Background: an optimization exercise with open tools, aiming at small area. Do not read the settings as production practice.
In this exercise RTL edits were held to simulation tests only and were not proved equivalent to the original.
Some runs may be left out. An edit can pass the tests and still lose a function that they never use.

## design.v

```verilog
module TOP_MODULE#(
    parameter NUM_DUT = 2,
    parameter UART_CNT_BAUDRATE = 216,
    parameter UART_FIFO_BYTE_SIZE = 3,
    parameter TEST_ENV_CMDS_BITWIDTH = 2,
    parameter TEST_ENV_ADR_WIDTH = 6,
    parameter TEST_ENV_DATA_BITWIDTH = 16
)(
    input wire          CLK_100MHz,
    input wire          RSTN,
    output wire [3:0]   LED,
    output wire         UART_TX,
    input wire          UART_RX
);
    localparam TEST_HEAD_BITWIDTH = 32;
    localparam UART_BITWIDTH = 8;
    wire uart_mod_rdy, uart_mod_start;
    wire [UART_BITWIDTH-'d1:0] data_uart_to_fifo, data_fifo_to_uart;
    wire uart_fifo_rdy;
    wire [UART_BITWIDTH*UART_FIFO_BYTE_SIZE -'d1:0] data_fifo_to_mid, data_mid_to_fifo;
    wire dut_start_flag, dut_rdy, dut_rnw;  
    wire [$clog2(NUM_DUT):0] dut_sel;
    wire [TEST_ENV_ADR_WIDTH-'d1:0] dut_adr;
    wire [TEST_ENV_DATA_BITWIDTH-'d1:0] dut_din, dut_dout;
    wire [TEST_HEAD_BITWIDTH-'d1:0] dut_header;
    assign LED[3:1] = {dut_rdy, dut_sel[0], dut_start_flag};
    TEST_ENVIRONMENT#(
        .NUM_DUT(NUM_DUT),
        .BITWIDTH_DATA(TEST_ENV_DATA_BITWIDTH), 
        .BITWIDTH_ADR(TEST_ENV_ADR_WIDTH),
        .NUM_BITS_HEADER(TEST_HEAD_BITWIDTH), 
        .UINT_DATATYPE(1'd1)
    ) DUT(
        .CLK(CLK_100MHz),
        .RSTN(RSTN),
        .START_FLAG(dut_start_flag),
        .SEL(dut_sel),
        .ADR(dut_adr),
        .RnW(dut_rnw),
        .DATA_IN(dut_din),
        .DATA_OUT(dut_dout),
        .HEAD_INFO(dut_header),
        .RDY_FLAG(dut_rdy)    
    );
    UART_COM#(
        .BITRATE(UART_CNT_BAUDRATE),
        .BITWIDTH(UART_BITWIDTH),
        .NSAMP(4)
    ) UART_MOD (
        .CLK_SYS(CLK_100MHz),
        .RSTN(RSTN),
        .RX(UART_RX),
        .TX(UART_TX),
        .UART_START_FLAG(uart_mod_start),
        .UART_DIN(data_fifo_to_uart),
        .UART_DOUT(data_uart_to_fifo),
        .UART_RDY(uart_mod_rdy)
    );
    UART_FIFO#(
        .FIFO_SIZE(UART_FIFO_BYTE_SIZE),
        .BITWIDTH(UART_BITWIDTH)
    ) UART_FIFO(
        .CLK_SYS(CLK_100MHz),
        .RSTN(RSTN),
        .START_FLAG(1'd0),
        .UART_START_FLAG(uart_mod_start),
        .UART_RDY_FLAG(uart_mod_rdy),
        .UART_DIN(data_uart_to_fifo),
        .UART_DOUT(data_fifo_to_uart),
        .FIFO_IN(data_mid_to_fifo),
        .FIFO_OUT(data_fifo_to_mid),
        .FIFO_RDY(uart_fifo_rdy)  
    );
    UART_MIDDLEWARE#(
        .FIFO_SIZE(UART_FIFO_BYTE_SIZE),
        .BITWIDTH(UART_BITWIDTH),
        .BITWIDTH_CMDS(TEST_ENV_CMDS_BITWIDTH),
        .BITWIDTH_DATA(TEST_ENV_DATA_BITWIDTH),
        .BITWIDTH_ADR(TEST_ENV_ADR_WIDTH),
        .BITWIDTH_HEAD(TEST_HEAD_BITWIDTH),
        .NUM_DUT(NUM_DUT)
    ) MIDDLEWARE(
        .CLK_SYS(CLK_100MHz),
        .RSTN(RSTN),
        .FIFO_RDY(uart_fifo_rdy),
        .FIFO_DIN(data_fifo_to_mid),
        .FIFO_DOUT(data_mid_to_fifo),
        .LED_CONTROL(LED[0]),
        .DUT_DO_TEST(dut_start_flag),
        .DUT_SEL(dut_sel),
        .DUT_DIN(dut_din),
        .DUT_DOUT(dut_dout),
        .DUT_ADR(dut_adr),
        .DUT_RnW(dut_rnw),
        .DUT_HEADER(dut_header)
    );
endmodule
module UART_COM#(
    parameter BITRATE = 'd26,
    parameter BITWIDTH = 'd8,
    parameter NSAMP = 'd4
)(
    input wire CLK_SYS,
    input wire RSTN,
    input wire RX,
    output reg TX,
    input wire UART_START_FLAG,
    input wire [BITWIDTH-'d1:0] UART_DIN,
    output reg [BITWIDTH-'d1:0] UART_DOUT,
    output wire UART_RDY
);
    localparam STATE_IDLE = 2'd0, STATE_START = 2'd1, STATE_RW = 2'd2, STATE_STOP = 2'd3;
    reg [1:0] state;
    reg [BITWIDTH-'d1:0] bufferUART;
    reg [$clog2(BITWIDTH)+'d1:0] bit_transfer;
    reg [$clog2(NSAMP)-'d1:0] valRX, cnt_ovs;
    reg [$clog2(BITRATE)-'d1:0] cnt_dt;
    wire ovs_done_flag, cnt_done_flag, uart_done_flag;
    assign UART_RDY = (state == STATE_IDLE);
    assign cnt_done_flag = (cnt_dt == BITRATE-'d1);
    assign ovs_done_flag = (cnt_ovs == NSAMP-'d1);
    assign uart_done_flag = (bit_transfer == BITWIDTH);
    always@(posedge CLK_SYS) begin
        if(!RSTN) begin
            bufferUART <= 'd0;
            UART_DOUT <= 'd0;
            state <= STATE_IDLE;
            cnt_dt <= 'd0;
            cnt_ovs <= 'd0;
            bit_transfer <= 'd0;
            TX <= 1'd1;
            valRX <= 'd0;
        end else begin
            case(state)
                STATE_IDLE: begin
                    state <= (UART_START_FLAG || !RX) ? STATE_START : STATE_IDLE;
                end
                STATE_START: begin
                    TX <= 1'd0;
                    bufferUART <= UART_DIN;
                    if(cnt_done_flag) begin
                        cnt_dt <= 'd0;
                        cnt_ovs <= (ovs_done_flag) ? 'd0 : cnt_ovs + 'd1;
                        state <= (ovs_done_flag) ? STATE_RW : STATE_START;
                        bit_transfer <= bit_transfer + ((ovs_done_flag) ? 'd1 : 'd0);
                    end else begin
                        cnt_dt <= cnt_dt + 'd1;
                        cnt_ovs <= cnt_ovs;
                        state <= STATE_START;
                        bit_transfer <= bit_transfer;
                    end
                end
                STATE_RW: begin
                    TX <= bufferUART[0];
                    if(cnt_done_flag) begin
                        cnt_dt <= 'd0;
                        cnt_ovs <= (ovs_done_flag) ? 'd0 : cnt_ovs + 'd1;
                        state <= (uart_done_flag && ovs_done_flag) ? STATE_STOP : STATE_RW; 
                        bit_transfer <= bit_transfer + ((ovs_done_flag) ? 'd1 : 'd0);
                        valRX <= (ovs_done_flag) ? 'd0 : valRX + RX;
                        bufferUART <= (ovs_done_flag) ? {valRX[1], bufferUART[BITWIDTH-'d1:1]} : bufferUART;
                    end else begin
                        cnt_dt <= cnt_dt + 'd1;
                        cnt_ovs <= cnt_ovs;
                        state <= state; 
                        bit_transfer <= bit_transfer;
                        valRX <= valRX;
                        bufferUART <= bufferUART;
                    end
                end
                STATE_STOP: begin
                    TX <= 1'd1;
                    if(cnt_done_flag) begin
                        cnt_dt <= 'd0;
                        cnt_ovs <= (ovs_done_flag) ? 'd0 : cnt_ovs + 'd1;
                        state <= (ovs_done_flag) ? STATE_IDLE : STATE_STOP;
                        UART_DOUT <= bufferUART;
                        bit_transfer <= 'd0;
                    end else begin
                        cnt_dt <= cnt_dt + 'd1;
                        cnt_ovs <= cnt_ovs;
                        state <= STATE_STOP;
                        UART_DOUT <= UART_DOUT;
                        bit_transfer <= bit_transfer;
                    end
                end  
            endcase
        end
    end
endmodule
module UART_FIFO#(
    parameter FIFO_SIZE = 'd4,
    parameter BITWIDTH = 'd8
)(
    input wire CLK_SYS,
    input wire RSTN,
    input wire UART_RDY_FLAG,
    input wire START_FLAG,
    input wire [BITWIDTH-'d1:0] UART_DIN,
    output wire [BITWIDTH-'d1:0] UART_DOUT,
    output wire UART_START_FLAG,
    input wire [BITWIDTH*FIFO_SIZE-'d1:0] FIFO_IN,
    output reg [BITWIDTH*FIFO_SIZE-'d1:0] FIFO_OUT,
    output wire FIFO_RDY
);
localparam STATE_IDLE = 2'd0, STATE_START = 2'd1, STATE_FIFO = 2'd2, STATE_STOP = 2'd3;
reg [1:0] state;
reg int_trigger;
reg [$clog2(FIFO_SIZE+'d1)-'d1:0] cnt_uart;
reg [2:0] shift_uart;
reg [1:0] shift_start;
wire do_flag_pos, do_flag_neg;
assign FIFO_RDY = (state == STATE_IDLE);
assign UART_START_FLAG = int_trigger && ((state == STATE_START) || (do_flag_pos && (cnt_uart < FIFO_SIZE-'d1)));
assign UART_DOUT = FIFO_OUT[(FIFO_SIZE-'d1)*BITWIDTH+:'d8];
assign do_flag_pos = (&shift_uart[1:0] && !shift_uart[2]);
assign do_flag_neg = (~&shift_uart[1:0] && shift_uart[1]);
assign do_start = (shift_start[0] && !shift_start[1]);
always@(posedge CLK_SYS) begin
    if(!RSTN) begin
        shift_uart <= 3'b111;
        shift_start <= 2'd0;
        state <= STATE_IDLE;
        cnt_uart <= 'd0;
        FIFO_OUT <= 'd0;
        int_trigger <= 1'd0;
    end else begin
        shift_uart <= {shift_uart[1:0], UART_RDY_FLAG};
        shift_start <= {shift_start[0], START_FLAG};
        case(state)
            STATE_IDLE: begin
                state <= (do_flag_neg ^ do_start) ? STATE_START : STATE_IDLE;
                int_trigger <= do_start;
            end
            STATE_START: begin
                state <= STATE_FIFO;
                FIFO_OUT <= FIFO_IN;
            end
            STATE_FIFO: begin
                if(cnt_uart == FIFO_SIZE) begin
                    state <= STATE_STOP;
                    cnt_uart <= 'd0;
                    FIFO_OUT <= FIFO_OUT;
                end else begin
                    state <= STATE_FIFO;
                    cnt_uart <= cnt_uart + ((do_flag_pos) ? 'd1 : 'd0);
                    FIFO_OUT <= (do_flag_pos) ? {FIFO_OUT[0+:(FIFO_SIZE-'d1)*BITWIDTH], UART_DIN} : FIFO_OUT;
                end
            end
            STATE_STOP: begin
                state <= STATE_IDLE;
            end
        endcase
    end
end
endmodule
module UART_MIDDLEWARE#(
    parameter NUM_DUT = 5,
    parameter FIFO_SIZE = 3,
    parameter BITWIDTH = 8,
    parameter BITWIDTH_CMDS = 2,
    parameter BITWIDTH_ADR = 6,
    parameter BITWIDTH_DATA = 16,
    parameter BITWIDTH_HEAD = 32
)(
    input wire                              CLK_SYS,
    input wire                              RSTN,
    input wire                              FIFO_RDY,
    input wire [BITWIDTH* FIFO_SIZE-'d1:0]  FIFO_DIN,
    output reg [BITWIDTH* FIFO_SIZE-'d1:0]  FIFO_DOUT,
    output reg                              LED_CONTROL,
    output wire                             DUT_DO_TEST,
    output reg [$clog2(NUM_DUT):0]          DUT_SEL,
    output reg [BITWIDTH_DATA-'d1:0]        DUT_DIN,
    input wire [BITWIDTH_DATA-'d1:0]        DUT_DOUT,
    output reg [BITWIDTH_ADR-'d1:0]         DUT_ADR,
    output reg                              DUT_RnW,
    input wire [BITWIDTH_HEAD-'d1:0]        DUT_HEADER
);
    localparam REG_DUT_CNTL = 2'd0, REG_DUT_WR = 2'd1, REG_DUT_RD = 2'd2, REG_HEADER = 2'd3;
    reg [1:0] shift_drdy;
    reg [1:0] shift_test;
    reg trigger_test;
    wire do_update_data;
    wire [BITWIDTH_CMDS-'d1:0] sel_cmds;
    wire [BITWIDTH_ADR-'d1:0] sel_adr;
    wire [BITWIDTH_DATA-'d1:0] sel_data;
    localparam NUM_HEAD_TRANSMISSION = 2**($clog2(BITWIDTH_HEAD) - $clog2(BITWIDTH_DATA));
    wire [BITWIDTH_DATA-'d1:0] data_head_send [NUM_HEAD_TRANSMISSION-'d1:0];
    genvar i1;
    for(i1 = 'd0; i1 < NUM_HEAD_TRANSMISSION; i1 = i1 + 'd1) begin
        assign data_head_send[i1] = DUT_HEADER[i1* BITWIDTH_DATA+:BITWIDTH_DATA];
    end
    assign do_update_data = shift_drdy[0] && ~shift_drdy[1];
    assign DUT_DO_TEST = shift_test[0] ^ shift_test[1];
    assign sel_cmds = (FIFO_RDY) ? FIFO_DIN[(BITWIDTH_DATA+BITWIDTH_ADR)+:BITWIDTH_CMDS] : 'd0;
    assign sel_adr = (FIFO_RDY) ? FIFO_DIN[BITWIDTH_DATA+:BITWIDTH_ADR] : 'd0;
    assign sel_data = (FIFO_RDY) ? FIFO_DIN[0+:BITWIDTH_DATA] : 'd0;
    always@(posedge CLK_SYS) begin
        if(~RSTN) begin
            shift_drdy <= 2'd3;
            shift_test <= 2'd0;
            FIFO_DOUT <= 'd0;
            LED_CONTROL <= 1'd0;
            trigger_test <= 1'd0;
            DUT_SEL <= 'd0;
            DUT_RnW <= 1'd1;
            DUT_ADR <= 'd0;
            DUT_DIN <= 'd0;
        end else begin
            shift_drdy <= {shift_drdy[0], FIFO_RDY};
            shift_test <= {shift_test[0], trigger_test};
            FIFO_DOUT <= (do_update_data) ? {sel_cmds, sel_adr, ((sel_cmds == REG_HEADER) ? data_head_send[sel_adr] : DUT_DOUT)} : FIFO_DOUT;
            LED_CONTROL     <= (do_update_data && sel_cmds == REG_DUT_CNTL && |sel_adr[3:2])    ? ((sel_adr[3]) ? ~LED_CONTROL : sel_data[0])  : LED_CONTROL;
            trigger_test    <= (do_update_data && sel_cmds == REG_DUT_CNTL && sel_adr[0])       ? ~trigger_test : trigger_test;
            DUT_SEL         <= (do_update_data && sel_cmds == REG_DUT_CNTL && sel_adr[1])       ? sel_data[$clog2(NUM_DUT)+'d1:1] : DUT_SEL;
            DUT_RnW         <= (do_update_data)                                                 ? ~(sel_cmds == REG_DUT_WR) : DUT_RnW;
            DUT_ADR         <= (do_update_data)                                                 ? sel_adr : DUT_ADR;
            DUT_DIN         <= (do_update_data && sel_cmds == REG_DUT_WR)                       ? sel_data : DUT_DIN;
        end
    end
endmodule
module TEST_ENVIRONMENT#(
    parameter BITWIDTH_DATA = 16,
    parameter BITWIDTH_ADR = 6,
    parameter NUM_DUT = 2,
    parameter NUM_BITS_HEADER = 32,
    parameter UINT_DATATYPE = 1
)(
    input wire CLK,
    input wire RSTN,
    input wire START_FLAG,
    input wire [$clog2(NUM_DUT):0] SEL,
    input wire [BITWIDTH_ADR-'d1:0] ADR,
    input wire RnW,
    input wire [BITWIDTH_DATA-'d1:0] DATA_IN,
    output wire [BITWIDTH_DATA-'d1:0] DATA_OUT,
    output wire [NUM_BITS_HEADER-'d1:0] HEAD_INFO, 
    output wire RDY_FLAG
);
    localparam BITWIDTH_HEAD = NUM_BITS_HEADER - 'd6;
    wire [BITWIDTH_DATA-'d1:0] dout [NUM_DUT:0];
    assign DATA_OUT = dout[SEL]; 
    wire [NUM_DUT:0] rdy_filt;
    assign RDY_FLAG = rdy_filt[SEL];
    wire [NUM_BITS_HEADER-'d7:0] head_array [NUM_DUT:0];
    assign HEAD_INFO = {NUM_DUT[5:0], head_array[SEL]};
    assign dout[0] = 'd0123;
    assign head_array[0] = {4'd0, 6'd0, 6'd1, 5'd0, BITWIDTH_DATA[4:0]};
    assign rdy_filt[0] = 1'd0; 
    SKELETON_ECHO#(
        .BITWIDTH_SYS(BITWIDTH_DATA),
        .BITWIDTH_HEAD(BITWIDTH_HEAD)
    ) DUT_01 (
        .CLK_SYS(CLK),
        .RSTN(RSTN),
        .EN(SEL == 'd1),
        .TRGG_START_CALC(START_FLAG),
        .DATA_IN(DATA_IN),
        .DATA_OUT(dout[1]),
        .DATA_HEAD(head_array[1]),
        .DATA_VALID(rdy_filt[1])
    );    
    SKELETON_RAM#(
        .BITWIDTH_IN('d16),
        .BITWIDTH_SYS(BITWIDTH_DATA),
        .BITWIDTH_HEAD(BITWIDTH_HEAD)
    ) DUT_02 (
        .CLK_SYS(CLK),
        .RSTN(RSTN),
		.EN(SEL == 'd2),
		.TRGG_START_CALC(START_FLAG),
		.RnW(RnW),
		.ADR(ADR),
		.DATA_IN(DATA_IN),
		.DATA_OUT(dout[2]),
		.DATA_HEAD(head_array[2]),
		.RDY(rdy_filt[2])
    );  
endmodule
module SKELETON_ECHO#(
    parameter BITWIDTH_SYS = 16,
    parameter BITWIDTH_HEAD = 26
)(
    input wire CLK_SYS,
    input wire RSTN,
    input wire EN,
    input wire TRGG_START_CALC,
    input wire [BITWIDTH_SYS-'d1:0] DATA_IN,
    output reg [BITWIDTH_SYS-'d1:0] DATA_OUT,
    output wire [BITWIDTH_HEAD-'d1:0] DATA_HEAD,
    output wire DATA_VALID
);
    reg first_run_done;
    assign DATA_HEAD = {4'd1, 6'd1, 6'd1, BITWIDTH_SYS[4:0], BITWIDTH_SYS[4:0]};
    assign DATA_VALID = first_run_done && !TRGG_START_CALC;
    always@(posedge CLK_SYS) begin
        if(~(RSTN && EN)) begin
            first_run_done <= 1'd0;
            DATA_OUT <= 'd0;
        end else begin
            first_run_done <= (TRGG_START_CALC) ? 1'd1 : first_run_done;
            DATA_OUT <= (TRGG_START_CALC) ? DATA_IN : DATA_OUT;
        end
    end
endmodule
module SKELETON_RAM#(
    parameter BITWIDTH_IN = 5'd12,
    parameter BITWIDTH_SYS = 5'd16,
    parameter BITWIDTH_HEAD = 6'd26,
	parameter BITWIDTH_ADR = 6'd6
)(
    input wire CLK_SYS,
    input wire RSTN,
    input wire EN,
    input wire TRGG_START_CALC,
    input wire RnW,
    input wire [BITWIDTH_ADR-'d1:0] ADR,
    input wire [BITWIDTH_SYS-'d1:0] DATA_IN,
    output wire [BITWIDTH_SYS-'d1:0] DATA_OUT,
    output wire [BITWIDTH_HEAD-'d1:0] DATA_HEAD,
    output wire RDY
);
localparam BITWIDTH_OFFSET = BITWIDTH_SYS - BITWIDTH_IN;
localparam NUM_POSITIONS = 2**BITWIDTH_ADR-'d4;
assign DATA_HEAD = {4'd3, NUM_POSITIONS[5:0], NUM_POSITIONS[5:0], BITWIDTH_IN[4:0], BITWIDTH_IN[4:0]};
wire en_module, we_module;
wire [BITWIDTH_IN-'d1:0] ram_din, ram_dout; 
assign en_module = EN && RSTN && ~TRGG_START_CALC;
assign we_module = ~RnW;
assign ram_din = DATA_IN[(BITWIDTH_SYS-'d1)-:BITWIDTH_IN];
assign DATA_OUT = {ram_dout, {BITWIDTH_OFFSET{1'd0}}};
assign RDY = 1'd1;
BRAM_SINGLE#(
    BITWIDTH_IN,
    NUM_POSITIONS,
    ""
) DUT (
    .CLK_RAM(CLK_SYS),
    .EN(en_module),
    .WE(we_module),
    .ADR(ADR),
    .DIN(ram_din),
    .DOUT(ram_dout)
);
endmodule
module BRAM_SINGLE#(
    parameter BITWIDTH = 12,
    parameter RAMWIDTH = 16,
    parameter DATAFILE = "bram_preload.mem"
)(
    input wire CLK_RAM,
    input wire EN,
    input wire WE,
    input wire [$clog2(RAMWIDTH)-'d1:'d0] ADR,
    input wire [BITWIDTH-'d1:'d0] DIN,
    output reg [BITWIDTH-'d1:'d0] DOUT
);
    (* ram_style = "block" *)
    reg [BITWIDTH-'d1:'d0] bram_block ['d0:RAMWIDTH-'d1];
    integer i0;
    always @(posedge CLK_RAM) begin
        if (EN) begin
            if (WE) begin
                bram_block[ADR] = DIN;
            end else begin
                DOUT = bram_block[ADR];
            end
        end
    end
endmodule
```

## run.sh

```bash
#!/bin/bash
# synth_recipe.tcl (not shown) runs the flow's synth.tcl, then flattens the netlist and writes it again
# the make line also repeats each setting of config.mk as NAME=value (left out here)
make -C /OpenROAD-flow-scripts/flow DESIGN_CONFIG=/design/flow/config.mk WORK_HOME=/design/flow/orfs CLKGATE_MAP_FILE= SYNTH_SCRIPT=/design/flow/synth_recipe.tcl finish
```

## config.mk

```make
export PLATFORM = sky130hd
export DESIGN_NAME = TOP_MODULE
export DESIGN_NICKNAME = TOP_MODULE
export VERILOG_FILES = /design/flow/design.v
export SDC_FILE = /design/flow/constraint.sdc
export NUM_CORES = 4
export LEC_CHECK = 0
export CAP_MARGIN = 20
export CORE_MARGIN = 2
export CORE_UTILIZATION = 40
export SLEW_MARGIN = 20
```

## constraint.sdc

```tcl
create_clock -name core_clock -period 10.0 [get_ports {CLK_100MHz}]
set_input_delay 2.0000 -clock core_clock [delete_from_list [all_inputs] [get_ports {CLK_100MHz}]]
set_output_delay 2.0000 -clock core_clock [all_outputs]
set_load 0.01 [all_outputs]
```

Figure 1. Logic cells by family (run 1).
(1.5 px per µm)
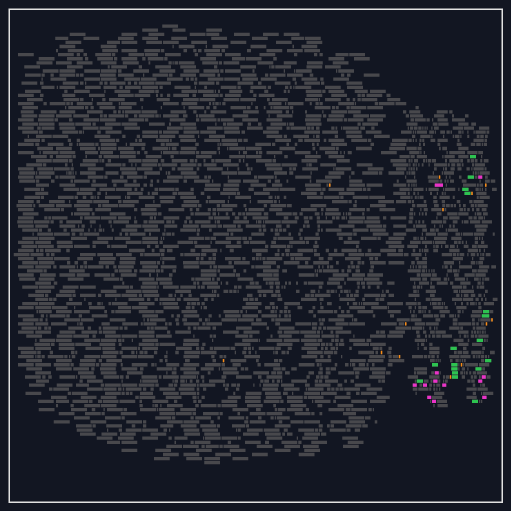
Key: orange = inv cells [cells 13, most used inv_1]; magenta = xor and xnor cells [cells 12, most used xor2_1]; green = fa/ha/maj cells [cells 17, most used ha_1]
Finished Layout Cells: 4,271
commonest non-fill, non-tap cell in the layout: edfxtp_1

Figure 2. Ports around the boundary (run 1).
(1.5 px per µm) Pins as bars across the die edge, other pins in grey.
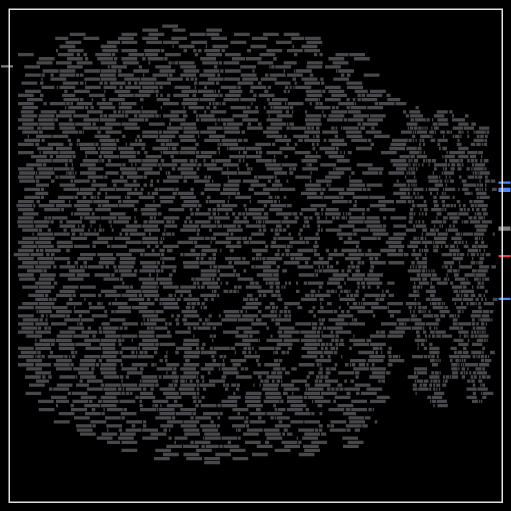
Key: red = UART_TX [pins 1, direction output, edge right]; blue = LED [pins 4, direction output, edge right]

Figure 3. Clock distribution (run 1).
(1.5 px per µm)
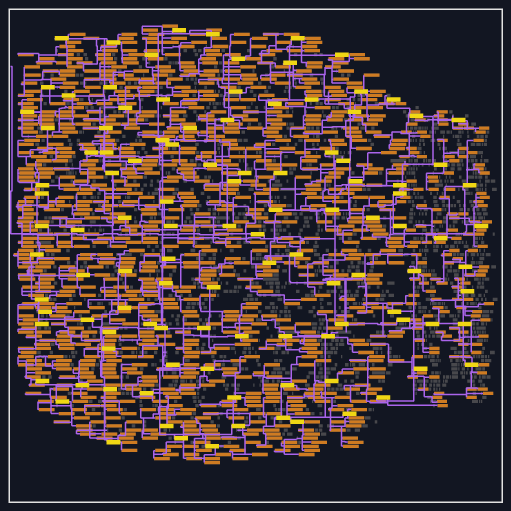
Key: purple = clock wires [length 12,800 µm]; yellow = clock-net drivers [count 111]; orange = flip-flops [count 1,109]
Position of the flops: widely spread.

Figure 4. Clock wiring as the flow saved it (run 1).
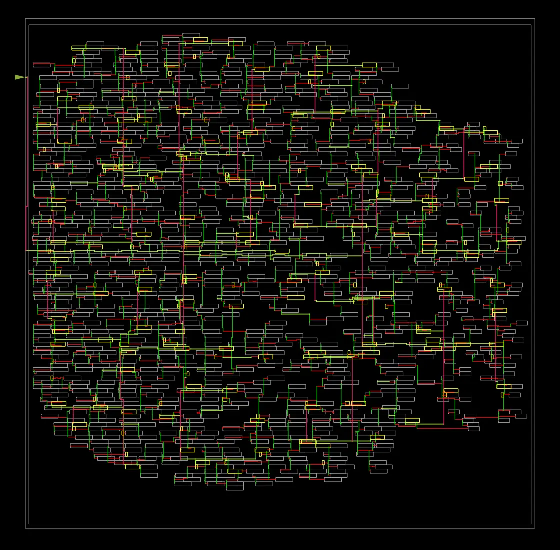
layout sequential cell count: 1,109
Worst-Skew Late Latency: 0.73 ns
final clock skew: 0.0645 ns
Num Clock Sinks: 1,109

==> flow_summary.toml, run 1 <==
[detailed_routing]
wl_met2_mm = 73.8
routed_wl_mm = 172
dr.first_iter.drc_count = 5265
drc = 0
dr_wl_met3_mm = 25.2
wl_per_cell_um = 40.2
routed.top_layer = "met5"
drt-pass1-iter-count = 6
wl_met1_mm = 61.8
ant_nets = 0
dr_total_vias = 28256
drt-vias-per-instance = 6.62

[sta]
finalCritPeriodShare = 0.523
rsz0062_at_grt = "false"
fin_tns_setup_ns = 0
finalWorstSetupSlack_ns = 4.77
layout_min_cycle_time_ns = 5.23
finalHoldViolCount = 0
max_freq_mhz = 191
report.final.slew_viol_count = 0
whs_ns = 0.452
setup_violations = 0
slew_headroom = 0.143
tightest_slew_ns = 1.27

[cts]
htreeDepth = 3
post_cts_buffers = 0
cts_tree = "built"
cts_resized = 0
cts_buffers = 111
clock_path_buffers = 3
cts-root-buf = "clkbuf_16"
hold_buffers = 0
clk_pin_slew_ns = 0.06

[placement]
dpl.hpwl_mm = 109
io_buffers = 7
detailedPlace.worstSlack_ns = 4.88
dp.cells = 4058
dpl_cell_area_um2 = 44500
routabilityCongestion = 1.04

[logic_synthesis]
postSynthAreaPerCell_um2 = 15.6
synth-seq-area-share = 0.763
syn_area_um2 = 41900
synth-edff-count = 976
yosysMostFrequentCell = "edfxtp_1"
synth_cells = 2680
yosys_most_used_dff = "edfxtp_1"
synth_top_family_by_area = "compound AO/OA/AOI/OAI gates"
yosys.area_share.simple = 0.0801
synth_cell_types = 74
synthAdderAreaFrac = 0.00508
synthTopCellsByArea = "edfxtp_1, a22oi_1, dfxtp_1"
ys_top_cells_by_count = "edfxtp_1, a22oi_1, nand2_1"
ys_ff_latch = 1109
synth_top_area_cell = "edfxtp_1"
synthMuxAreaShare = 0.0142
async_reset_ff_frac = 0
synth_compound_area_frac = 0.115
syn-num-nets = 2700
synth_top_area_frac = 0.700
yosysWarnings = 8
synth_xor_xnor_area_share = 0.00269

[status]
status = "no timing/DRC/antenna violations"

[worst_setup_path]
rr_worst_depth = 8
required_ns = 8.00
cpMaxStageDelayCell = "clkinv_1"
slowest_delay_ns = 0.71
crit_cells = 4
timing.reg2reg.setup_slack_ns = 5.52
cp.arrival_ns = 3.23
path_max_fanout = 19
worstSetupPathType = "flip-flop to output port"
timing.rr.start = "MIDDLEWARE.DUT_ADR[1]"
critPathLaunch = "MIDDLEWARE.shift_test[1]"
endpoint_kind = "output port"
worst-path-buf-inv = 2
r2r_end = "DUT.DUT_02.DUT.DOUT[1]"
path_delay_family = "buffers and inverters"
start_kind = "flip-flop"
crit_chain = "xnor2_2, clkinv_1, o22ai_1, clkdlybuf4s50_1"
worstSetupEndpoint = "LED[3]"

[global_route]
top_usage_layer = "met2"
grt.total_usage = 0.317
first_global_vias = 26187
antenna_found_initial = 9
met1_usage = 0.416
grt_max_degree = 76
grt_util_met2 = 0.464
met3_usage = 0.112
grt-ovfl-total = 0
grt_pass1_wl_mm = 230

[cells_and_area]
drive_gt1_frac = 0.155
num_antenna_cells = 5
largest_reg_flops = 960
seq_area_um2 = 32000
buffers_excl_clock = 162
bufAreaShareNonClock = 0.0255
multiInputGateArea_um2 = 9540
n_fill_cell = 8978
area_growth_pct = 14.9
fin_util = 0.464
final_area_um2 = 48100
layout_common_cells = "edfxtp_1, a22oi_1, nand2_1"
final_nets = 2811
multi_input_cells = 1394
seq_share = 0.665
inv_count = 13
clkCellAreaFrac = 0.0743
multi_input_area_share = 0.198
largest_class = "sequential cells"
clock_buffers = 133

[floorplan]
tapcell.inserted = 1380
core_um2 = 104000
start_util = 0.404
fp.dieH_um = 328
ios = 8
die_area_um2 = 107000
die_x_um = 328
rows = 118

[min_path]
hold_class = "flip-flop to flip-flop"
hold_path_end = "DUT.DUT_01.DATA_OUT[6]"
min_path_cells = 2
hold_path.startpoint = "DUT.DUT_01.DATA_OUT[6]"

[run]
max-cap-violations = 0
==> run 2: a larger rewrite; changed files in full <==
==> design.v <==
module TOP_MODULE#(
    parameter NUM_DUT = 2,
    parameter UART_CNT_BAUDRATE = 216,
    parameter UART_FIFO_BYTE_SIZE = 3,
    parameter TEST_ENV_CMDS_BITWIDTH = 2,
    parameter TEST_ENV_ADR_WIDTH = 6,
    parameter TEST_ENV_DATA_BITWIDTH = 16
)(
    input wire          CLK_100MHz,
    input wire          RSTN,
    output wire [3:0]   LED,
    output reg          UART_TX,
    input wire          UART_RX
);
    localparam BITLEN = 4 * UART_CNT_BAUDRATE;    
    reg [9:0]  cnt;      
    reg [3:0]  bst;      
    reg [1:0]  byte_i;   
    reg [23:0] sr;       
    reg        ans_ok;   
    wire idle     = (bst == 4'd0);
    wire bit_mid  = (cnt == BITLEN/2 - 1);
    wire bit_end  = (cnt == BITLEN - 1);
    wire last_bit = (bst == 4'd15);
    wire apply    = bit_end & last_bit & (byte_i == 2'd2);
    wire [5:0]  f_adr  = sr[5:0];
    wire [1:0]  f_cmd  = sr[7:6];
    wire [15:0] f_data = {sr[15:8], sr[23:16]};
    reg [1:0]  sel;
    reg        ledbit;
    reg [15:0] din;
    reg [15:0] rreg;     
    reg        evalid;
    wire is_ctl   = (f_cmd == 2'd0);
    wire start    = is_ctl & f_adr[0];
    wire [1:0] new_sel = (is_ctl & f_adr[1]) ? f_data[2:1] : sel;
    reg [15:0] head;
    always @(*) begin
        case ({sel[1], f_adr[0]})
            2'b00: head = sel[0] ? 16'h0610 : 16'h0410;
            2'b01: head = sel[0] ? 16'h0841 : 16'h0800;
            2'b10: head = 16'hF210;
            default: head = 16'h08FC;
        endcase
    end
    wire [15:0] rdata = (f_cmd == 2'd3) ? head : (sel == 2'd0) ? 16'd123 : rreg;
    reg [15:0] ring [0:59];
    reg [5:0]  pc;
    wire ram_go = idle & (byte_i == 2'd0) & (sel == 2'd2) & (pc == f_adr);
    wire ram_wr = ram_go & (f_cmd == 2'd1);
    wire ram_rd = ram_go & (f_cmd != 2'd1);
    integer i;
    always @(posedge CLK_100MHz) begin
        ring[0] <= ram_wr ? din : ring[59];
        for (i = 1; i < 60; i = i + 1)
            ring[i] <= ring[i-1];
    end
    always @(posedge CLK_100MHz) begin
        if (!RSTN)
            pc <= 6'd0;
        else
            pc <= (pc == 6'd59) ? 6'd0 : pc + 6'd1;
    end
    always @(posedge CLK_100MHz) begin
        cnt <= (idle | bit_end) ? 10'd0 : cnt + 10'd1;
        if (bit_mid & bst[3])
            sr <= {UART_RX, sr[23:1]};
        else if (apply) begin
            sr[15:8]  <= rdata[15:8];
            sr[23:16] <= rdata[7:0];
        end
    end
    always @(posedge CLK_100MHz) begin
        if (!RSTN) begin
            bst     <= 4'd0;
            byte_i  <= 2'd0;
            UART_TX <= 1'b1;
            ans_ok  <= 1'b0;
        end else begin
            if (idle) begin
                if (!UART_RX) begin
                    bst     <= 4'd7;
                    UART_TX <= 1'b0;
                end
            end else if (bit_end) begin
                bst     <= bst + 4'd1;
                UART_TX <= last_bit | (ans_ok & sr[0]);
                if (last_bit)
                    byte_i <= (byte_i == 2'd2) ? 2'd0 : byte_i + 2'd1;
            end
            if (apply)
                ans_ok <= 1'b1;
        end
    end
    always @(posedge CLK_100MHz) begin
        if (!RSTN) begin
            sel    <= 2'd0;
            ledbit <= 1'b0;
            din    <= 16'd0;
            evalid <= 1'b0;
        end else if (apply) begin
            sel <= new_sel;
            if (is_ctl & f_adr[3])
                ledbit <= ~ledbit;
            else if (is_ctl & f_adr[2])
                ledbit <= f_data[0];
            if (f_cmd == 2'd1)
                din <= f_data;
            evalid <= (new_sel == 2'd1) & (start | evalid);
        end
    end
    always @(posedge CLK_100MHz) begin
        if (apply) begin
            if (new_sel == 2'd1) begin
                if (start)
                    rreg <= din;
                else if (!evalid)
                    rreg <= 16'd0;
            end
        end else if (ram_rd)
            rreg <= ring[59];
    end
    assign LED[0] = ledbit;
    assign LED[1] = apply & start;
    assign LED[2] = sel[0];
    assign LED[3] = sel[1] | evalid;
endmodule
==> config.mk <==
export PLATFORM = sky130hd
export DESIGN_NAME = TOP_MODULE
export DESIGN_NICKNAME = TOP_MODULE
export VERILOG_FILES = /design/flow/design.v
export SDC_FILE = /design/flow/constraint.sdc
export NUM_CORES = 4
export LEC_CHECK = 0
export CAP_MARGIN = 20
export CORE_MARGIN = 2
export CORE_UTILIZATION = 60
export CTS_BUF_LIST = sky130_fd_sc_hd__clkbuf_4
export CTS_CLUSTER_SIZE = 30
export SLEW_MARGIN = 20
==> flow_summary.toml, run 2 <==
[logic_synthesis]
async_reset_ff_frac = 0
syn_area_um2 = 23300
ys_ff_latch = 1044
yosys.area_share.simple = 0.0373
synthMuxAreaShare = 0.00987
syn-num-nets = 1391
yosys_most_used_dff = "dfxtp_1"
synthAdderAreaFrac = 0.00215
synth_cells = 1384
synth-edff-count = 40
ys_top_cells_by_count = "dfxtp_1, nand2_1, edfxtp_1, o21ai_0, a21oi_1"
yosysWarnings = 2
synth_xor_xnor_area_share = 0.00676
yosysMostFrequentCell = "dfxtp_1"
synth_top_area_frac = 0.862
synth_top_area_cell = "dfxtp_1"
synth_compound_area_frac = 0.0233
synth_cell_types = 52
postSynthAreaPerCell_um2 = 16.9
synth-seq-area-share = 0.913
synth_top_family_by_area = "simple AND/OR/NAND/NOR gates"
synthTopCellsByArea = "dfxtp_1, edfxtp_1, nand2_1"

[placement]
detailedPlace.worstSlack_ns = 5.30
dpl.hpwl_mm = 13.7
dpl_cell_area_um2 = 23900
routabilityCongestion = 0.799
dp.cells = 1883

[sta]
setup_violations = 0
finalHoldViolCount = 0
whs_ns = 0.303
rsz0062_at_grt = "false"
report.final.slew_viol_count = 0
finalCritPeriodShare = 0.550
tightest_slew_ns = 0.893
finalWorstSetupSlack_ns = 4.50
fin_tns_setup_ns = 0
layout_min_cycle_time_ns = 5.50
slew_headroom = 0.405
max_freq_mhz = 182

[global_route]
grt-ovfl-total = 0
met3_usage = 0.0614
grt_util_met2 = 0.202
grt_pass1_wl_mm = 50.0
met1_usage = 0.216
grt.total_usage = 0.154
top_usage_layer = "met1"
first_global_vias = 10505
grt_max_degree = 23
antenna_found_initial = 1

[cells_and_area]
num_antenna_cells = 1
multi_input_cells = 302
area_growth_pct = 15.2
seq_share = 0.793
final_nets = 1599
largest_reg_flops = 960
final_common_cell = "dfxtp_1"
largest_class = "sequential cells"
seq_area_um2 = 21300
bufAreaShareNonClock = 0.00345
clock_buffers = 348
layout.cells.non_filler = 2280
layout_common_cells = "dfxtp_1, clkbuf_4, nand2_1"
buffers_excl_clock = 10
multiInputGateArea_um2 = 1860
inv_count = 9
clkCellAreaFrac = 0.109
fin_util = 0.698
drive_gt1_frac = 0.226
final_area_um2 = 26900
multi_input_area_share = 0.0691
n_fill_cell = 2659

[detailed_routing]
wl_met1_mm = 15.1
routed_wl_mm = 28.6
routed.top_layer = "met4"
dr_wl_met3_mm = 1.26
wl_per_cell_um = 12.5
dr.first_iter.drc_count = 374
ant_nets = 0
drt-vias-per-instance = 4.33
drt-pass1-iter-count = 4
drc = 0
wl_met2_mm = 11.7
dr_total_vias = 9877

[floorplan]
start_util = 0.606
die_area_um2 = 40500
core_um2 = 38500
tapcell.inserted = 518
ios = 8
die_x_um = 201
rows = 72

[cts]
clock_path_buffers = 3
cts-root-buf = "clkbuf_4"
cts_resized = 0
post_cts_buffers = 0
cts_tree = "built"
clk_pin_slew_ns = 0.07
htreeDepth = 4
hold_buffers = 0
cts_buffers = 225

[worst_setup_path]
required_ns = 8.00
r2r_end = "rreg[11]"
slowest_delay_ns = 0.71
cpMaxStageDelayCell = "nand4_1"
timing.rr.start = "bst[0]"
crit_chain = "ha_1, and3_1, nand4_1, nor2_1, clkdlybuf4s50_1"
worst-path-buf-inv = 1
rr_worst_depth = 5
timing.reg2reg.setup_slack_ns = 6.85
crit_cells = 5
critPathLaunch = "bst[0]"
path_max_fanout = 20
worstSetupEndpoint = "LED[1]"
path_delay_family = "simple AND/OR/NAND/NOR gates"
start_kind = "flip-flop"
endpoint_kind = "output port"
cp.arrival_ns = 3.50
worstSetupPathType = "flip-flop to output port"

[min_path]
hold_path.startpoint = "ring[2][12]"
min_path_cells = 0
hold_path_end = "ring[3][12]"
hold_class = "flip-flop to flip-flop"

[run]
max-cap-violations = 0

[status]
status = "no timing/DRC/antenna violations"
Figure 5. Clock wiring as the flow saved it (run 2).
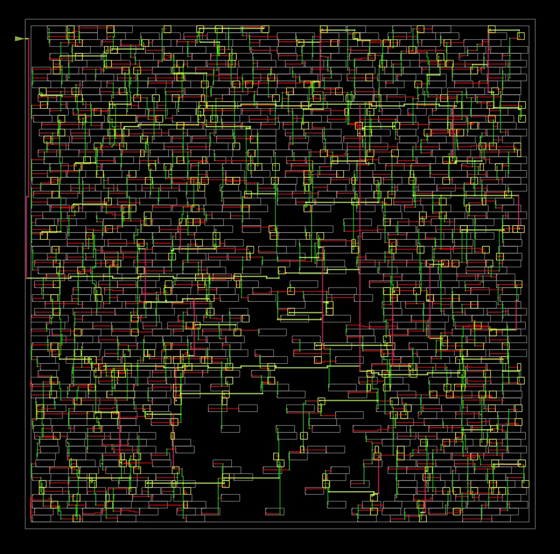
layout sequential cell count: 1,044
final clock skew: 0.0320 ns
Num Clock Sinks: 1,044
Worst-Skew Late Latency: 0.86 ns

Figure 6. Ports around the boundary (run 2).
(2 px per µm) Pins as bars across the die edge, other pins in grey.
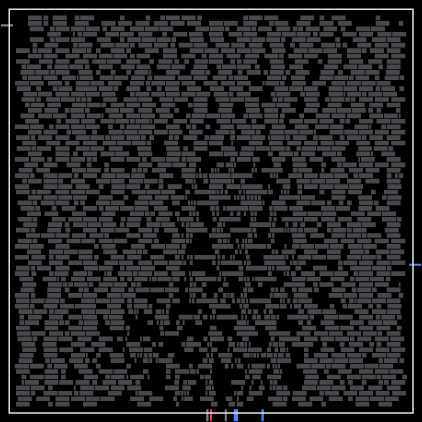
Key: blue = LED [pins 4, direction output, edge 3 bottom, 1 right]; red = UART_TX [pins 1, direction output, edge bottom]
All pins by edge: 6 bottom, 1 left, 1 right.
Port Buffers: 7
Die Span Y: 201 µm

Figure 7. Clock distribution (run 2).
(3 px per µm)
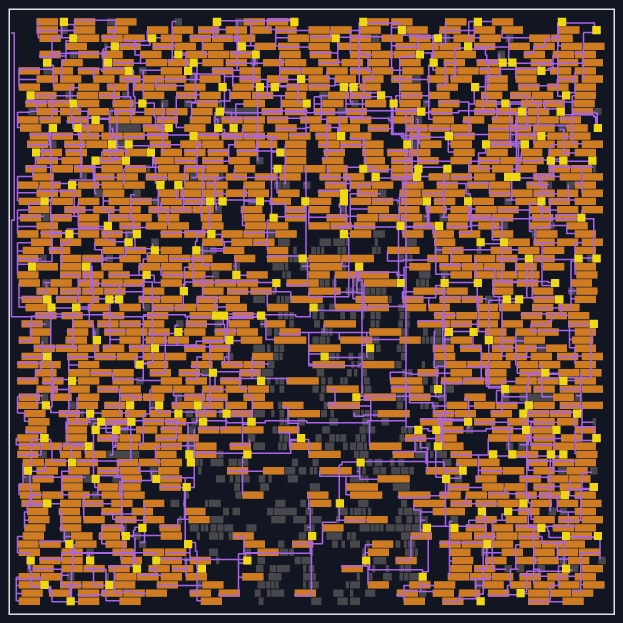

==> run 2 -> run 3 <==
--- a/config.mk
+++ b/config.mk
@@ -7,7 +7,5 @@
 export LEC_CHECK = 0
 export CAP_MARGIN = 20
 export CORE_MARGIN = 2
-export CORE_UTILIZATION = 60
-export CTS_BUF_LIST = sky130_fd_sc_hd__clkbuf_4
-export CTS_CLUSTER_SIZE = 30
+export CORE_UTILIZATION = 40
 export SLEW_MARGIN = 20
Figure 8. Clock distribution (run 3).
(2 px per µm)
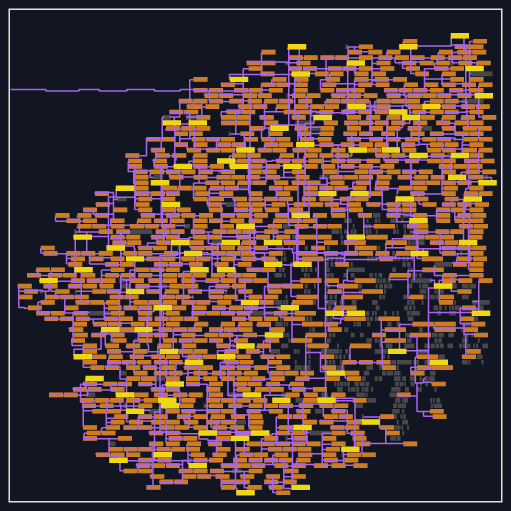
Key: yellow = clock-net drivers [count 93]; orange = flip-flops [count 1,044]; purple = clock wires [length 9,830 µm]
There are 94 routed clock nets. Position of the flops: widely spread.

Figure 9. Cell sizes after repair (run 3).
(1.5 px per µm)
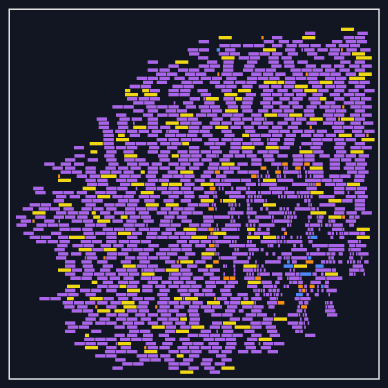
Key: blue = x3 and x4 [cells 9, share 0.59%]; yellow = x6 and larger [cells 130, share 8.5%, most used clkbuf_16]; orange = x2 [cells 42, share 2.7%, most used clkinv_2]; purple = x1 and smaller [cells 1,357, share 88%, most used dfxtp_1]
Design Area, Final: 27,400 µm²
Area growth syn-to-layout: 17.6%
worst setup margin: 4.78 ns

==> flow_summary.toml, run 3 <==
[global_route]
first_global_vias = 9440
grt-ovfl-total = 0
met3_usage = 0.0297
grt_max_degree = 23
grt.total_usage = 0.0977
antenna_found_initial = 0
top_usage_layer = "met1"
grt_util_met2 = 0.133
grt_pass1_wl_mm = 47.7

[cts]
cts_resized = 0
worstSkewPairLatency_ns = 0.63
clk_pin_slew_ns = 0.06
cts-root-buf = "clkbuf_16"
clock_path_buffers = 3
cts_sinks = 1044
htreeDepth = 3
cts_tree = "built"
hold_buffers = 0

[placement]
dpl_cell_area_um2 = 24200
detailedPlace.worstSlack_ns = 5.42
dp.cells = 2128
io_buffers = 7
dpl.hpwl_mm = 14.1
routabilityCongestion = 0.767

[cells_and_area]
layout_common_cells = "dfxtp_1, clkbuf_16, nand2_1"
clkCellAreaFrac = 0.117
buffers_excl_clock = 8
drive_gt1_frac = 0.118
inv_count = 9
fin_util = 0.475
bufAreaShareNonClock = 0.00283
multiInputGateArea_um2 = 1860
final_common_cell = "dfxtp_1"
seq_share = 0.777
multi_input_area_share = 0.0679
clock_buffers = 139
multi_input_cells = 302
n_fill_cell = 4809
final_nets = 1465
seq_area_um2 = 21300
largest_class = "sequential cells"
largest_reg_flops = 960
nFlopsAndLatches = 1044
num_antenna_cells = 0
layout.cells.non_filler = 2303

[worst_setup_path]
cpMaxStageDelayCell = "nand4_1"
critPathLaunch = "bst[0]"
cp.arrival_ns = 3.22
path_max_fanout = 20
timing.reg2reg.setup_slack_ns = 6.94
required_ns = 8.00
start_kind = "flip-flop"
r2r_end = "rreg[8]"
slowest_delay_ns = 0.70
worstSetupPathType = "flip-flop to output port"
rr_worst_depth = 5
worst-path-buf-inv = 1
endpoint_kind = "output port"
crit_cells = 5
worstSetupEndpoint = "LED[1]"
path_delay_family = "simple AND/OR/NAND/NOR gates"
crit_chain = "ha_1, and3_1, nand4_1, nor2_1, clkdlybuf4s50_1"
timing.rr.start = "bst[0]"

[logic_synthesis]
synth_compound_area_frac = 0.0233
syn-num-nets = 1391
yosysMostFrequentCell = "dfxtp_1"
async_reset_ff_frac = 0
yosys_most_used_dff = "dfxtp_1"
synth-seq-area-share = 0.913
synth-edff-count = 40
synth_top_area_cell = "dfxtp_1"
synthTopCellsByArea = "dfxtp_1, edfxtp_1, nand2_1"
synth_top_area_frac = 0.862
synth_cells = 1384
yosysWarnings = 2
yosys.area_share.simple = 0.0373
synth_cell_types = 52
synth_top_family_by_area = "simple AND/OR/NAND/NOR gates"
postSynthAreaPerCell_um2 = 16.9
ys_ff_latch = 1044
synthAdderAreaFrac = 0.00215
synthMuxAreaShare = 0.00987
syn_area_um2 = 23300
ys_top_cells_by_count = "dfxtp_1, nand2_1, edfxtp_1, o21ai_0, a21oi_1"
synth_xor_xnor_area_share = 0.00676

[min_path]
hold_path.startpoint = "ring[1][4]"
hold_class = "flip-flop to flip-flop"
min_path_cells = 0
hold_path_end = "ring[2][4]"

[floorplan]
rows = 88
die_x_um = 245
tapcell.inserted = 765
fp.dieH_um = 245
start_util = 0.404
ios = 8
core_um2 = 57700

[detailed_routing]
drt-vias-per-instance = 4.01
wl_per_cell_um = 12.3
dr_total_vias = 9228
wl_met1_mm = 15.2
wl_met2_mm = 11.0
dr_wl_met3_mm = 1.31
routed.top_layer = "met4"
drc = 0
ant_nets = 0
drt-pass1-iter-count = 4
routed_wl_mm = 28.4

[sta]
layout_min_cycle_time_ns = 5.22
rsz0062_at_grt = "false"
max_freq_mhz = 192
finalHoldViolCount = 0
fin_tns_setup_ns = 0
skew_ns = 0.0175
finalCritPeriodShare = 0.522
whs_ns = 0.315
report.final.slew_viol_count = 0
tightest_slew_ns = 1.01
setup_violations = 0

[run]
max-cap-violations = 0

[status]
status = "no timing/DRC/antenna violations"
Figure 10. Clock wiring as the flow saved it (run 3).
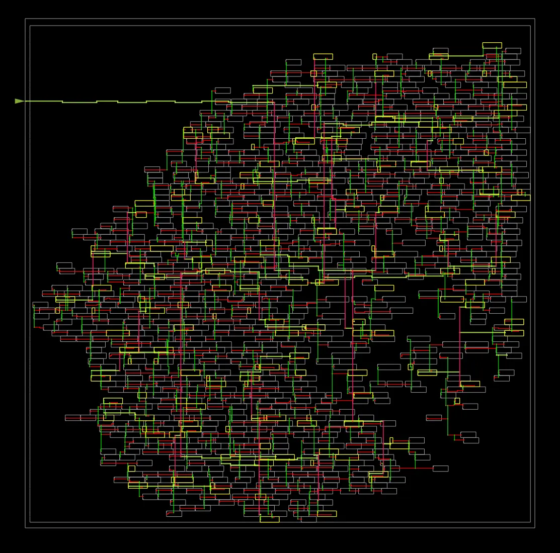

==> run 3 -> run 4 <==
--- a/config.mk
+++ b/config.mk
@@ -7,5 +7,6 @@
 export LEC_CHECK = 0
 export CAP_MARGIN = 20
 export CORE_MARGIN = 2
-export CORE_UTILIZATION = 40
+export CORE_UTILIZATION = 70
+export CTS_BUF_LIST = sky130_fd_sc_hd__clkbuf_2 sky130_fd_sc_hd__clkbuf_4
 export SLEW_MARGIN = 20
Figure 11. Clock wiring as the flow saved it (run 4).
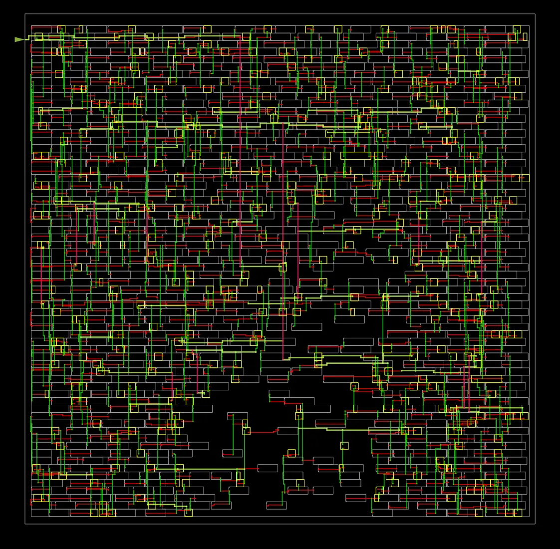
CTS Buf Count: 217

==> flow_summary.toml, run 4 <==
[logic_synthesis]
synth_top_area_frac = 0.862
synth-seq-area-share = 0.913
syn-num-nets = 1391
synth-edff-count = 40
synth_compound_area_frac = 0.0233
synthMuxAreaShare = 0.00987
synthAdderAreaFrac = 0.00215
yosysMostFrequentCell = "dfxtp_1"
syn_area_um2 = 23300
yosys.area_share.simple = 0.0373

[global_route]
grt_pass1_wl_mm = 53.9
met3_usage = 0.0670
top_usage_layer = "met2"
grt.total_usage = 0.195

[sta]
layout_min_cycle_time_ns = 5.47
setup_violations = 0
report.final.slew_viol_count = 0
skew_ns = 0.0437
finalWorstSetupSlack_ns = 4.53
finalCritPeriodShare = 0.547
slew_headroom = 0.379

[worst_setup_path]
path_max_fanout = 20
crit_cells = 5
endpoint_kind = "output port"
crit_chain = "ha_1, and3_1, nand4_1, nor2_1, clkdlybuf4s50_1"
critPathLaunch = "bst[0]"
timing.reg2reg.setup_slack_ns = 6.85
required_ns = 8.00
start_kind = "flip-flop"
path_delay_family = "simple AND/OR/NAND/NOR gates"

[cells_and_area]
final_nets = 1591
area_growth_pct = 14.1
clock_buffers = 330
fin_util = 0.814
inv_count = 9
layout.cells.non_filler = 2189
n_fill_cell = 1671
drive_gt1_frac = 0.216
seq_share = 0.800
buffers_excl_clock = 10

[min_path]
hold_class = "flip-flop to flip-flop"
hold_path_end = "ring[9][3]"

[run]
max-cap-violations = 0

[placement]
detailedPlace.worstSlack_ns = 5.36
routabilityCongestion = 0.829
dp.cells = 1807
io_buffers = 7
dpl.hpwl_mm = 14.5

[cts]
clk_pin_slew_ns = 0.07
post_cts_buffers = 0
cts_tree = "built"
htreeDepth = 4

[detailed_routing]
drc = 0
wl_per_cell_um = 14.7
wl_met2_mm = 14.7
ant_nets = 0
dr.first_iter.drc_count = 520

[status]
status = "no timing/DRC/antenna violations"
Figure 12. Ports around the boundary (run 4).
(2 px per µm) Pins as bars across the die edge, other pins in grey.
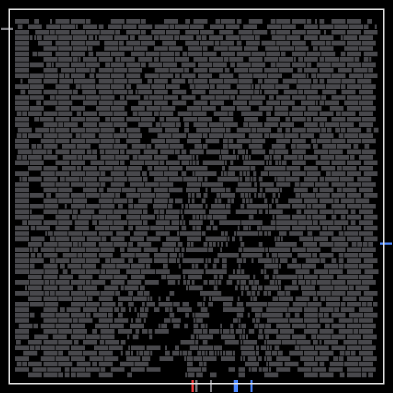
Key: red = UART_TX [pins 1, direction output, edge bottom]; blue = LED [pins 4, direction output, edge 3 bottom, 1 right]
All pins by edge: 6 bottom, 1 left, 1 right.
Die Span Y: 187 µm
die width: 187 µm

==> run 4 -> run 5 <==
==> design.v (replaced) <==
module TOP_MODULE#(
    parameter NUM_DUT = 2,
    parameter UART_CNT_BAUDRATE = 216,
    parameter UART_FIFO_BYTE_SIZE = 3,
    parameter TEST_ENV_CMDS_BITWIDTH = 2,
    parameter TEST_ENV_ADR_WIDTH = 6,
    parameter TEST_ENV_DATA_BITWIDTH = 16
)(
    input wire          CLK_100MHz,
    input wire          RSTN,
    output wire [3:0]   LED,
    output reg          UART_TX,
    input wire          UART_RX
);
    localparam BITLEN = 4 * UART_CNT_BAUDRATE;    
    localparam [5:0] DIN_SLOT = 6'd60;
    reg [9:0]  cnt;      
    reg [3:0]  bst;      
    reg [1:0]  byte_i;   
    reg [23:0] sr;       
    reg        ans_ok;   
    wire idle     = (bst == 4'd0);
    wire bit_mid  = (cnt == BITLEN/2 - 1);
    wire bit_end  = (cnt == BITLEN - 1);
    wire last_bit = (bst == 4'd15);
    wire fr_last  = last_bit & (byte_i == 2'd2);
    wire step_a   = fr_last & cnt[9];                
    wire step_b   = fr_last & bit_end;
    wire step_c   = idle & (byte_i == 2'd0);
    wire [5:0]  f_adr  = sr[5:0];
    wire [1:0]  f_cmd  = sr[7:6];
    wire [15:0] f_data = {sr[15:8], sr[23:16]};
    reg [1:0]  sel;
    reg        ledbit;
    reg        din_ok;   
    reg        evalid;   
    reg        eok;      
    reg [15:0] rreg;     
    wire is_ctl   = (f_cmd == 2'd0);
    wire is_wr    = (f_cmd == 2'd1);
    wire start    = is_ctl & f_adr[0];
    wire [1:0] new_sel = (is_ctl & f_adr[1]) ? f_data[2:1] : sel;
    reg [15:0] head;
    always @(*) begin
        case ({sel[1], f_adr[0]})
            2'b00: head = sel[0] ? 16'h0610 : 16'h0410;
            2'b01: head = sel[0] ? 16'h0841 : 16'h0800;
            2'b10: head = 16'hF210;
            default: head = 16'h08FC;
        endcase
    end
    wire rvis = sel[1] | (evalid & eok);
    wire [15:0] rdata = (f_cmd == 2'd3) ? head :
                        (sel == 2'd0)   ? 16'd123 : (rreg & {16{rvis}});
    reg [15:0] ring [0:60];
    reg [5:0]  pc;
    wire at_adr = (pc == f_adr);
    wire at_din = (pc == DIN_SLOT);
    wire ram_wr = step_a & is_wr & (at_din | (at_adr & (sel == 2'd2)));
    wire r_ld   = step_c & ((at_adr & (sel == 2'd2) & !is_wr) |
                            (at_din & (sel == 2'd1) & start));
    integer i;
    always @(posedge CLK_100MHz) begin
        ring[0] <= ram_wr ? f_data : ring[60];
        for (i = 1; i < 61; i = i + 1)
            ring[i] <= ring[i-1];
        if (r_ld)
            rreg <= ring[60];
    end
    always @(posedge CLK_100MHz) begin
        if (!RSTN)
            pc <= 6'd0;
        else
            pc <= (pc == DIN_SLOT) ? 6'd0 : pc + 6'd1;
    end
    always @(posedge CLK_100MHz) begin
        cnt <= (idle | bit_end) ? 10'd0 : cnt + 10'd1;
        if (bit_mid & bst[3])
            sr <= {UART_RX, sr[23:1]};
        else if (step_b) begin
            sr[15:8]  <= rdata[15:8];
            sr[23:16] <= rdata[7:0];
        end
    end
    always @(posedge CLK_100MHz) begin
        if (!RSTN) begin
            bst     <= 4'd0;
            byte_i  <= 2'd0;
            UART_TX <= 1'b1;
            ans_ok  <= 1'b0;
        end else begin
            if (idle) begin
                if (!UART_RX) begin
                    bst     <= 4'd7;
                    UART_TX <= 1'b0;
                end
            end else if (bit_end) begin
                bst     <= bst + 4'd1;
                UART_TX <= last_bit | (ans_ok & sr[0]);
                if (last_bit)
                    byte_i <= (byte_i == 2'd2) ? 2'd0 : byte_i + 2'd1;
            end
            if (step_b)
                ans_ok <= 1'b1;
        end
    end
    always @(posedge CLK_100MHz) begin
        if (!RSTN) begin
            sel    <= 2'd0;
            ledbit <= 1'b0;
            din_ok <= 1'b0;
            evalid <= 1'b0;
        end else if (step_b) begin
            sel <= new_sel;
            if (is_ctl & f_adr[3])
                ledbit <= ~ledbit;
            else if (is_ctl & f_adr[2])
                ledbit <= f_data[0];
            if (is_wr)
                din_ok <= 1'b1;
            evalid <= (new_sel == 2'd1) & (start | evalid);
        end
    end
    always @(posedge CLK_100MHz) begin
        if (step_b & start & (new_sel == 2'd1))
            eok <= din_ok;
    end
    assign LED[0] = ledbit;
    assign LED[1] = step_b & start;
    assign LED[2] = sel[0];
    assign LED[3] = sel[1] | evalid;
endmodule
--- a/config.mk
+++ b/config.mk
@@ -8,5 +8,7 @@
 export CAP_MARGIN = 20
 export CORE_MARGIN = 2
 export CORE_UTILIZATION = 70
-export CTS_BUF_LIST = sky130_fd_sc_hd__clkbuf_2 sky130_fd_sc_hd__clkbuf_4
+export CTS_BUF_LIST = sky130_fd_sc_hd__clkbuf_16
+export CTS_CLUSTER_DIAMETER = 80
+export CTS_CLUSTER_SIZE = 30
 export SLEW_MARGIN = 20
==> flow_summary.toml, run 5 <==
[logic_synthesis]
synth_top_area_frac = 0.861
postSynthAreaPerCell_um2 = 17.2
ys_top_cells_by_count = "dfxtp_1, edfxtp_1, nand2_1"
syn-num-nets = 1367
synthMuxAreaShare = 0.00964
synth_xor_xnor_area_share = 0.00675
synth_cell_types = 58
synth_top_family_by_area = "simple AND/OR/NAND/NOR gates"
synth-seq-area-share = 0.914
synth_top_area_cell = "dfxtp_1"
yosysWarnings = 2
yosysMostFrequentCell = "dfxtp_1"
yosys_most_used_dff = "dfxtp_1"
synth_compound_area_frac = 0.0209
synth-edff-count = 41
synthAdderAreaFrac = 0.00268
async_reset_ff_frac = 0
ys_ff_latch = 1046
synth_cells = 1359
syn_area_um2 = 23400
yosys.area_share.simple = 0.0387
synthTopCellsByArea = "dfxtp_1, edfxtp_1, mux2i_1"

[detailed_routing]
drt-pass1-iter-count = 5
ant_nets = 0
routed_wl_mm = 30.9
wl_met1_mm = 15.4
dr.first_iter.drc_count = 582
drt-vias-per-instance = 4.87
wl_met2_mm = 13.5
dr_wl_met3_mm = 1.45
dr_total_vias = 8934
routed.top_layer = "met4"
drc = 0
wl_per_cell_um = 16.8

[cells_and_area]
inv_count = 8
final_common_cell = "dfxtp_1"
bufAreaShareNonClock = 0.00370
n_fill_cell = 1775
multi_input_cells = 278
buffers_excl_clock = 10
layout.cells.non_filler = 1836
nFlopsAndLatches = 1046
fin_util = 0.765
layout_common_cells = "dfxtp_1, clkbuf_16, edfxtp_1"
final_area_um2 = 25000
largest_class = "sequential cells"
multi_input_area_share = 0.0737
multiInputGateArea_um2 = 1840
clkCellAreaFrac = 0.0460
drive_gt1_frac = 0.0452
largest_reg_flops = 976
num_antenna_cells = 1
area_growth_pct = 7.14
seq_area_um2 = 21400
seq_share = 0.853
final_nets = 1393

[sta]
fin_tns_setup_ns = 0
max_freq_mhz = 211
report.final.slew_viol_count = 0
whs_ns = 0.325
finalCritPeriodShare = 0.473
slew_headroom = 0.309
tightest_slew_ns = 1.03
finalHoldViolCount = 0
rsz0062_at_grt = "false"
finalWorstSetupSlack_ns = 5.27
setup_violations = 0
layout_min_cycle_time_ns = 4.73

[worst_setup_path]
crit_chain = "ha_1, nand4b_1, nor4_2, and2_1, clkdlybuf4s50_1"
cpMaxStageDelayCell = "nor4_2"
r2r_end = "rreg[10]"
required_ns = 8.00
crit_cells = 5
start_kind = "flip-flop"
worstSetupPathType = "flip-flop to output port"
worst-path-buf-inv = 1
path_max_fanout = 8
cp.arrival_ns = 2.73
endpoint_kind = "output port"
slowest_delay_ns = 0.61
worstSetupEndpoint = "LED[1]"
path_delay_family = "simple AND/OR/NAND/NOR gates"
timing.rr.start = "pc[0]"
rr_worst_depth = 7
timing.reg2reg.setup_slack_ns = 7.24
critPathLaunch = "cnt[0]"

[min_path]
hold_path.startpoint = "ring[27][15]"
hold_path_end = "ring[28][15]"
hold_class = "flip-flop to flip-flop"
min_path_cells = 0

[floorplan]
tapcell.inserted = 442
core_um2 = 32700
rows = 66
fp.dieH_um = 187
die_x_um = 187
start_util = 0.714
ios = 8
die_area_um2 = 34800

[placement]
io_buffers = 7
dp.cells = 1784
routabilityCongestion = 0.806
dpl_cell_area_um2 = 23900
dpl.hpwl_mm = 14.4
detailedPlace.worstSlack_ns = 5.84

[status]
status = "no timing/DRC/antenna violations"

[cts]
cts-root-buf = "clkbuf_16"
cts_buffers = 41
cts_resized = 0
clock_path_buffers = 3
post_cts_buffers = 0
htreeDepth = 2
clk_pin_slew_ns = 0.11
hold_buffers = 0
cts_tree = "built"

[global_route]
grt-ovfl-total = 0
antenna_found_initial = 4
grt_max_degree = 39
grt_util_met2 = 0.275
grt_pass1_wl_mm = 50.4
first_global_vias = 9101
grt.total_usage = 0.183
met3_usage = 0.0354
met1_usage = 0.278
top_usage_layer = "met1"

[run]
max-cap-violations = 0
Figure 13. Ports around the boundary (run 5).
(2 px per µm) Pins as bars across the die edge, other pins in grey.
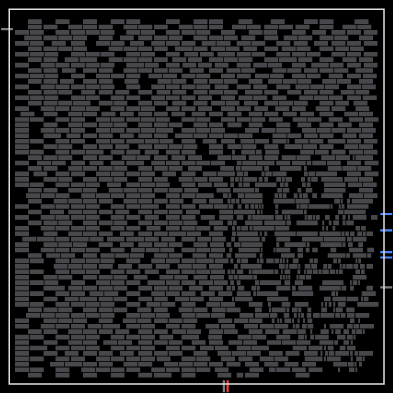
Key: red = UART_TX [pins 1, direction output, edge bottom]; blue = LED [pins 4, direction output, edge right]
All pins by edge: 5 right, 2 bottom, 1 left.

Figure 14. Clock wiring as the flow saved it (run 5).
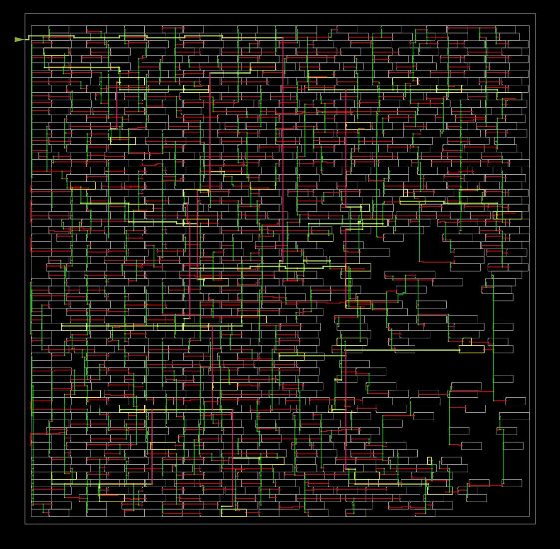
Num Clock Sinks: 1,046
final clock skew: 0.0242 ns
Worst-Skew Late Latency: 0.58 ns
clock buffers: 42

==> run 5 -> run 6 <==
--- a/config.mk
+++ b/config.mk
@@ -8,7 +8,7 @@
 export CAP_MARGIN = 20
 export CORE_MARGIN = 2
 export CORE_UTILIZATION = 70
-export CTS_BUF_LIST = sky130_fd_sc_hd__clkbuf_16
-export CTS_CLUSTER_DIAMETER = 80
-export CTS_CLUSTER_SIZE = 30
+export CTS_BUF_LIST = sky130_fd_sc_hd__clkbuf_8
+export CTS_CLUSTER_DIAMETER = 60
+export CTS_CLUSTER_SIZE = 16
 export SLEW_MARGIN = 20
==> flow_summary.toml, run 6 <==
[cells_and_area]
multi_input_area_share = 0.0737
bufAreaShareNonClock = 0.00370
layout.cells.non_filler = 1875
n_fill_cell = 1812
area_growth_pct = 7.11
largest_class = "sequential cells"
final_common_cell = "dfxtp_1"
seq_area_um2 = 21400
drive_gt1_frac = 0.0698
clkCellAreaFrac = 0.0457
layout_common_cells = "dfxtp_1, clkbuf_8, edfxtp_1"
num_antenna_cells = 1
seq_share = 0.853
fin_util = 0.765
multi_input_cells = 278
inv_count = 8
buffers_excl_clock = 10
largest_reg_flops = 976
final_nets = 1427
multiInputGateArea_um2 = 1840
nFlopsAndLatches = 1046

[floorplan]
die_area_um2 = 34800
rows = 66
ios = 8
die_x_um = 187
start_util = 0.714
tapcell.inserted = 442
core_um2 = 32700
fp.dieH_um = 187

[global_route]
met3_usage = 0.0387
grt_pass1_wl_mm = 48.9
top_usage_layer = "met1"
grt.total_usage = 0.177
grt-ovfl-total = 0
antenna_found_initial = 2
grt_max_degree = 39
grt_util_met2 = 0.253
met1_usage = 0.265
first_global_vias = 9250

[cts]
cts_sinks = 1046
clk_pin_slew_ns = 0.11
htreeDepth = 3
cts-root-buf = "clkbuf_8"
worstSkewPairLatency_ns = 0.64
cts_resized = 0
post_cts_buffers = 0
cts_tree = "built"
hold_buffers = 0
clock_path_buffers = 3

[placement]
dpl.hpwl_mm = 14.4
io_buffers = 7
dpl_cell_area_um2 = 23900
dp.cells = 1784
detailedPlace.worstSlack_ns = 5.84
routabilityCongestion = 0.806

[logic_synthesis]
synthTopCellsByArea = "dfxtp_1, edfxtp_1, mux2i_1"
yosysWarnings = 2
synth_xor_xnor_area_share = 0.00675
yosysMostFrequentCell = "dfxtp_1"
synth-edff-count = 41
ys_ff_latch = 1046
synth_top_area_frac = 0.861
synth_top_area_cell = "dfxtp_1"
synth-seq-area-share = 0.914
ys_top_cells_by_count = "dfxtp_1, edfxtp_1, nand2_1"
synthMuxAreaShare = 0.00964
synth_top_family_by_area = "simple AND/OR/NAND/NOR gates"
yosys_most_used_dff = "dfxtp_1"
postSynthAreaPerCell_um2 = 17.2
synthAdderAreaFrac = 0.00268
async_reset_ff_frac = 0
yosys.area_share.simple = 0.0387
synth_cell_types = 58
syn_area_um2 = 23400
synth_compound_area_frac = 0.0209
syn-num-nets = 1367
synth_cells = 1359

[sta]
max_freq_mhz = 208
report.final.slew_viol_count = 0
layout_min_cycle_time_ns = 4.81
slew_headroom = 0.288
tightest_slew_ns = 1.06
whs_ns = 0.298
finalHoldViolCount = 0
setup_violations = 0
finalCritPeriodShare = 0.481
fin_tns_setup_ns = 0
rsz0062_at_grt = "false"

[worst_setup_path]
timing.rr.start = "pc[0]"
endpoint_kind = "output port"
worstSetupPathType = "flip-flop to output port"
required_ns = 8.00
worst-path-buf-inv = 1
timing.reg2reg.setup_slack_ns = 7.22
start_kind = "flip-flop"
crit_cells = 5
critPathLaunch = "cnt[0]"
cpMaxStageDelayCell = "nor4_2"
cp.arrival_ns = 2.81
crit_chain = "ha_1, nand4b_1, nor4_2, and2_1, clkdlybuf4s50_1"
r2r_end = "rreg[9]"
rr_worst_depth = 7
path_delay_family = "simple AND/OR/NAND/NOR gates"
path_max_fanout = 8
slowest_delay_ns = 0.63
worstSetupEndpoint = "LED[1]"

[detailed_routing]
routed.top_layer = "met4"
drt-vias-per-instance = 4.78
dr.first_iter.drc_count = 458
drc = 0
dr_wl_met3_mm = 1.31
dr_total_vias = 8971
routed_wl_mm = 29.0
ant_nets = 0
wl_met2_mm = 12.3
wl_met1_mm = 14.7
wl_per_cell_um = 15.5
drt-pass1-iter-count = 4

[min_path]
min_path_cells = 0
hold_class = "flip-flop to flip-flop"
hold_path.startpoint = "ring[58][12]"
hold_path_end = "ring[59][12]"

[run]
max-cap-violations = 0

[status]
status = "no timing/DRC/antenna violations"
Figure 15. Clock wiring as the flow saved it (run 6).
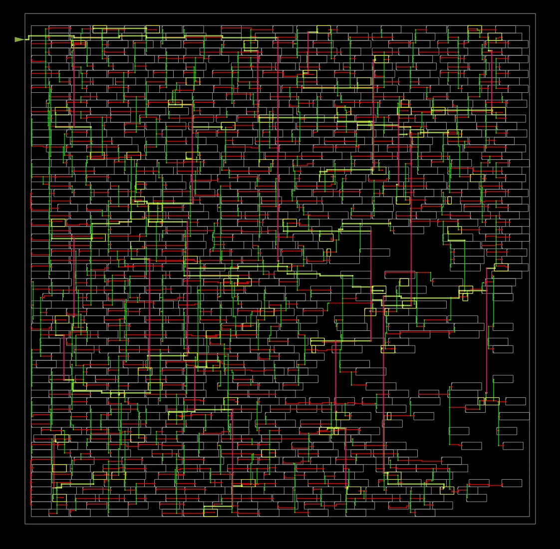
clock buffers: 78
CTS Buf Count: 75
final clock skew: 0.0387 ns

Figure 16. Cell sizes after repair (run 6).
(2 px per µm)
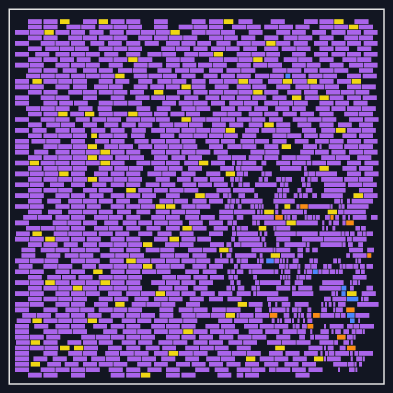
Key: orange = x2 [cells 11, share 0.77%, most used mux2_2]; yellow = x6 and larger [cells 81, share 5.7%, most used clkbuf_8]; purple = x1 and smaller [cells 1,332, share 93%, most used dfxtp_1]; blue = x3 and x4 [cells 8, share 0.56%, most used buf_4]
worst setup margin: 5.19 ns
Design Area, Final: 25,000 µm²

==> run 6 -> run 7 <==
--- a/design.v
+++ b/design.v
@@ -12,19 +12,22 @@
     output reg          UART_TX,
     input wire          UART_RX
 );
-    localparam BITLEN = 4 * UART_CNT_BAUDRATE;    
+    localparam [9:0] T_SEED = 10'h3FF;
+    localparam [9:0] T_MID  = 10'h05F;
+    localparam [9:0] T_END  = 10'h329;
     localparam [5:0] DIN_SLOT = 6'd60;
-    reg [9:0]  cnt;      
+    reg [9:0]  tmr;
+    reg        late;     
     reg [3:0]  bst;      
     reg [1:0]  byte_i;   
     reg [23:0] sr;       
     reg        ans_ok;   
     wire idle     = (bst == 4'd0);
-    wire bit_mid  = (cnt == BITLEN/2 - 1);
-    wire bit_end  = (cnt == BITLEN - 1);
+    wire bit_mid  = (tmr == T_MID);
+    wire bit_end  = (tmr == T_END);
     wire last_bit = (bst == 4'd15);
     wire fr_last  = last_bit & (byte_i == 2'd2);
-    wire step_a   = fr_last & cnt[9];                
+    wire step_a   = fr_last & late;
     wire step_b   = fr_last & bit_end;
     wire step_c   = idle & (byte_i == 2'd0);
     wire [5:0]  f_adr  = sr[5:0];
@@ -34,7 +37,6 @@
     reg        ledbit;
     reg        din_ok;   
     reg        evalid;   
-    reg        eok;      
     reg [15:0] rreg;     
     wire is_ctl   = (f_cmd == 2'd0);
     wire is_wr    = (f_cmd == 2'd1);
@@ -49,32 +51,37 @@
             default: head = 16'h08FC;
         endcase
     end
-    wire rvis = sel[1] | (evalid & eok);
-    wire [15:0] rdata = (f_cmd == 2'd3) ? head :
-                        (sel == 2'd0)   ? 16'd123 : (rreg & {16{rvis}});
+    wire [15:0] rdata = (f_cmd == 2'd3) ? head : rreg;
     reg [15:0] ring [0:60];
     reg [5:0]  pc;
     wire at_adr = (pc == f_adr);
     wire at_din = (pc == DIN_SLOT);
     wire ram_wr = step_a & is_wr & (at_din | (at_adr & (sel == 2'd2)));
-    wire r_ld   = step_c & ((at_adr & (sel == 2'd2) & !is_wr) |
-                            (at_din & (sel == 2'd1) & start));
+    wire r_ring = step_c & ((at_adr & (sel == 2'd2) & !is_wr) |
+                            (at_din & (sel == 2'd1) & start & din_ok));
+    wire r_const = (step_c & (sel == 2'd0)) |
+                   (step_b & (new_sel == 2'd1) & (start ? !din_ok : !evalid));
+    wire [15:0] r_k = idle ? 16'd123 : 16'd0;
     integer i;
     always @(posedge CLK_100MHz) begin
         ring[0] <= ram_wr ? f_data : ring[60];
         for (i = 1; i < 61; i = i + 1)
             ring[i] <= ring[i-1];
-        if (r_ld)
+        if (r_ring)
             rreg <= ring[60];
+        else if (r_const)
+            rreg <= r_k;
     end
+    wire pc_jump = &pc[4:0];
     always @(posedge CLK_100MHz) begin
         if (!RSTN)
             pc <= 6'd0;
         else
-            pc <= (pc == DIN_SLOT) ? 6'd0 : pc + 6'd1;
+            pc <= {pc[4:2], pc[1] & !pc_jump, pc[0], ~(pc[5] ^ pc[4]) | pc_jump};
     end
     always @(posedge CLK_100MHz) begin
-        cnt <= (idle | bit_end) ? 10'd0 : cnt + 10'd1;
+        tmr  <= (idle | bit_end) ? T_SEED : {tmr[8:0], tmr[9] ^ tmr[6]};
+        late <= bit_mid | (late & !bit_end);
         if (bit_mid & bst[3])
             sr <= {UART_RX, sr[23:1]};
         else if (step_b) begin
@@ -121,10 +128,6 @@
             evalid <= (new_sel == 2'd1) & (start | evalid);
         end
     end
-    always @(posedge CLK_100MHz) begin
-        if (step_b & start & (new_sel == 2'd1))
-            eok <= din_ok;
-    end
     assign LED[0] = ledbit;
     assign LED[1] = step_b & start;
     assign LED[2] = sel[0];
--- a/config.mk
+++ b/config.mk
@@ -7,8 +7,8 @@
 export LEC_CHECK = 0
 export CAP_MARGIN = 20
 export CORE_MARGIN = 2
-export CORE_UTILIZATION = 70
-export CTS_BUF_LIST = sky130_fd_sc_hd__clkbuf_8
+export CORE_UTILIZATION = 80
+export CTS_BUF_LIST = sky130_fd_sc_hd__clkbuf_16
 export CTS_CLUSTER_DIAMETER = 60
-export CTS_CLUSTER_SIZE = 16
+export CTS_CLUSTER_SIZE = 36
 export SLEW_MARGIN = 20
==> flow_summary.toml, run 7 <==
[logic_synthesis]
synth_top_area_frac = 0.882
synth_compound_area_frac = 0.0153
ys_top_cells_by_count = "dfxtp_1, edfxtp_1, a21oi_1"
synthTopCellsByArea = "dfxtp_1, edfxtp_1, mux2_2"
yosys.area_share.simple = 0.0313
syn-num-nets = 1283
yosysWarnings = 2
yosysMostFrequentCell = "dfxtp_1"
synthMuxAreaShare = 0.00970
synth_top_family_by_area = "simple AND/OR/NAND/NOR gates"
synth-edff-count = 40
synth_cells = 1277
synth-seq-area-share = 0.935
async_reset_ff_frac = 0
synth_top_area_cell = "dfxtp_1"
syn_area_um2 = 22800
postSynthAreaPerCell_um2 = 17.9
yosys_most_used_dff = "dfxtp_1"
synthAdderAreaFrac = 0.00164
ys_ff_latch = 1046
synth_cell_types = 54
synth_xor_xnor_area_share = 0.00307

[floorplan]
die_x_um = 173
ios = 8
rows = 61
start_util = 0.817
fp.dieH_um = 173

[status]
stop_error = "[ERROR DPL-0033] detailed placement checks failed during check placement."
flow.stopped_at = "detailed placement (3_5_place_dp)"
status = "aborted with a tool error"

[placement]
routabilityCongestion = 0.838
io_buffers = 7
dpl.hpwl_mm = 20.7
==> run 7 -> run 8 <==
--- a/config.mk
+++ b/config.mk
@@ -7,7 +7,7 @@
 export LEC_CHECK = 0
 export CAP_MARGIN = 20
 export CORE_MARGIN = 2
-export CORE_UTILIZATION = 80
+export CORE_UTILIZATION = 72
 export CTS_BUF_LIST = sky130_fd_sc_hd__clkbuf_16
 export CTS_CLUSTER_DIAMETER = 60
 export CTS_CLUSTER_SIZE = 36
==> flow_summary.toml, run 8 <==
[sta]
rsz0062_at_grt = "false"
finalHoldViolCount = 0
layout_min_cycle_time_ns = 4.70
slew_headroom = 0.335
report.final.slew_viol_count = 0
whs_ns = 0.299
setup_violations = 0
finalCritPeriodShare = 0.470
tightest_slew_ns = 0.996
fin_tns_setup_ns = 0
max_freq_mhz = 213
finalWorstSetupSlack_ns = 5.30

[cts]
cts_buffers = 39
clk_pin_slew_ns = 0.12
cts_sinks = 1046
cts_resized = 0
cts-root-buf = "clkbuf_16"
htreeDepth = 2
post_cts_buffers = 0
worstSkewPairLatency_ns = 0.56

[worst_setup_path]
rr_worst_depth = 4
start_kind = "flip-flop"
crit_chain = "ha_1, nand3_2, or3b_2, nor3_1, clkdlybuf4s50_1"
timing.reg2reg.setup_slack_ns = 7.39
critPathLaunch = "bst[0]"
worst-path-buf-inv = 1
cpMaxStageDelayCell = "clkdlybuf4s50_1"
r2r_end = "rreg[4]"
endpoint_kind = "output port"
path_max_fanout = 6
worstSetupPathType = "flip-flop to output port"
worstSetupEndpoint = "LED[1]"

[cells_and_area]
drive_gt1_frac = 0.0625
inv_count = 6
nFlopsAndLatches = 1046
final_area_um2 = 24600
final_nets = 1315
buffers_excl_clock = 7
bufAreaShareNonClock = 0.00285
num_antenna_cells = 0
seq_area_um2 = 21300
layout_common_cells = "dfxtp_1, clkbuf_16, edfxtp_1"
final_common_cell = "dfxtp_1"
multiInputGateArea_um2 = 1400
largest_class = "sequential cells"
clkCellAreaFrac = 0.0514
multi_input_area_share = 0.0569
area_growth_pct = 7.73

[placement]
dp.cells = 1670
io_buffers = 7
detailedPlace.worstSlack_ns = 5.92
routabilityCongestion = 0.835

[detailed_routing]
routed.top_layer = "met4"
drt-vias-per-instance = 4.73
ant_nets = 0
dr.first_iter.drc_count = 451
dr_wl_met3_um = 689
wl_met1_mm = 14.6
routed_wl_mm = 29.1
wl_met2_mm = 13.2
drt-pass1-iter-count = 4

[logic_synthesis]
synthMuxAreaShare = 0.00970
synth_top_area_cell = "dfxtp_1"
synth-edff-count = 40
yosysMostFrequentCell = "dfxtp_1"
ys_top_cells_by_count = "dfxtp_1, edfxtp_1, a21oi_1"
syn_area_um2 = 22800
synth_cell_types = 54
synth_top_area_frac = 0.882
yosysWarnings = 2
synth_cells = 1277
synthTopCellsByArea = "dfxtp_1, edfxtp_1, mux2_2"
yosys_most_used_dff = "dfxtp_1"
synth_top_family_by_area = "simple AND/OR/NAND/NOR gates"
syn-num-nets = 1283
postSynthAreaPerCell_um2 = 17.9
synth_compound_area_frac = 0.0153
ys_ff_latch = 1046

[global_route]
grt_pass1_wl_mm = 46.4
antenna_found_initial = 0
grt-ovfl-total = 0
met3_usage = 0.0273
grt_util_met2 = 0.285
top_usage_layer = "met2"
grt.total_usage = 0.179

[floorplan]
tapcell.inserted = 402
rows = 65
ios = 8
die_area_um2 = 33200
fp.dieH_um = 182

[min_path]
hold_path_end = "ring[7][9]"
hold_path.startpoint = "ring[6][9]"

[status]
status = "no timing/DRC/antenna violations"
Figure 17. Ports around the boundary (run 8).
(2 px per µm) Pins as bars across the die edge, other pins in grey.
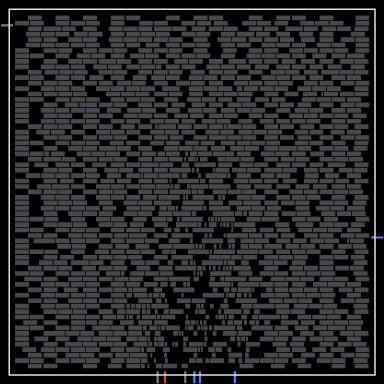
Key: red = UART_TX [pins 1, direction output, edge bottom]; blue = LED [pins 4, direction output, edge 3 bottom, 1 right]
All pins by edge: 6 bottom, 1 left, 1 right.

Figure 18. Cell sizes after repair (run 8).
(2 px per µm)
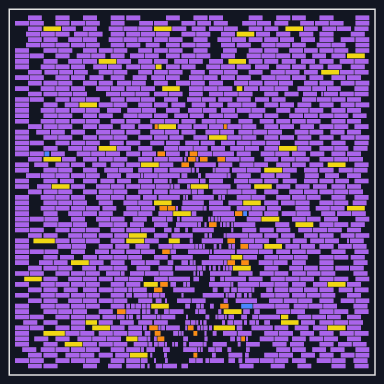
Key: yellow = x6 and larger [cells 52, share 3.9%, most used clkbuf_16]; purple = x1 and smaller [cells 1,244, share 94%, most used dfxtp_1]; orange = x2 [cells 28, share 2.1%, most used mux2_2]; blue = x3 and x4 [cells 3, share 0.23%]

==> run 8 -> run 9 <==
--- a/config.mk
+++ b/config.mk
@@ -7,8 +7,8 @@
 export LEC_CHECK = 0
 export CAP_MARGIN = 20
 export CORE_MARGIN = 2
-export CORE_UTILIZATION = 72
-export CTS_BUF_LIST = sky130_fd_sc_hd__clkbuf_16
-export CTS_CLUSTER_DIAMETER = 60
-export CTS_CLUSTER_SIZE = 36
+export CORE_UTILIZATION = 80
+export CTS_BUF_LIST = sky130_fd_sc_hd__clkbuf_8
+export CTS_CLUSTER_DIAMETER = 50
+export CTS_CLUSTER_SIZE = 18
 export SLEW_MARGIN = 20
==> flow_summary.toml, run 9 <==
[logic_synthesis]
synth_cell_types = 54
syn_area_um2 = 22800
postSynthAreaPerCell_um2 = 17.9
synth_xor_xnor_area_share = 0.00307
ys_top_cells_by_count = "dfxtp_1, edfxtp_1, a21oi_1"
yosys_most_used_dff = "dfxtp_1"
synth_cells = 1277
async_reset_ff_frac = 0
synth-edff-count = 40
synth-seq-area-share = 0.935
synth_top_area_cell = "dfxtp_1"
syn-num-nets = 1283
synthTopCellsByArea = "dfxtp_1, edfxtp_1, mux2_2"
yosysWarnings = 2
synthMuxAreaShare = 0.00970
ys_ff_latch = 1046
synthAdderAreaFrac = 0.00164
yosysMostFrequentCell = "dfxtp_1"
synth_compound_area_frac = 0.0153
yosys.area_share.simple = 0.0313
synth_top_family_by_area = "simple AND/OR/NAND/NOR gates"
synth_top_area_frac = 0.882

[status]
flow.stopped_at = "detailed placement (3_5_place_dp)"
stop_error = "[ERROR DPL-0033] detailed placement checks failed during check placement."
status = "aborted with a tool error"

[placement]
io_buffers = 7
dpl.hpwl_mm = 20.7
routabilityCongestion = 0.838

[floorplan]
start_util = 0.817
rows = 61
fp.dieH_um = 173
ios = 8
die_x_um = 173
==> run 9 -> run 10 <==
--- a/config.mk
+++ b/config.mk
@@ -7,7 +7,7 @@
 export LEC_CHECK = 0
 export CAP_MARGIN = 20
 export CORE_MARGIN = 2
-export CORE_UTILIZATION = 80
+export CORE_UTILIZATION = 72
 export CTS_BUF_LIST = sky130_fd_sc_hd__clkbuf_8
 export CTS_CLUSTER_DIAMETER = 50
 export CTS_CLUSTER_SIZE = 18
==> flow_summary.toml, run 10 <==
[min_path]
min_path_cells = 0
hold_path.startpoint = "ring[47][2]"
hold_path_end = "ring[48][2]"
hold_class = "flip-flop to flip-flop"

[cells_and_area]
largest_reg_flops = 976
clock_buffers = 72
layout_common_cells = "dfxtp_1, clkbuf_8, edfxtp_1"
multi_input_cells = 209
buffers_excl_clock = 7
largest_class = "sequential cells"
final_nets = 1344
clkCellAreaFrac = 0.0447
drive_gt1_frac = 0.0783
n_fill_cell = 1692
seq_area_um2 = 21300
area_growth_pct = 6.98
layout.cells.non_filler = 1756
final_area_um2 = 24400
nFlopsAndLatches = 1046
fin_util = 0.778
final_common_cell = "dfxtp_1"
num_antenna_cells = 0
bufAreaShareNonClock = 0.00287
seq_share = 0.874
multiInputGateArea_um2 = 1400
multi_input_area_share = 0.0573
inv_count = 6

[cts]
cts_resized = 0
clk_pin_slew_ns = 0.10
worstSkewPairLatency_ns = 0.62
cts-root-buf = "clkbuf_8"
cts_tree = "built"
post_cts_buffers = 0
cts_sinks = 1046
cts_buffers = 68
hold_buffers = 0
htreeDepth = 3
clock_path_buffers = 3

[sta]
fin_tns_setup_ns = 0
report.final.slew_viol_count = 0
finalCritPeriodShare = 0.470
whs_ns = 0.316
max_freq_mhz = 213
rsz0062_at_grt = "false"
setup_violations = 0
finalWorstSetupSlack_ns = 5.30
tightest_slew_ns = 0.964
slew_headroom = 0.356
finalHoldViolCount = 0
layout_min_cycle_time_ns = 4.70

[worst_setup_path]
start_kind = "flip-flop"
cp.arrival_ns = 2.70
worstSetupEndpoint = "LED[1]"
r2r_end = "rreg[12]"
timing.rr.start = "sr[0]"
slowest_delay_ns = 0.59
rr_worst_depth = 5
crit_cells = 5
worstSetupPathType = "flip-flop to output port"
endpoint_kind = "output port"
path_max_fanout = 6
timing.reg2reg.setup_slack_ns = 7.40
required_ns = 8.00
worst-path-buf-inv = 1
path_delay_family = "simple AND/OR/NAND/NOR gates"
cpMaxStageDelayCell = "clkdlybuf4s50_1"
critPathLaunch = "bst[0]"
crit_chain = "ha_1, nand3_2, or3b_2, nor3_1, clkdlybuf4s50_1"

[global_route]
grt_pass1_wl_mm = 42.2
grt_util_met2 = 0.223
first_global_vias = 8200
antenna_found_initial = 0
grt.total_usage = 0.161
met1_usage = 0.247
top_usage_layer = "met1"
met3_usage = 0.0349
grt-ovfl-total = 0
grt_max_degree = 31

[floorplan]
die_x_um = 182
start_util = 0.727
fp.dieH_um = 182
rows = 65
die_area_um2 = 33200
ios = 8
core_um2 = 31400
tapcell.inserted = 402

[logic_synthesis]
synth-seq-area-share = 0.935
synth_xor_xnor_area_share = 0.00307
postSynthAreaPerCell_um2 = 17.9
synth_cells = 1277
synth_top_family_by_area = "simple AND/OR/NAND/NOR gates"
async_reset_ff_frac = 0
synth_cell_types = 54
synthMuxAreaShare = 0.00970
synthAdderAreaFrac = 0.00164
yosys_most_used_dff = "dfxtp_1"
ys_top_cells_by_count = "dfxtp_1, edfxtp_1, a21oi_1"
synth_top_area_frac = 0.882
syn-num-nets = 1283
yosys.area_share.simple = 0.0313
synth_compound_area_frac = 0.0153
synthTopCellsByArea = "dfxtp_1, edfxtp_1, mux2_2"
syn_area_um2 = 22800
ys_ff_latch = 1046
yosysWarnings = 2
synth_top_area_cell = "dfxtp_1"
synth-edff-count = 40
yosysMostFrequentCell = "dfxtp_1"

[detailed_routing]
wl_met2_mm = 10.5
ant_nets = 0
drt-pass1-iter-count = 4
routed_wl_mm = 25.8
routed.top_layer = "met4"
dr_total_vias = 8163
dr_wl_met3_um = 849
wl_met1_mm = 13.7
wl_per_cell_um = 14.7
dr.first_iter.drc_count = 454
drt-vias-per-instance = 4.65

[placement]
dp.cells = 1670
dpl.hpwl_mm = 13.6
io_buffers = 7
dpl_cell_area_um2 = 23300
routabilityCongestion = 0.835
detailedPlace.worstSlack_ns = 5.92

[run]
max-cap-violations = 0

[status]
status = "no timing/DRC/antenna violations"
Figure 19. Clock distribution (run 10).
(3 px per µm)
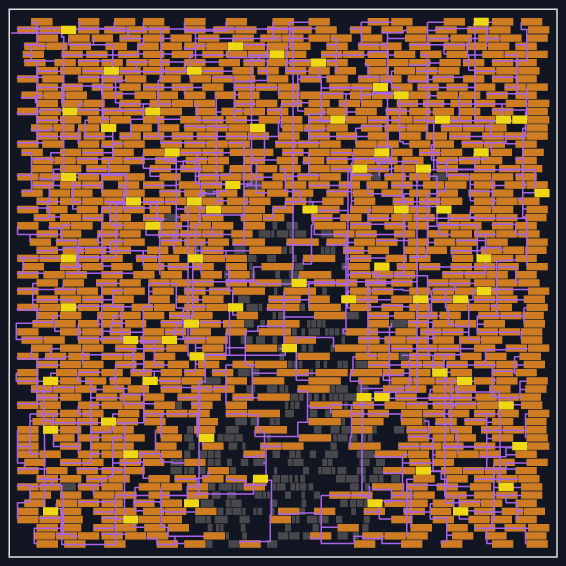
Key: purple = clock wires [length 8,540 µm]; orange = flip-flops [count 1,046]; yellow = clock-net drivers [count 68]
Position of the flops: widely spread.

Figure 20. Clock wiring as the flow saved it (run 10).
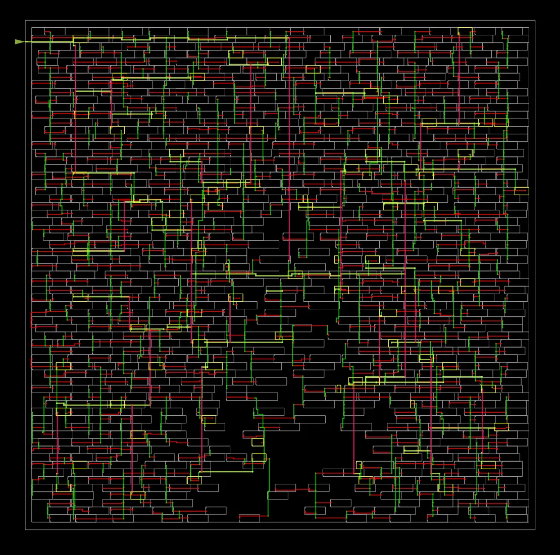
final clock skew: 0.0248 ns

==> run 10 -> run 11 <==
--- a/config.mk
+++ b/config.mk
@@ -9,6 +9,6 @@
 export CORE_MARGIN = 2
 export CORE_UTILIZATION = 72
 export CTS_BUF_LIST = sky130_fd_sc_hd__clkbuf_8
-export CTS_CLUSTER_DIAMETER = 50
-export CTS_CLUSTER_SIZE = 18
+export CTS_CLUSTER_DIAMETER = 45
+export CTS_CLUSTER_SIZE = 20
 export SLEW_MARGIN = 20
Figure 21. Logic cells by family (run 11).
(3 px per µm)
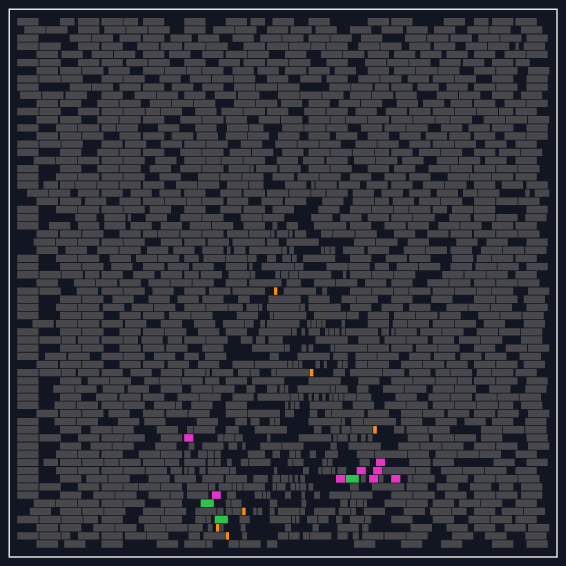
Key: magenta = xor and xnor cells [cells 8, most used xor2_1]; orange = inv cells [cells 6, most used inv_1, where bottom middle]; green = fa/ha/maj cells [cells 3, most used ha_1]

Figure 22. Ports around the boundary (run 11).
(2 px per µm) Pins as bars across the die edge, other pins in grey.
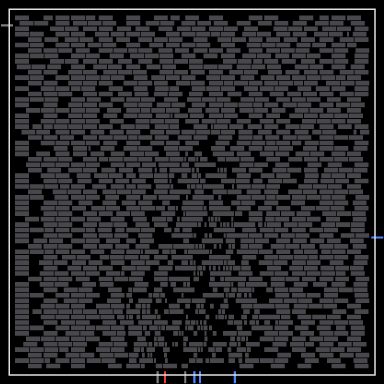
Key: blue = LED [pins 4, direction output, edge 3 bottom, 1 right]; red = UART_TX [pins 1, direction output, edge bottom]

==> flow_summary.toml, run 11 <==
[status]
status = "no timing/DRC/antenna violations"

[logic_synthesis]
synthMuxAreaShare = 0.00970
synth-edff-count = 40
synth_cell_types = 54
yosys_most_used_dff = "dfxtp_1"
yosys.area_share.simple = 0.0313
postSynthAreaPerCell_um2 = 17.9
ys_ff_latch = 1046
async_reset_ff_frac = 0
synth_cells = 1277
ys_top_cells_by_count = "dfxtp_1, edfxtp_1, a21oi_1"
synth_top_area_frac = 0.882
syn_area_um2 = 22800
synth_compound_area_frac = 0.0153

[floorplan]
start_util = 0.727
tapcell.inserted = 402
fp.dieH_um = 182
ios = 8
die_x_um = 182
die_area_um2 = 33200
core_um2 = 31400

[worst_setup_path]
rr_worst_depth = 5
slowest_delay_ns = 0.59
cp.arrival_ns = 2.72
worstSetupPathType = "flip-flop to output port"
critPathLaunch = "bst[0]"
start_kind = "flip-flop"
timing.rr.start = "sr[0]"
r2r_end = "rreg[4]"
path_max_fanout = 6
worst-path-buf-inv = 1
path_delay_family = "simple AND/OR/NAND/NOR gates"
endpoint_kind = "output port"
timing.reg2reg.setup_slack_ns = 7.40
crit_chain = "ha_1, nand3_2, or3b_2, nor3_1, clkdlybuf4s50_1"

[placement]
dpl_cell_area_um2 = 23300
dpl.hpwl_mm = 13.6

[cts]
cts_buffers = 61
cts_tree = "built"
cts_resized = 0
cts_sinks = 1046
htreeDepth = 2
hold_buffers = 0
cts-root-buf = "clkbuf_8"
clk_pin_slew_ns = 0.11
post_cts_buffers = 0
worstSkewPairLatency_ns = 0.63

[cells_and_area]
clkCellAreaFrac = 0.0408
seq_area_um2 = 21300
clock_buffers = 63
inv_count = 6
layout.cells.non_filler = 1751
final_nets = 1337
n_fill_cell = 1695
buffers_excl_clock = 7
final_area_um2 = 24300
num_antenna_cells = 0

[detailed_routing]
wl_per_cell_um = 15.2
drt-pass1-iter-count = 4
routed.top_layer = "met4"
wl_met2_mm = 11.1
ant_nets = 0
dr.first_iter.drc_count = 418
dr_wl_met3_um = 912

[sta]
rsz0062_at_grt = "false"
skew_ns = 0.0242
finalCritPeriodShare = 0.472
max_freq_mhz = 212
slew_headroom = 0.346
layout_min_cycle_time_ns = 4.72
fin_tns_setup_ns = 0
tightest_slew_ns = 0.978
finalHoldViolCount = 0

[min_path]
min_path_cells = 0
hold_path.startpoint = "ring[58][12]"
hold_path_end = "ring[59][12]"
hold_class = "flip-flop to flip-flop"

[global_route]
antenna_found_initial = 0
met1_usage = 0.250
grt_pass1_wl_mm = 43.1
grt_max_degree = 31
grt_util_met2 = 0.240
Figure 23. Clock wiring as the flow saved it (run 11).
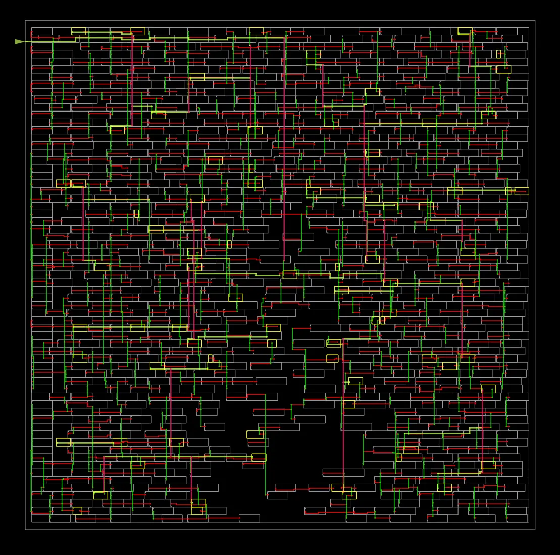

==> run 11 -> run 12 <==
==> flow/run.sh (new file) <==
#!/bin/bash
# Standard ORFS layout with custom clock-tree and port-buffer arguments.
set -euo pipefail
export CTS_ARGS="-sink_clustering_enable -repair_clock_nets -sink_clustering_size 34 -sink_clustering_max_diameter 45 -buf_list sky130_fd_sc_hd__clkbuf_16 -dont_use_dummy_load"
export BUFFER_PORTS_ARGS="-buffer_cell sky130_fd_sc_hd__buf_1"
bash standard.sh finish > orfs_make.log 2>&1
==> standard.sh (new file) <==
#!/bin/bash
# synth_recipe.tcl (not shown) runs the flow's synth.tcl, then flattens the netlist and writes it again
# the make line also repeats each setting of config.mk as NAME=value (left out here)
make -C /OpenROAD-flow-scripts/flow DESIGN_CONFIG=/design/flow/config.mk WORK_HOME=/design/flow/orfs CLKGATE_MAP_FILE= SYNTH_SCRIPT=/design/flow/synth_recipe.tcl "${@:-finish}"
--- a/config.mk
+++ b/config.mk
@@ -8,7 +8,4 @@
 export CAP_MARGIN = 20
 export CORE_MARGIN = 2
 export CORE_UTILIZATION = 72
-export CTS_BUF_LIST = sky130_fd_sc_hd__clkbuf_8
-export CTS_CLUSTER_DIAMETER = 45
-export CTS_CLUSTER_SIZE = 20
 export SLEW_MARGIN = 20
removed: run.sh
Figure 24. Clock wiring as the flow saved it (run 12).
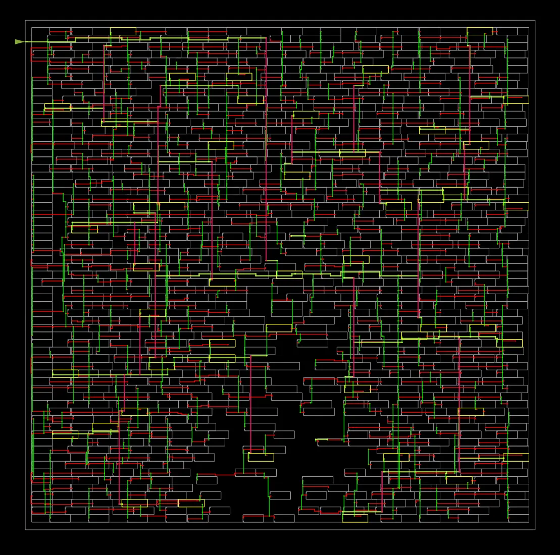
Worst-Skew Late Latency: 0.59 ns
CTS Buf Count: 48
clock buffers: 48

==> flow_summary.toml, run 12 <==
[detailed_routing]
drt-pass1-iter-count = 6
dr_total_vias = 8205
routed_wl_mm = 28.3
routed.top_layer = "met4"
drt-vias-per-instance = 4.78
wl_met1_mm = 13.9
wl_per_cell_um = 16.4
wl_met2_mm = 12.9
ant_nets = 0
dr_wl_met3_um = 805
drc = 0

[logic_synthesis]
async_reset_ff_frac = 0
synth_top_area_frac = 0.882
ys_ff_latch = 1046
syn_area_um2 = 22800
synth-seq-area-share = 0.935
synthTopCellsByArea = "dfxtp_1, edfxtp_1, mux2_2"
yosysWarnings = 2
synth_compound_area_frac = 0.0153
ys_top_cells_by_count = "dfxtp_1, edfxtp_1, a21oi_1"
syn-num-nets = 1283
synthAdderAreaFrac = 0.00164
yosys.area_share.simple = 0.0313
synth_cells = 1277
yosysMostFrequentCell = "dfxtp_1"
synth_top_area_cell = "dfxtp_1"
synth-edff-count = 40
synth_cell_types = 54
yosys_most_used_dff = "dfxtp_1"
synthMuxAreaShare = 0.00970

[sta]
fin_tns_setup_ns = 0
skew_ns = 0.0628
tightest_slew_ns = 1.00
max_freq_mhz = 238
layout_min_cycle_time_ns = 4.20
rsz0062_at_grt = "false"
finalWorstSetupSlack_ns = 5.80
finalHoldViolCount = 0
setup_violations = 0
report.final.slew_viol_count = 0
slew_headroom = 0.332
whs_ns = 0.287
finalCritPeriodShare = 0.420

[global_route]
grt_util_met2 = 0.284
grt_pass1_wl_mm = 46.2
top_usage_layer = "met2"
antenna_found_initial = 0
first_global_vias = 8629
grt.total_usage = 0.178
met1_usage = 0.256

[cells_and_area]
nFlopsAndLatches = 1046
num_antenna_cells = 0
final_area_um2 = 24500
bufAreaShareNonClock = 0.00107
buffers_excl_clock = 7
final_nets = 1324
drive_gt1_frac = 0.0570
seq_area_um2 = 21300
seq_share = 0.871
inv_count = 6
largest_class = "sequential cells"
clkCellAreaFrac = 0.0490
n_fill_cell = 1641
layout.cells.non_filler = 1718
final_common_cell = "dfxtp_1"
multi_input_area_share = 0.0571
layout_common_cells = "dfxtp_1, clkbuf_16, edfxtp_1"
fin_util = 0.780
multi_input_cells = 209

[run]
max-cap-violations = 0

[worst_setup_path]
r2r_end = "rreg[8]"
slowest_delay_ns = 0.49
cpMaxStageDelayCell = "or3b_2"
timing.rr.start = "sr[0]"
cp.arrival_ns = 2.20
crit_chain = "ha_1, nand3_2, or3b_2, nor3_1, buf_1"
worst-path-buf-inv = 1
required_ns = 8.00
path_max_fanout = 6
rr_worst_depth = 5
crit_cells = 5
critPathLaunch = "bst[0]"
path_delay_family = "simple AND/OR/NAND/NOR gates"
start_kind = "flip-flop"
worstSetupEndpoint = "LED[1]"
endpoint_kind = "output port"
timing.reg2reg.setup_slack_ns = 7.39

[cts]
cts_resized = 0
cts-root-buf = "clkbuf_16"
cts_sinks = 1046
post_cts_buffers = 0
clock_path_buffers = 3
clk_pin_slew_ns = 0.11
htreeDepth = 2
hold_buffers = 0

[placement]
dpl.hpwl_mm = 13.3
io_buffers = 7
detailedPlace.worstSlack_ns = 6.37
routabilityCongestion = 0.796
dpl_cell_area_um2 = 23300
dp.cells = 1670

[floorplan]
tapcell.inserted = 402
start_util = 0.727
rows = 65
fp.dieH_um = 182
die_area_um2 = 33200
core_um2 = 31400

[min_path]
hold_path.startpoint = "ring[33][13]"
hold_path_end = "ring[34][13]"
hold_class = "flip-flop to flip-flop"

[status]
status = "no timing/DRC/antenna violations"
Figure 25. Ports around the boundary (run 12).
(2 px per µm) Pins as bars across the die edge, other pins in grey.
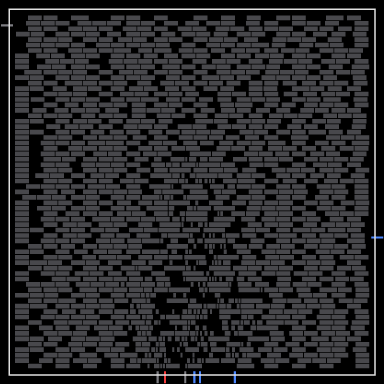
Key: blue = LED [pins 4, direction output, edge 3 bottom, 1 right]; red = UART_TX [pins 1, direction output, edge bottom]
All pins by edge: 6 bottom, 1 left, 1 right.

==> run 12 -> run 13 <==
==> flow/run.sh (replaced) <==
#!/bin/bash
# Standard ORFS layout with custom clock-tree and port-buffer arguments.
set -euo pipefail
export CTS_ARGS="-sink_clustering_enable -repair_clock_nets -sink_clustering_size 23 -sink_clustering_max_diameter 45 -buf_list sky130_fd_sc_hd__clkbuf_8 -dont_use_dummy_load"
export BUFFER_PORTS_ARGS="-buffer_cell sky130_fd_sc_hd__buf_1"
bash standard.sh finish > orfs_make.log 2>&1
Figure 26. Clock wiring as the flow saved it (run 13).
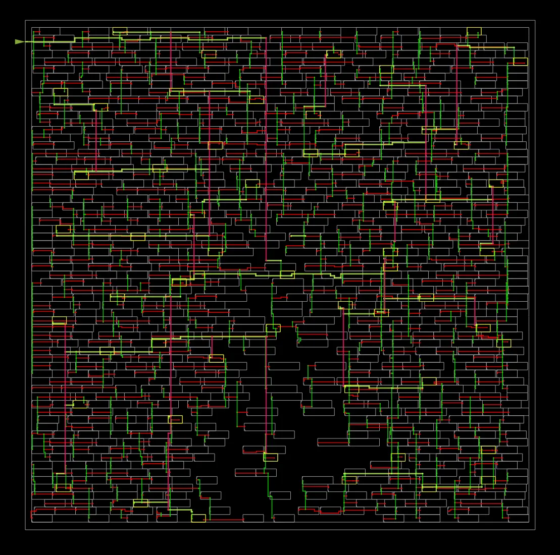
layout sequential cell count: 1,046
Worst-Skew Late Latency: 0.62 ns
CTS Buf Count: 56
clock buffers: 56

Figure 27. Logic cells by family (run 13).
(3 px per µm)
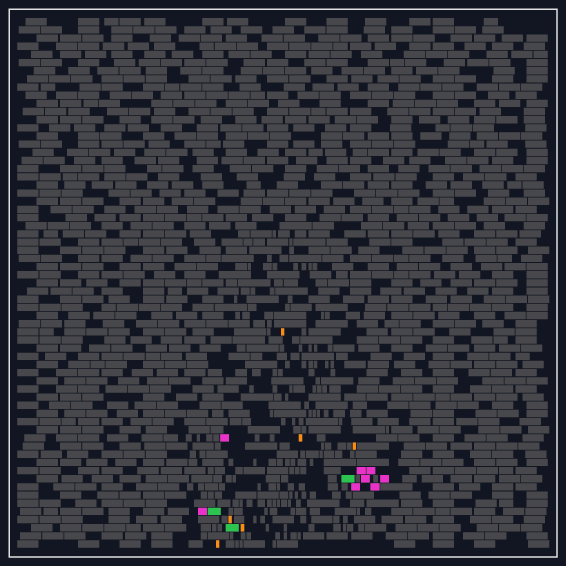
Key: orange = inv cells [cells 6, most used inv_1, where bottom middle]; green = fa/ha/maj cells [cells 3, most used ha_1]; magenta = xor and xnor cells [cells 8, most used xor2_1]

==> flow_summary.toml, run 13 <==
[status]
status = "no timing/DRC/antenna violations"

[worst_setup_path]
required_ns = 8.00
r2r_end = "rreg[1]"
rr_worst_depth = 5
start_kind = "flip-flop"
cp.arrival_ns = 2.23
path_delay_family = "simple AND/OR/NAND/NOR gates"
cpMaxStageDelayCell = "or3b_2"
crit_cells = 5
timing.reg2reg.setup_slack_ns = 7.41
slowest_delay_ns = 0.49
worstSetupPathType = "flip-flop to output port"

[detailed_routing]
wl_per_cell_um = 14.4
dr_wl_met3_um = 977
dr_total_vias = 8109
wl_met2_mm = 10.1

[cells_and_area]
final_common_cell = "dfxtp_1"
seq_area_um2 = 21300
bufAreaShareNonClock = 0.00109
drive_gt1_frac = 0.0627
layout.cells.non_filler = 1726
fin_util = 0.766
largest_reg_flops = 976
buffers_excl_clock = 7
final_area_um2 = 24100
multi_input_area_share = 0.0581
n_fill_cell = 1772

[sta]
finalHoldViolCount = 0
report.final.slew_viol_count = 0
finalCritPeriodShare = 0.423
slew_headroom = 0.331
fin_tns_setup_ns = 0
tightest_slew_ns = 1.00

[cts]
htreeDepth = 2
clock_path_buffers = 3
hold_buffers = 0
cts-root-buf = "clkbuf_8"

[logic_synthesis]
synth_cell_types = 54
syn_area_um2 = 22800
synth_xor_xnor_area_share = 0.00307
yosys.area_share.simple = 0.0313
synthTopCellsByArea = "dfxtp_1, edfxtp_1, mux2_2"
synthAdderAreaFrac = 0.00164
yosys_most_used_dff = "dfxtp_1"
async_reset_ff_frac = 0
synth_cells = 1277

[placement]
dpl.hpwl_mm = 13.3
routabilityCongestion = 0.796
dpl_cell_area_um2 = 23300
io_buffers = 7

[min_path]
hold_path.startpoint = "ring[43][7]"
hold_class = "flip-flop to flip-flop"
min_path_cells = 0

[floorplan]
core_um2 = 31400
die_x_um = 182
ios = 8

[global_route]
first_global_vias = 8182
grt_pass1_wl_mm = 41.2

[run]
max-cap-violations = 0
Figure 28. Cell sizes after repair (run 13).
(2 px per µm)
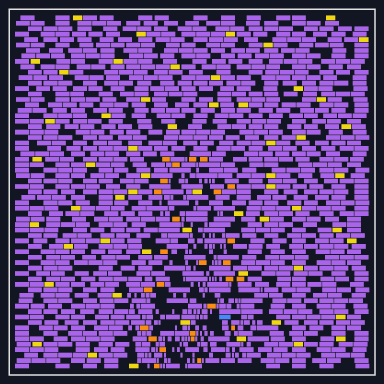

==> run 13 -> run 14 <==
==> flow/run.sh (replaced) <==
#!/bin/bash
# Standard ORFS layout with custom clock-tree and port-buffer arguments.
set -euo pipefail
export CTS_ARGS="-sink_clustering_enable -repair_clock_nets -sink_clustering_size 10 -sink_clustering_max_diameter 30 -buf_list sky130_fd_sc_hd__clkbuf_4 -dont_use_dummy_load"
export BUFFER_PORTS_ARGS="-buffer_cell sky130_fd_sc_hd__buf_1"
bash standard.sh finish > orfs_make.log 2>&1
Figure 29. Cell sizes after repair (run 14).
(2 px per µm)
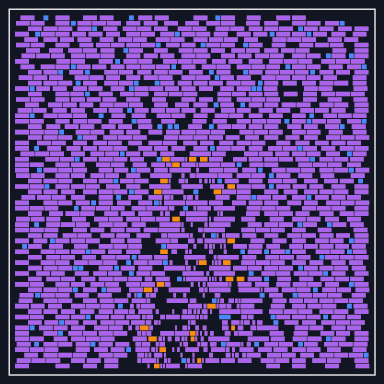
Key: orange = x2 [cells 26, share 1.9%, most used mux2_2]; blue = x3 and x4 [cells 136, share 9.7%, most used clkbuf_4]; purple = x1 and smaller [cells 1,241, share 88%, most used dfxtp_1]

Figure 30. Ports around the boundary (run 14).
(2 px per µm) Pins as bars across the die edge, other pins in grey.
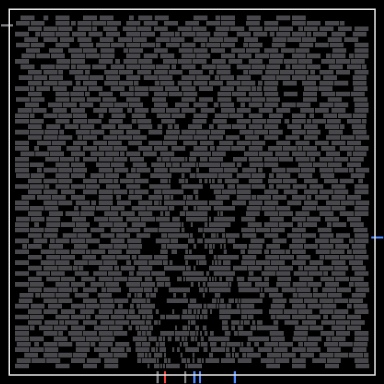
Key: red = UART_TX [pins 1, direction output, edge bottom]; blue = LED [pins 4, direction output, edge 3 bottom, 1 right]
All pins by edge: 6 bottom, 1 left, 1 right.
Die Span Y: 182 µm
die width: 182 µm

==> flow_summary.toml, run 14 <==
[cells_and_area]
drive_gt1_frac = 0.115
final_nets = 1411
num_antenna_cells = 3
area_growth_pct = 6.47
n_fill_cell = 1786
bufAreaShareNonClock = 0.00108
largest_reg_flops = 976
clkCellAreaFrac = 0.0417
fin_util = 0.774
buffers_excl_clock = 7
largest_class = "sequential cells"
inv_count = 6
multi_input_cells = 209
final_common_cell = "dfxtp_1"
nFlopsAndLatches = 1046
multiInputGateArea_um2 = 1400
layout.cells.non_filler = 1808
layout_common_cells = "dfxtp_1, clkbuf_4, edfxtp_1"
seq_area_um2 = 21300
seq_share = 0.878
clock_buffers = 135
multi_input_area_share = 0.0575
final_area_um2 = 24300

[worst_setup_path]
timing.rr.start = "sr[0]"
crit_chain = "ha_1, nand3_2, or3b_2, nor3_1, buf_1"
slowest_delay_ns = 0.50
path_max_fanout = 6
required_ns = 8.00
cp.arrival_ns = 2.43
worst-path-buf-inv = 1
worstSetupEndpoint = "LED[1]"
start_kind = "flip-flop"
crit_cells = 5
cpMaxStageDelayCell = "or3b_2"
r2r_end = "rreg[15]"
rr_worst_depth = 5
timing.reg2reg.setup_slack_ns = 7.38
endpoint_kind = "output port"
critPathLaunch = "bst[0]"
path_delay_family = "simple AND/OR/NAND/NOR gates"
worstSetupPathType = "flip-flop to output port"

[logic_synthesis]
synthAdderAreaFrac = 0.00164
synth_top_area_frac = 0.882
syn-num-nets = 1283
synth-edff-count = 40
syn_area_um2 = 22800
yosysWarnings = 2
postSynthAreaPerCell_um2 = 17.9
yosys_most_used_dff = "dfxtp_1"
synthTopCellsByArea = "dfxtp_1, edfxtp_1, mux2_2"
async_reset_ff_frac = 0
synth_cell_types = 54
synth_compound_area_frac = 0.0153
synth_top_family_by_area = "simple AND/OR/NAND/NOR gates"
synth_cells = 1277
synthMuxAreaShare = 0.00970
synth-seq-area-share = 0.935
ys_top_cells_by_count = "dfxtp_1, edfxtp_1, a21oi_1"
synth_top_area_cell = "dfxtp_1"
ys_ff_latch = 1046
synth_xor_xnor_area_share = 0.00307

[sta]
tightest_slew_ns = 1.02
finalWorstSetupSlack_ns = 5.57
finalCritPeriodShare = 0.443
report.final.slew_viol_count = 0
layout_min_cycle_time_ns = 4.43
finalHoldViolCount = 0
slew_headroom = 0.319
whs_ns = 0.283
fin_tns_setup_ns = 0
max_freq_mhz = 226
setup_violations = 0
skew_ns = 0.0659
rsz0062_at_grt = "false"

[global_route]
first_global_vias = 8951
met3_usage = 0.0529
grt-ovfl-total = 0
grt.total_usage = 0.165
met1_usage = 0.236
grt_pass1_wl_mm = 43.2
antenna_found_initial = 2
grt_util_met2 = 0.228
top_usage_layer = "met1"
grt_max_degree = 31

[detailed_routing]
dr.first_iter.drc_count = 440
wl_met2_mm = 10.6
routed.top_layer = "met4"
wl_per_cell_um = 14.1
ant_nets = 0
drt-vias-per-instance = 4.69
drc = 0
dr_wl_met3_mm = 1.11
routed_wl_mm = 25.4
drt-pass1-iter-count = 4
wl_met1_mm = 13.3
dr_total_vias = 8482

[cts]
hold_buffers = 0
htreeDepth = 4
cts_buffers = 135
clk_pin_slew_ns = 0.10
cts_resized = 0
clock_path_buffers = 3
cts_sinks = 1046
cts_tree = "built"
worstSkewPairLatency_ns = 0.78
cts-root-buf = "clkbuf_4"
post_cts_buffers = 0

[placement]
detailedPlace.worstSlack_ns = 6.37
dpl.hpwl_mm = 13.3
dpl_cell_area_um2 = 23300
io_buffers = 7
routabilityCongestion = 0.796
dp.cells = 1670

[min_path]
hold_path.startpoint = "ring[57][1]"
hold_class = "flip-flop to flip-flop"
min_path_cells = 0
hold_path_end = "ring[58][1]"

[floorplan]
core_um2 = 31400
die_area_um2 = 33200
start_util = 0.727
ios = 8
tapcell.inserted = 402
rows = 65

[run]
max-cap-violations = 0

[status]
status = "no timing/DRC/antenna violations"
==> run 14 -> run 15 <==
==> flow/run.sh (replaced) <==
#!/bin/bash
# Standard ORFS layout with custom clock-tree and port-buffer arguments.
set -euo pipefail
export CTS_ARGS="-sink_clustering_enable -repair_clock_nets -sink_clustering_size 12 -sink_clustering_max_diameter 30 -buf_list sky130_fd_sc_hd__clkbuf_4 sky130_fd_sc_hd__clkbuf_8 -dont_use_dummy_load"
export BUFFER_PORTS_ARGS="-buffer_cell sky130_fd_sc_hd__buf_1"
bash standard.sh finish > orfs_make.log 2>&1
==> flow_summary.toml, run 15 <==
[logic_synthesis]
synth-edff-count = 40
synth_top_family_by_area = "simple AND/OR/NAND/NOR gates"
async_reset_ff_frac = 0
yosysMostFrequentCell = "dfxtp_1"
yosys.area_share.simple = 0.0313
syn-num-nets = 1283
yosys_most_used_dff = "dfxtp_1"
synth_top_area_frac = 0.882
postSynthAreaPerCell_um2 = 17.9
synthAdderAreaFrac = 0.00164
synthMuxAreaShare = 0.00970
synth-seq-area-share = 0.935
yosysWarnings = 2
syn_area_um2 = 22800
synth_cell_types = 54
synth_xor_xnor_area_share = 0.00307
synth_top_area_cell = "dfxtp_1"
synth_compound_area_frac = 0.0153
synth_cells = 1277
ys_top_cells_by_count = "dfxtp_1, edfxtp_1, a21oi_1"
ys_ff_latch = 1046
synthTopCellsByArea = "dfxtp_1, edfxtp_1, mux2_2"

[status]
stop_error = "[ERROR STA-0564] clock_tree_synthesis positional arguments not supported."
flow.stopped_at = "clock tree synthesis (4_1_cts)"
status = "aborted with a tool error"

[placement]
dpl_cell_area_um2 = 23300
dpl.hpwl_mm = 13.3
dp.cells = 1670
io_buffers = 7
routabilityCongestion = 0.796
detailedPlace.worstSlack_ns = 6.37

[floorplan]
start_util = 0.727
die_x_um = 182
rows = 65
ios = 8
fp.dieH_um = 182
==> run 15 -> run 16 <==
==> flow/run.sh (replaced) <==
#!/bin/bash
# Standard ORFS layout with custom clock-tree and port-buffer arguments.
set -euo pipefail
export CTS_ARGS="-sink_clustering_enable -repair_clock_nets -sink_clustering_size 21 -sink_clustering_max_diameter 45 -buf_list sky130_fd_sc_hd__clkbuf_8 -dont_use_dummy_load"
export BUFFER_PORTS_ARGS="-buffer_cell sky130_fd_sc_hd__buf_1"
bash standard.sh finish > orfs_make.log 2>&1
Figure 31. Cell sizes after repair (run 16).
(2 px per µm)
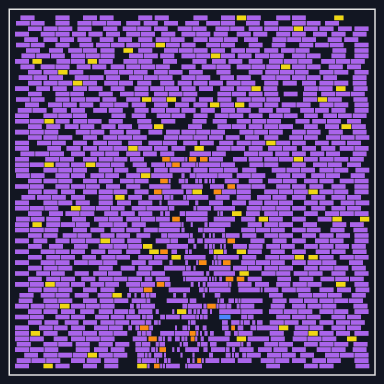
Key: yellow = x6 and larger [cells 59, share 4.4%, most used clkbuf_8]; orange = x2 [cells 26, share 2.0%, most used mux2_2]; purple = x1 and smaller [cells 1,241, share 94%, most used dfxtp_1]; blue = x3 and x4 [cells 1, share 0.075%, most used a21oi_4]

==> flow_summary.toml, run 16 <==
[logic_synthesis]
synth_compound_area_frac = 0.0153
synth-seq-area-share = 0.935
syn-num-nets = 1283
yosysMostFrequentCell = "dfxtp_1"
ys_top_cells_by_count = "dfxtp_1, edfxtp_1, a21oi_1"
synth_top_family_by_area = "simple AND/OR/NAND/NOR gates"
synthAdderAreaFrac = 0.00164
yosys_most_used_dff = "dfxtp_1"
yosysWarnings = 2
postSynthAreaPerCell_um2 = 17.9
synth_cell_types = 54
synthTopCellsByArea = "dfxtp_1, edfxtp_1, mux2_2"
synth_top_area_frac = 0.882
synth_top_area_cell = "dfxtp_1"
synth_cells = 1277
synthMuxAreaShare = 0.00970
syn_area_um2 = 22800
synth_xor_xnor_area_share = 0.00307
ys_ff_latch = 1046
async_reset_ff_frac = 0
yosys.area_share.simple = 0.0313
synth-edff-count = 40

[placement]
routabilityCongestion = 0.796
io_buffers = 7
detailedPlace.worstSlack_ns = 6.37
dpl_cell_area_um2 = 23300
dp.cells = 1670
dpl.hpwl_mm = 13.3

[global_route]
grt-ovfl-total = 0
grt_util_met2 = 0.230
grt_pass1_wl_mm = 41.8
grt_max_degree = 31
first_global_vias = 8286
top_usage_layer = "met1"
grt.total_usage = 0.157
met1_usage = 0.235
antenna_found_initial = 0
met3_usage = 0.0359

[sta]
fin_tns_setup_ns = 0
slew_headroom = 0.342
rsz0062_at_grt = "false"
setup_violations = 0
report.final.slew_viol_count = 0
skew_ns = 0.0895
layout_min_cycle_time_ns = 4.25
finalHoldViolCount = 0
max_freq_mhz = 236
finalWorstSetupSlack_ns = 5.75
whs_ns = 0.232
finalCritPeriodShare = 0.425
tightest_slew_ns = 0.982

[worst_setup_path]
worstSetupEndpoint = "LED[1]"
required_ns = 8.00
slowest_delay_ns = 0.49
crit_cells = 5
rr_worst_depth = 5
r2r_end = "rreg[0]"
start_kind = "flip-flop"
crit_chain = "ha_1, nand3_2, or3b_2, nor3_1, buf_1"
cp.arrival_ns = 2.25
timing.rr.start = "sr[0]"
timing.reg2reg.setup_slack_ns = 7.37
path_delay_family = "simple AND/OR/NAND/NOR gates"
cpMaxStageDelayCell = "or3b_2"
path_max_fanout = 6
critPathLaunch = "bst[0]"
endpoint_kind = "output port"
worst-path-buf-inv = 1
worstSetupPathType = "flip-flop to output port"

[cells_and_area]
num_antenna_cells = 0
buffers_excl_clock = 7
fin_util = 0.768
drive_gt1_frac = 0.0648
final_common_cell = "dfxtp_1"
largest_reg_flops = 976
multiInputGateArea_um2 = 1400
bufAreaShareNonClock = 0.00109
layout.cells.non_filler = 1729
n_fill_cell = 1763
clkCellAreaFrac = 0.0337
multi_input_area_share = 0.0580
multi_input_cells = 209
clock_buffers = 59
area_growth_pct = 5.56
nFlopsAndLatches = 1046
largest_class = "sequential cells"
layout_common_cells = "dfxtp_1, clkbuf_8, edfxtp_1"
inv_count = 6
seq_area_um2 = 21300
seq_share = 0.885
final_nets = 1335
final_area_um2 = 24100

[detailed_routing]
dr_total_vias = 8094
wl_met1_mm = 13.4
drc = 0
wl_met2_mm = 10.4
drt-vias-per-instance = 4.68
dr.first_iter.drc_count = 567
ant_nets = 0
routed_wl_mm = 25.3
wl_per_cell_um = 14.6
drt-pass1-iter-count = 4
routed.top_layer = "met4"
dr_wl_met3_um = 958

[floorplan]
fp.dieH_um = 182
tapcell.inserted = 402
rows = 65
core_um2 = 31400
ios = 8
die_area_um2 = 33200
start_util = 0.727
die_x_um = 182

[run]
max-cap-violations = 0

[min_path]
min_path_cells = 0
hold_path_end = "ring[1][6]"
hold_class = "flip-flop to flip-flop"
hold_path.startpoint = "ring[0][6]"

[cts]
clock_path_buffers = 3
cts_buffers = 59
hold_buffers = 0
clk_pin_slew_ns = 0.11
worstSkewPairLatency_ns = 0.64
cts_resized = 0
post_cts_buffers = 0
htreeDepth = 2
cts-root-buf = "clkbuf_8"
cts_tree = "built"
cts_sinks = 1046

[status]
status = "no timing/DRC/antenna violations"
Figure 32. Ports around the boundary (run 16).
(2 px per µm) Pins as bars across the die edge, other pins in grey.
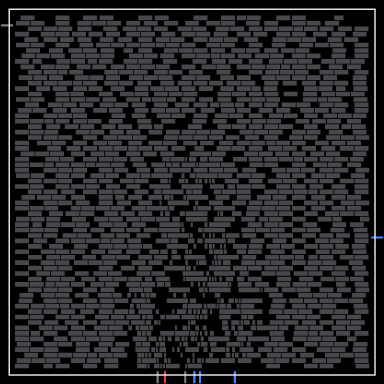
Key: blue = LED [pins 4, direction output, edge 3 bottom, 1 right]; red = UART_TX [pins 1, direction output, edge bottom]
All pins by edge: 6 bottom, 1 left, 1 right.

==> run 16 -> run 17 <==
==> flow/run.sh (replaced) <==
#!/bin/bash
# Standard ORFS layout with custom clock-tree and port-buffer arguments.
set -euo pipefail
export CTS_ARGS="-sink_clustering_enable -repair_clock_nets -sink_clustering_size 22 -sink_clustering_max_diameter 50 -buf_list sky130_fd_sc_hd__clkbuf_8 -dont_use_dummy_load"
export BUFFER_PORTS_ARGS="-buffer_cell sky130_fd_sc_hd__buf_1"
bash standard.sh finish > orfs_make.log 2>&1
Figure 33. Clock distribution (run 17).
(3 px per µm)
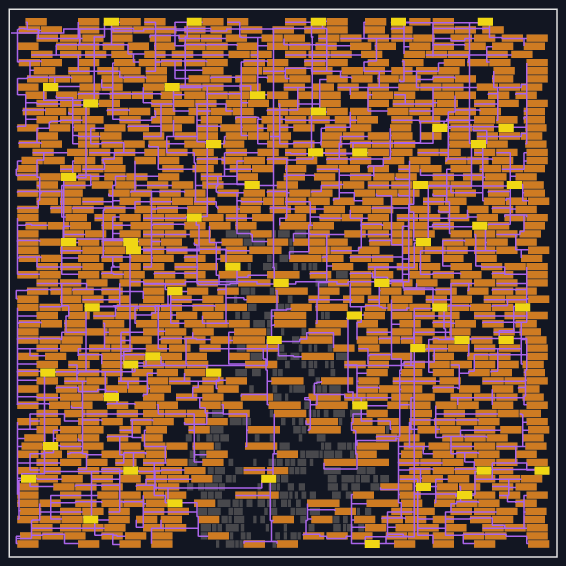
Key: purple = clock wires [length 8,180 µm]; orange = flip-flops [count 1,046]; yellow = clock-net drivers [count 55]
Position of the flops: widely spread.

Figure 34. Clock wiring as the flow saved it (run 17).
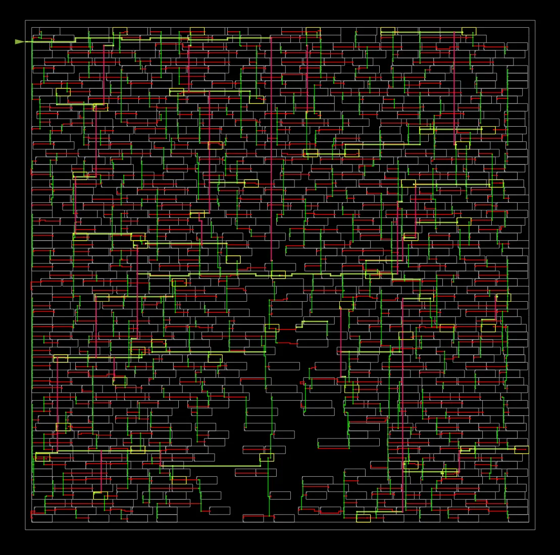
final clock skew: 0.0635 ns

==> flow_summary.toml, run 17 <==
[detailed_routing]
dr.first_iter.drc_count = 464
wl_met2_mm = 10.2
dr_wl_met3_um = 936
wl_per_cell_um = 14.5
routed_wl_mm = 25.0
routed.top_layer = "met4"
drc = 0
wl_met1_mm = 13.2

[cells_and_area]
fin_util = 0.766
final_nets = 1331
layout.cells.non_filler = 1725
multi_input_cells = 209
seq_area_um2 = 21300
final_area_um2 = 24000
largest_reg_flops = 976
area_growth_pct = 5.32
inv_count = 6
num_antenna_cells = 0
nFlopsAndLatches = 1046
final_common_cell = "dfxtp_1"
drive_gt1_frac = 0.0620
clock_buffers = 55
multiInputGateArea_um2 = 1400
largest_class = "sequential cells"

[global_route]
grt_util_met2 = 0.223
antenna_found_initial = 0
met3_usage = 0.0341
met1_usage = 0.237
grt-ovfl-total = 0
grt.total_usage = 0.155
grt_max_degree = 31

[logic_synthesis]
yosysWarnings = 2
syn_area_um2 = 22800
yosys_most_used_dff = "dfxtp_1"
synth-seq-area-share = 0.935
synthAdderAreaFrac = 0.00164
syn-num-nets = 1283
synth_top_area_cell = "dfxtp_1"
yosys.area_share.simple = 0.0313
yosysMostFrequentCell = "dfxtp_1"
ys_top_cells_by_count = "dfxtp_1, edfxtp_1, a21oi_1"
synthMuxAreaShare = 0.00970
synth-edff-count = 40

[worst_setup_path]
required_ns = 8.00
cpMaxStageDelayCell = "or3b_2"
start_kind = "flip-flop"
crit_cells = 5
slowest_delay_ns = 0.49
worstSetupEndpoint = "LED[1]"
timing.reg2reg.setup_slack_ns = 7.36
endpoint_kind = "output port"
critPathLaunch = "bst[0]"
path_delay_family = "simple AND/OR/NAND/NOR gates"
worstSetupPathType = "flip-flop to output port"

[cts]
clk_pin_slew_ns = 0.11
htreeDepth = 2
cts_buffers = 55
post_cts_buffers = 0
worstSkewPairLatency_ns = 0.61

[floorplan]
core_um2 = 31400
fp.dieH_um = 182
ios = 8
rows = 65

[min_path]
min_path_cells = 0
hold_path.startpoint = "ring[24][9]"

[placement]
dp.cells = 1670
io_buffers = 7
routabilityCongestion = 0.796
dpl_cell_area_um2 = 23300

[sta]
whs_ns = 0.287
report.final.slew_viol_count = 0
finalWorstSetupSlack_ns = 5.72
rsz0062_at_grt = "false"
finalHoldViolCount = 0

[run]
max-cap-violations = 0

[status]
status = "no timing/DRC/antenna violations"

-- static timing again, ports no longer ideal --
Ports are ideal in the flow. The routed layouts listed here were re-timed in OpenROAD.
Step 1, drivers: a clkbuf_16 drives CLK_100MHz and a buf_2 each remaining input, both assumed.
Step 2 adds t to the input delays and takes it off the output delays; t is the mean of the earliest and latest rising clock arrival at the registers after step 1. Input paths then give back, and output paths get back, about the clock's delay inside the block.
Slacks: ideal / step 1 / step 2; pairs: ideal / step 1.
run | t, ns | setup slack, ns | hold WS [ns] | slew at the worst register clock pin (ns)
run 1 | 0.760 | 4.769 / 4.702 / 4.884 | 0.452 / 0.452 / 0.452 | 0.07 / 0.07
run 2 | 0.894 | 4.500 / 4.453 / 5.347 | 0.303 / 0.303 / 0.303 | 0.07 / 0.07
run 3 | 0.670 | 4.784 / 4.731 / 5.401 | 0.315 / 0.315 / 0.315 | 0.07 / 0.07
run 4 | 0.890 | 4.533 / 4.485 / 5.375 | 0.298 / 0.298 / 0.298 | 0.12 / 0.12
run 5 | 0.615 | 5.268 / 5.217 / 5.832 | 0.325 / 0.325 / 0.325 | 0.12 / 0.12
run 6 | 0.663 | 5.190 / 5.144 / 5.807 | 0.298 / 0.298 / 0.298 | 0.11 / 0.11
run 8 | 0.601 | 5.296 / 5.245 / 5.846 | 0.299 / 0.299 / 0.299 | 0.12 / 0.12
run 10 | 0.651 | 5.303 / 5.256 / 5.907 | 0.316 / 0.316 / 0.316 | 0.12 / 0.12
run 11 | 0.667 | 5.282 / 5.234 / 5.902 | 0.317 / 0.317 / 0.317 | 0.11 / 0.11
run 12 | 0.610 | 5.798 / 5.745 / 6.355 | 0.287 / 0.287 / 0.287 | 0.12 / 0.12
run 13 | 0.635 | 5.768 / 5.720 / 6.354 | 0.288 / 0.288 / 0.288 | 0.12 / 0.12
run 14 | 0.800 | 5.566 / 5.516 / 6.316 | 0.283 / 0.283 / 0.283 | 0.10 / 0.10
run 16 | 0.644 | 5.755 / 5.706 / 6.350 | 0.232 / 0.232 / 0.232 | 0.12 / 0.12
run 17 | 0.632 | 5.716 / 5.669 / 6.301 | 0.287 / 0.287 / 0.287 | 0.12 / 0.12
After both steps setup and hold are still met in every run listed.
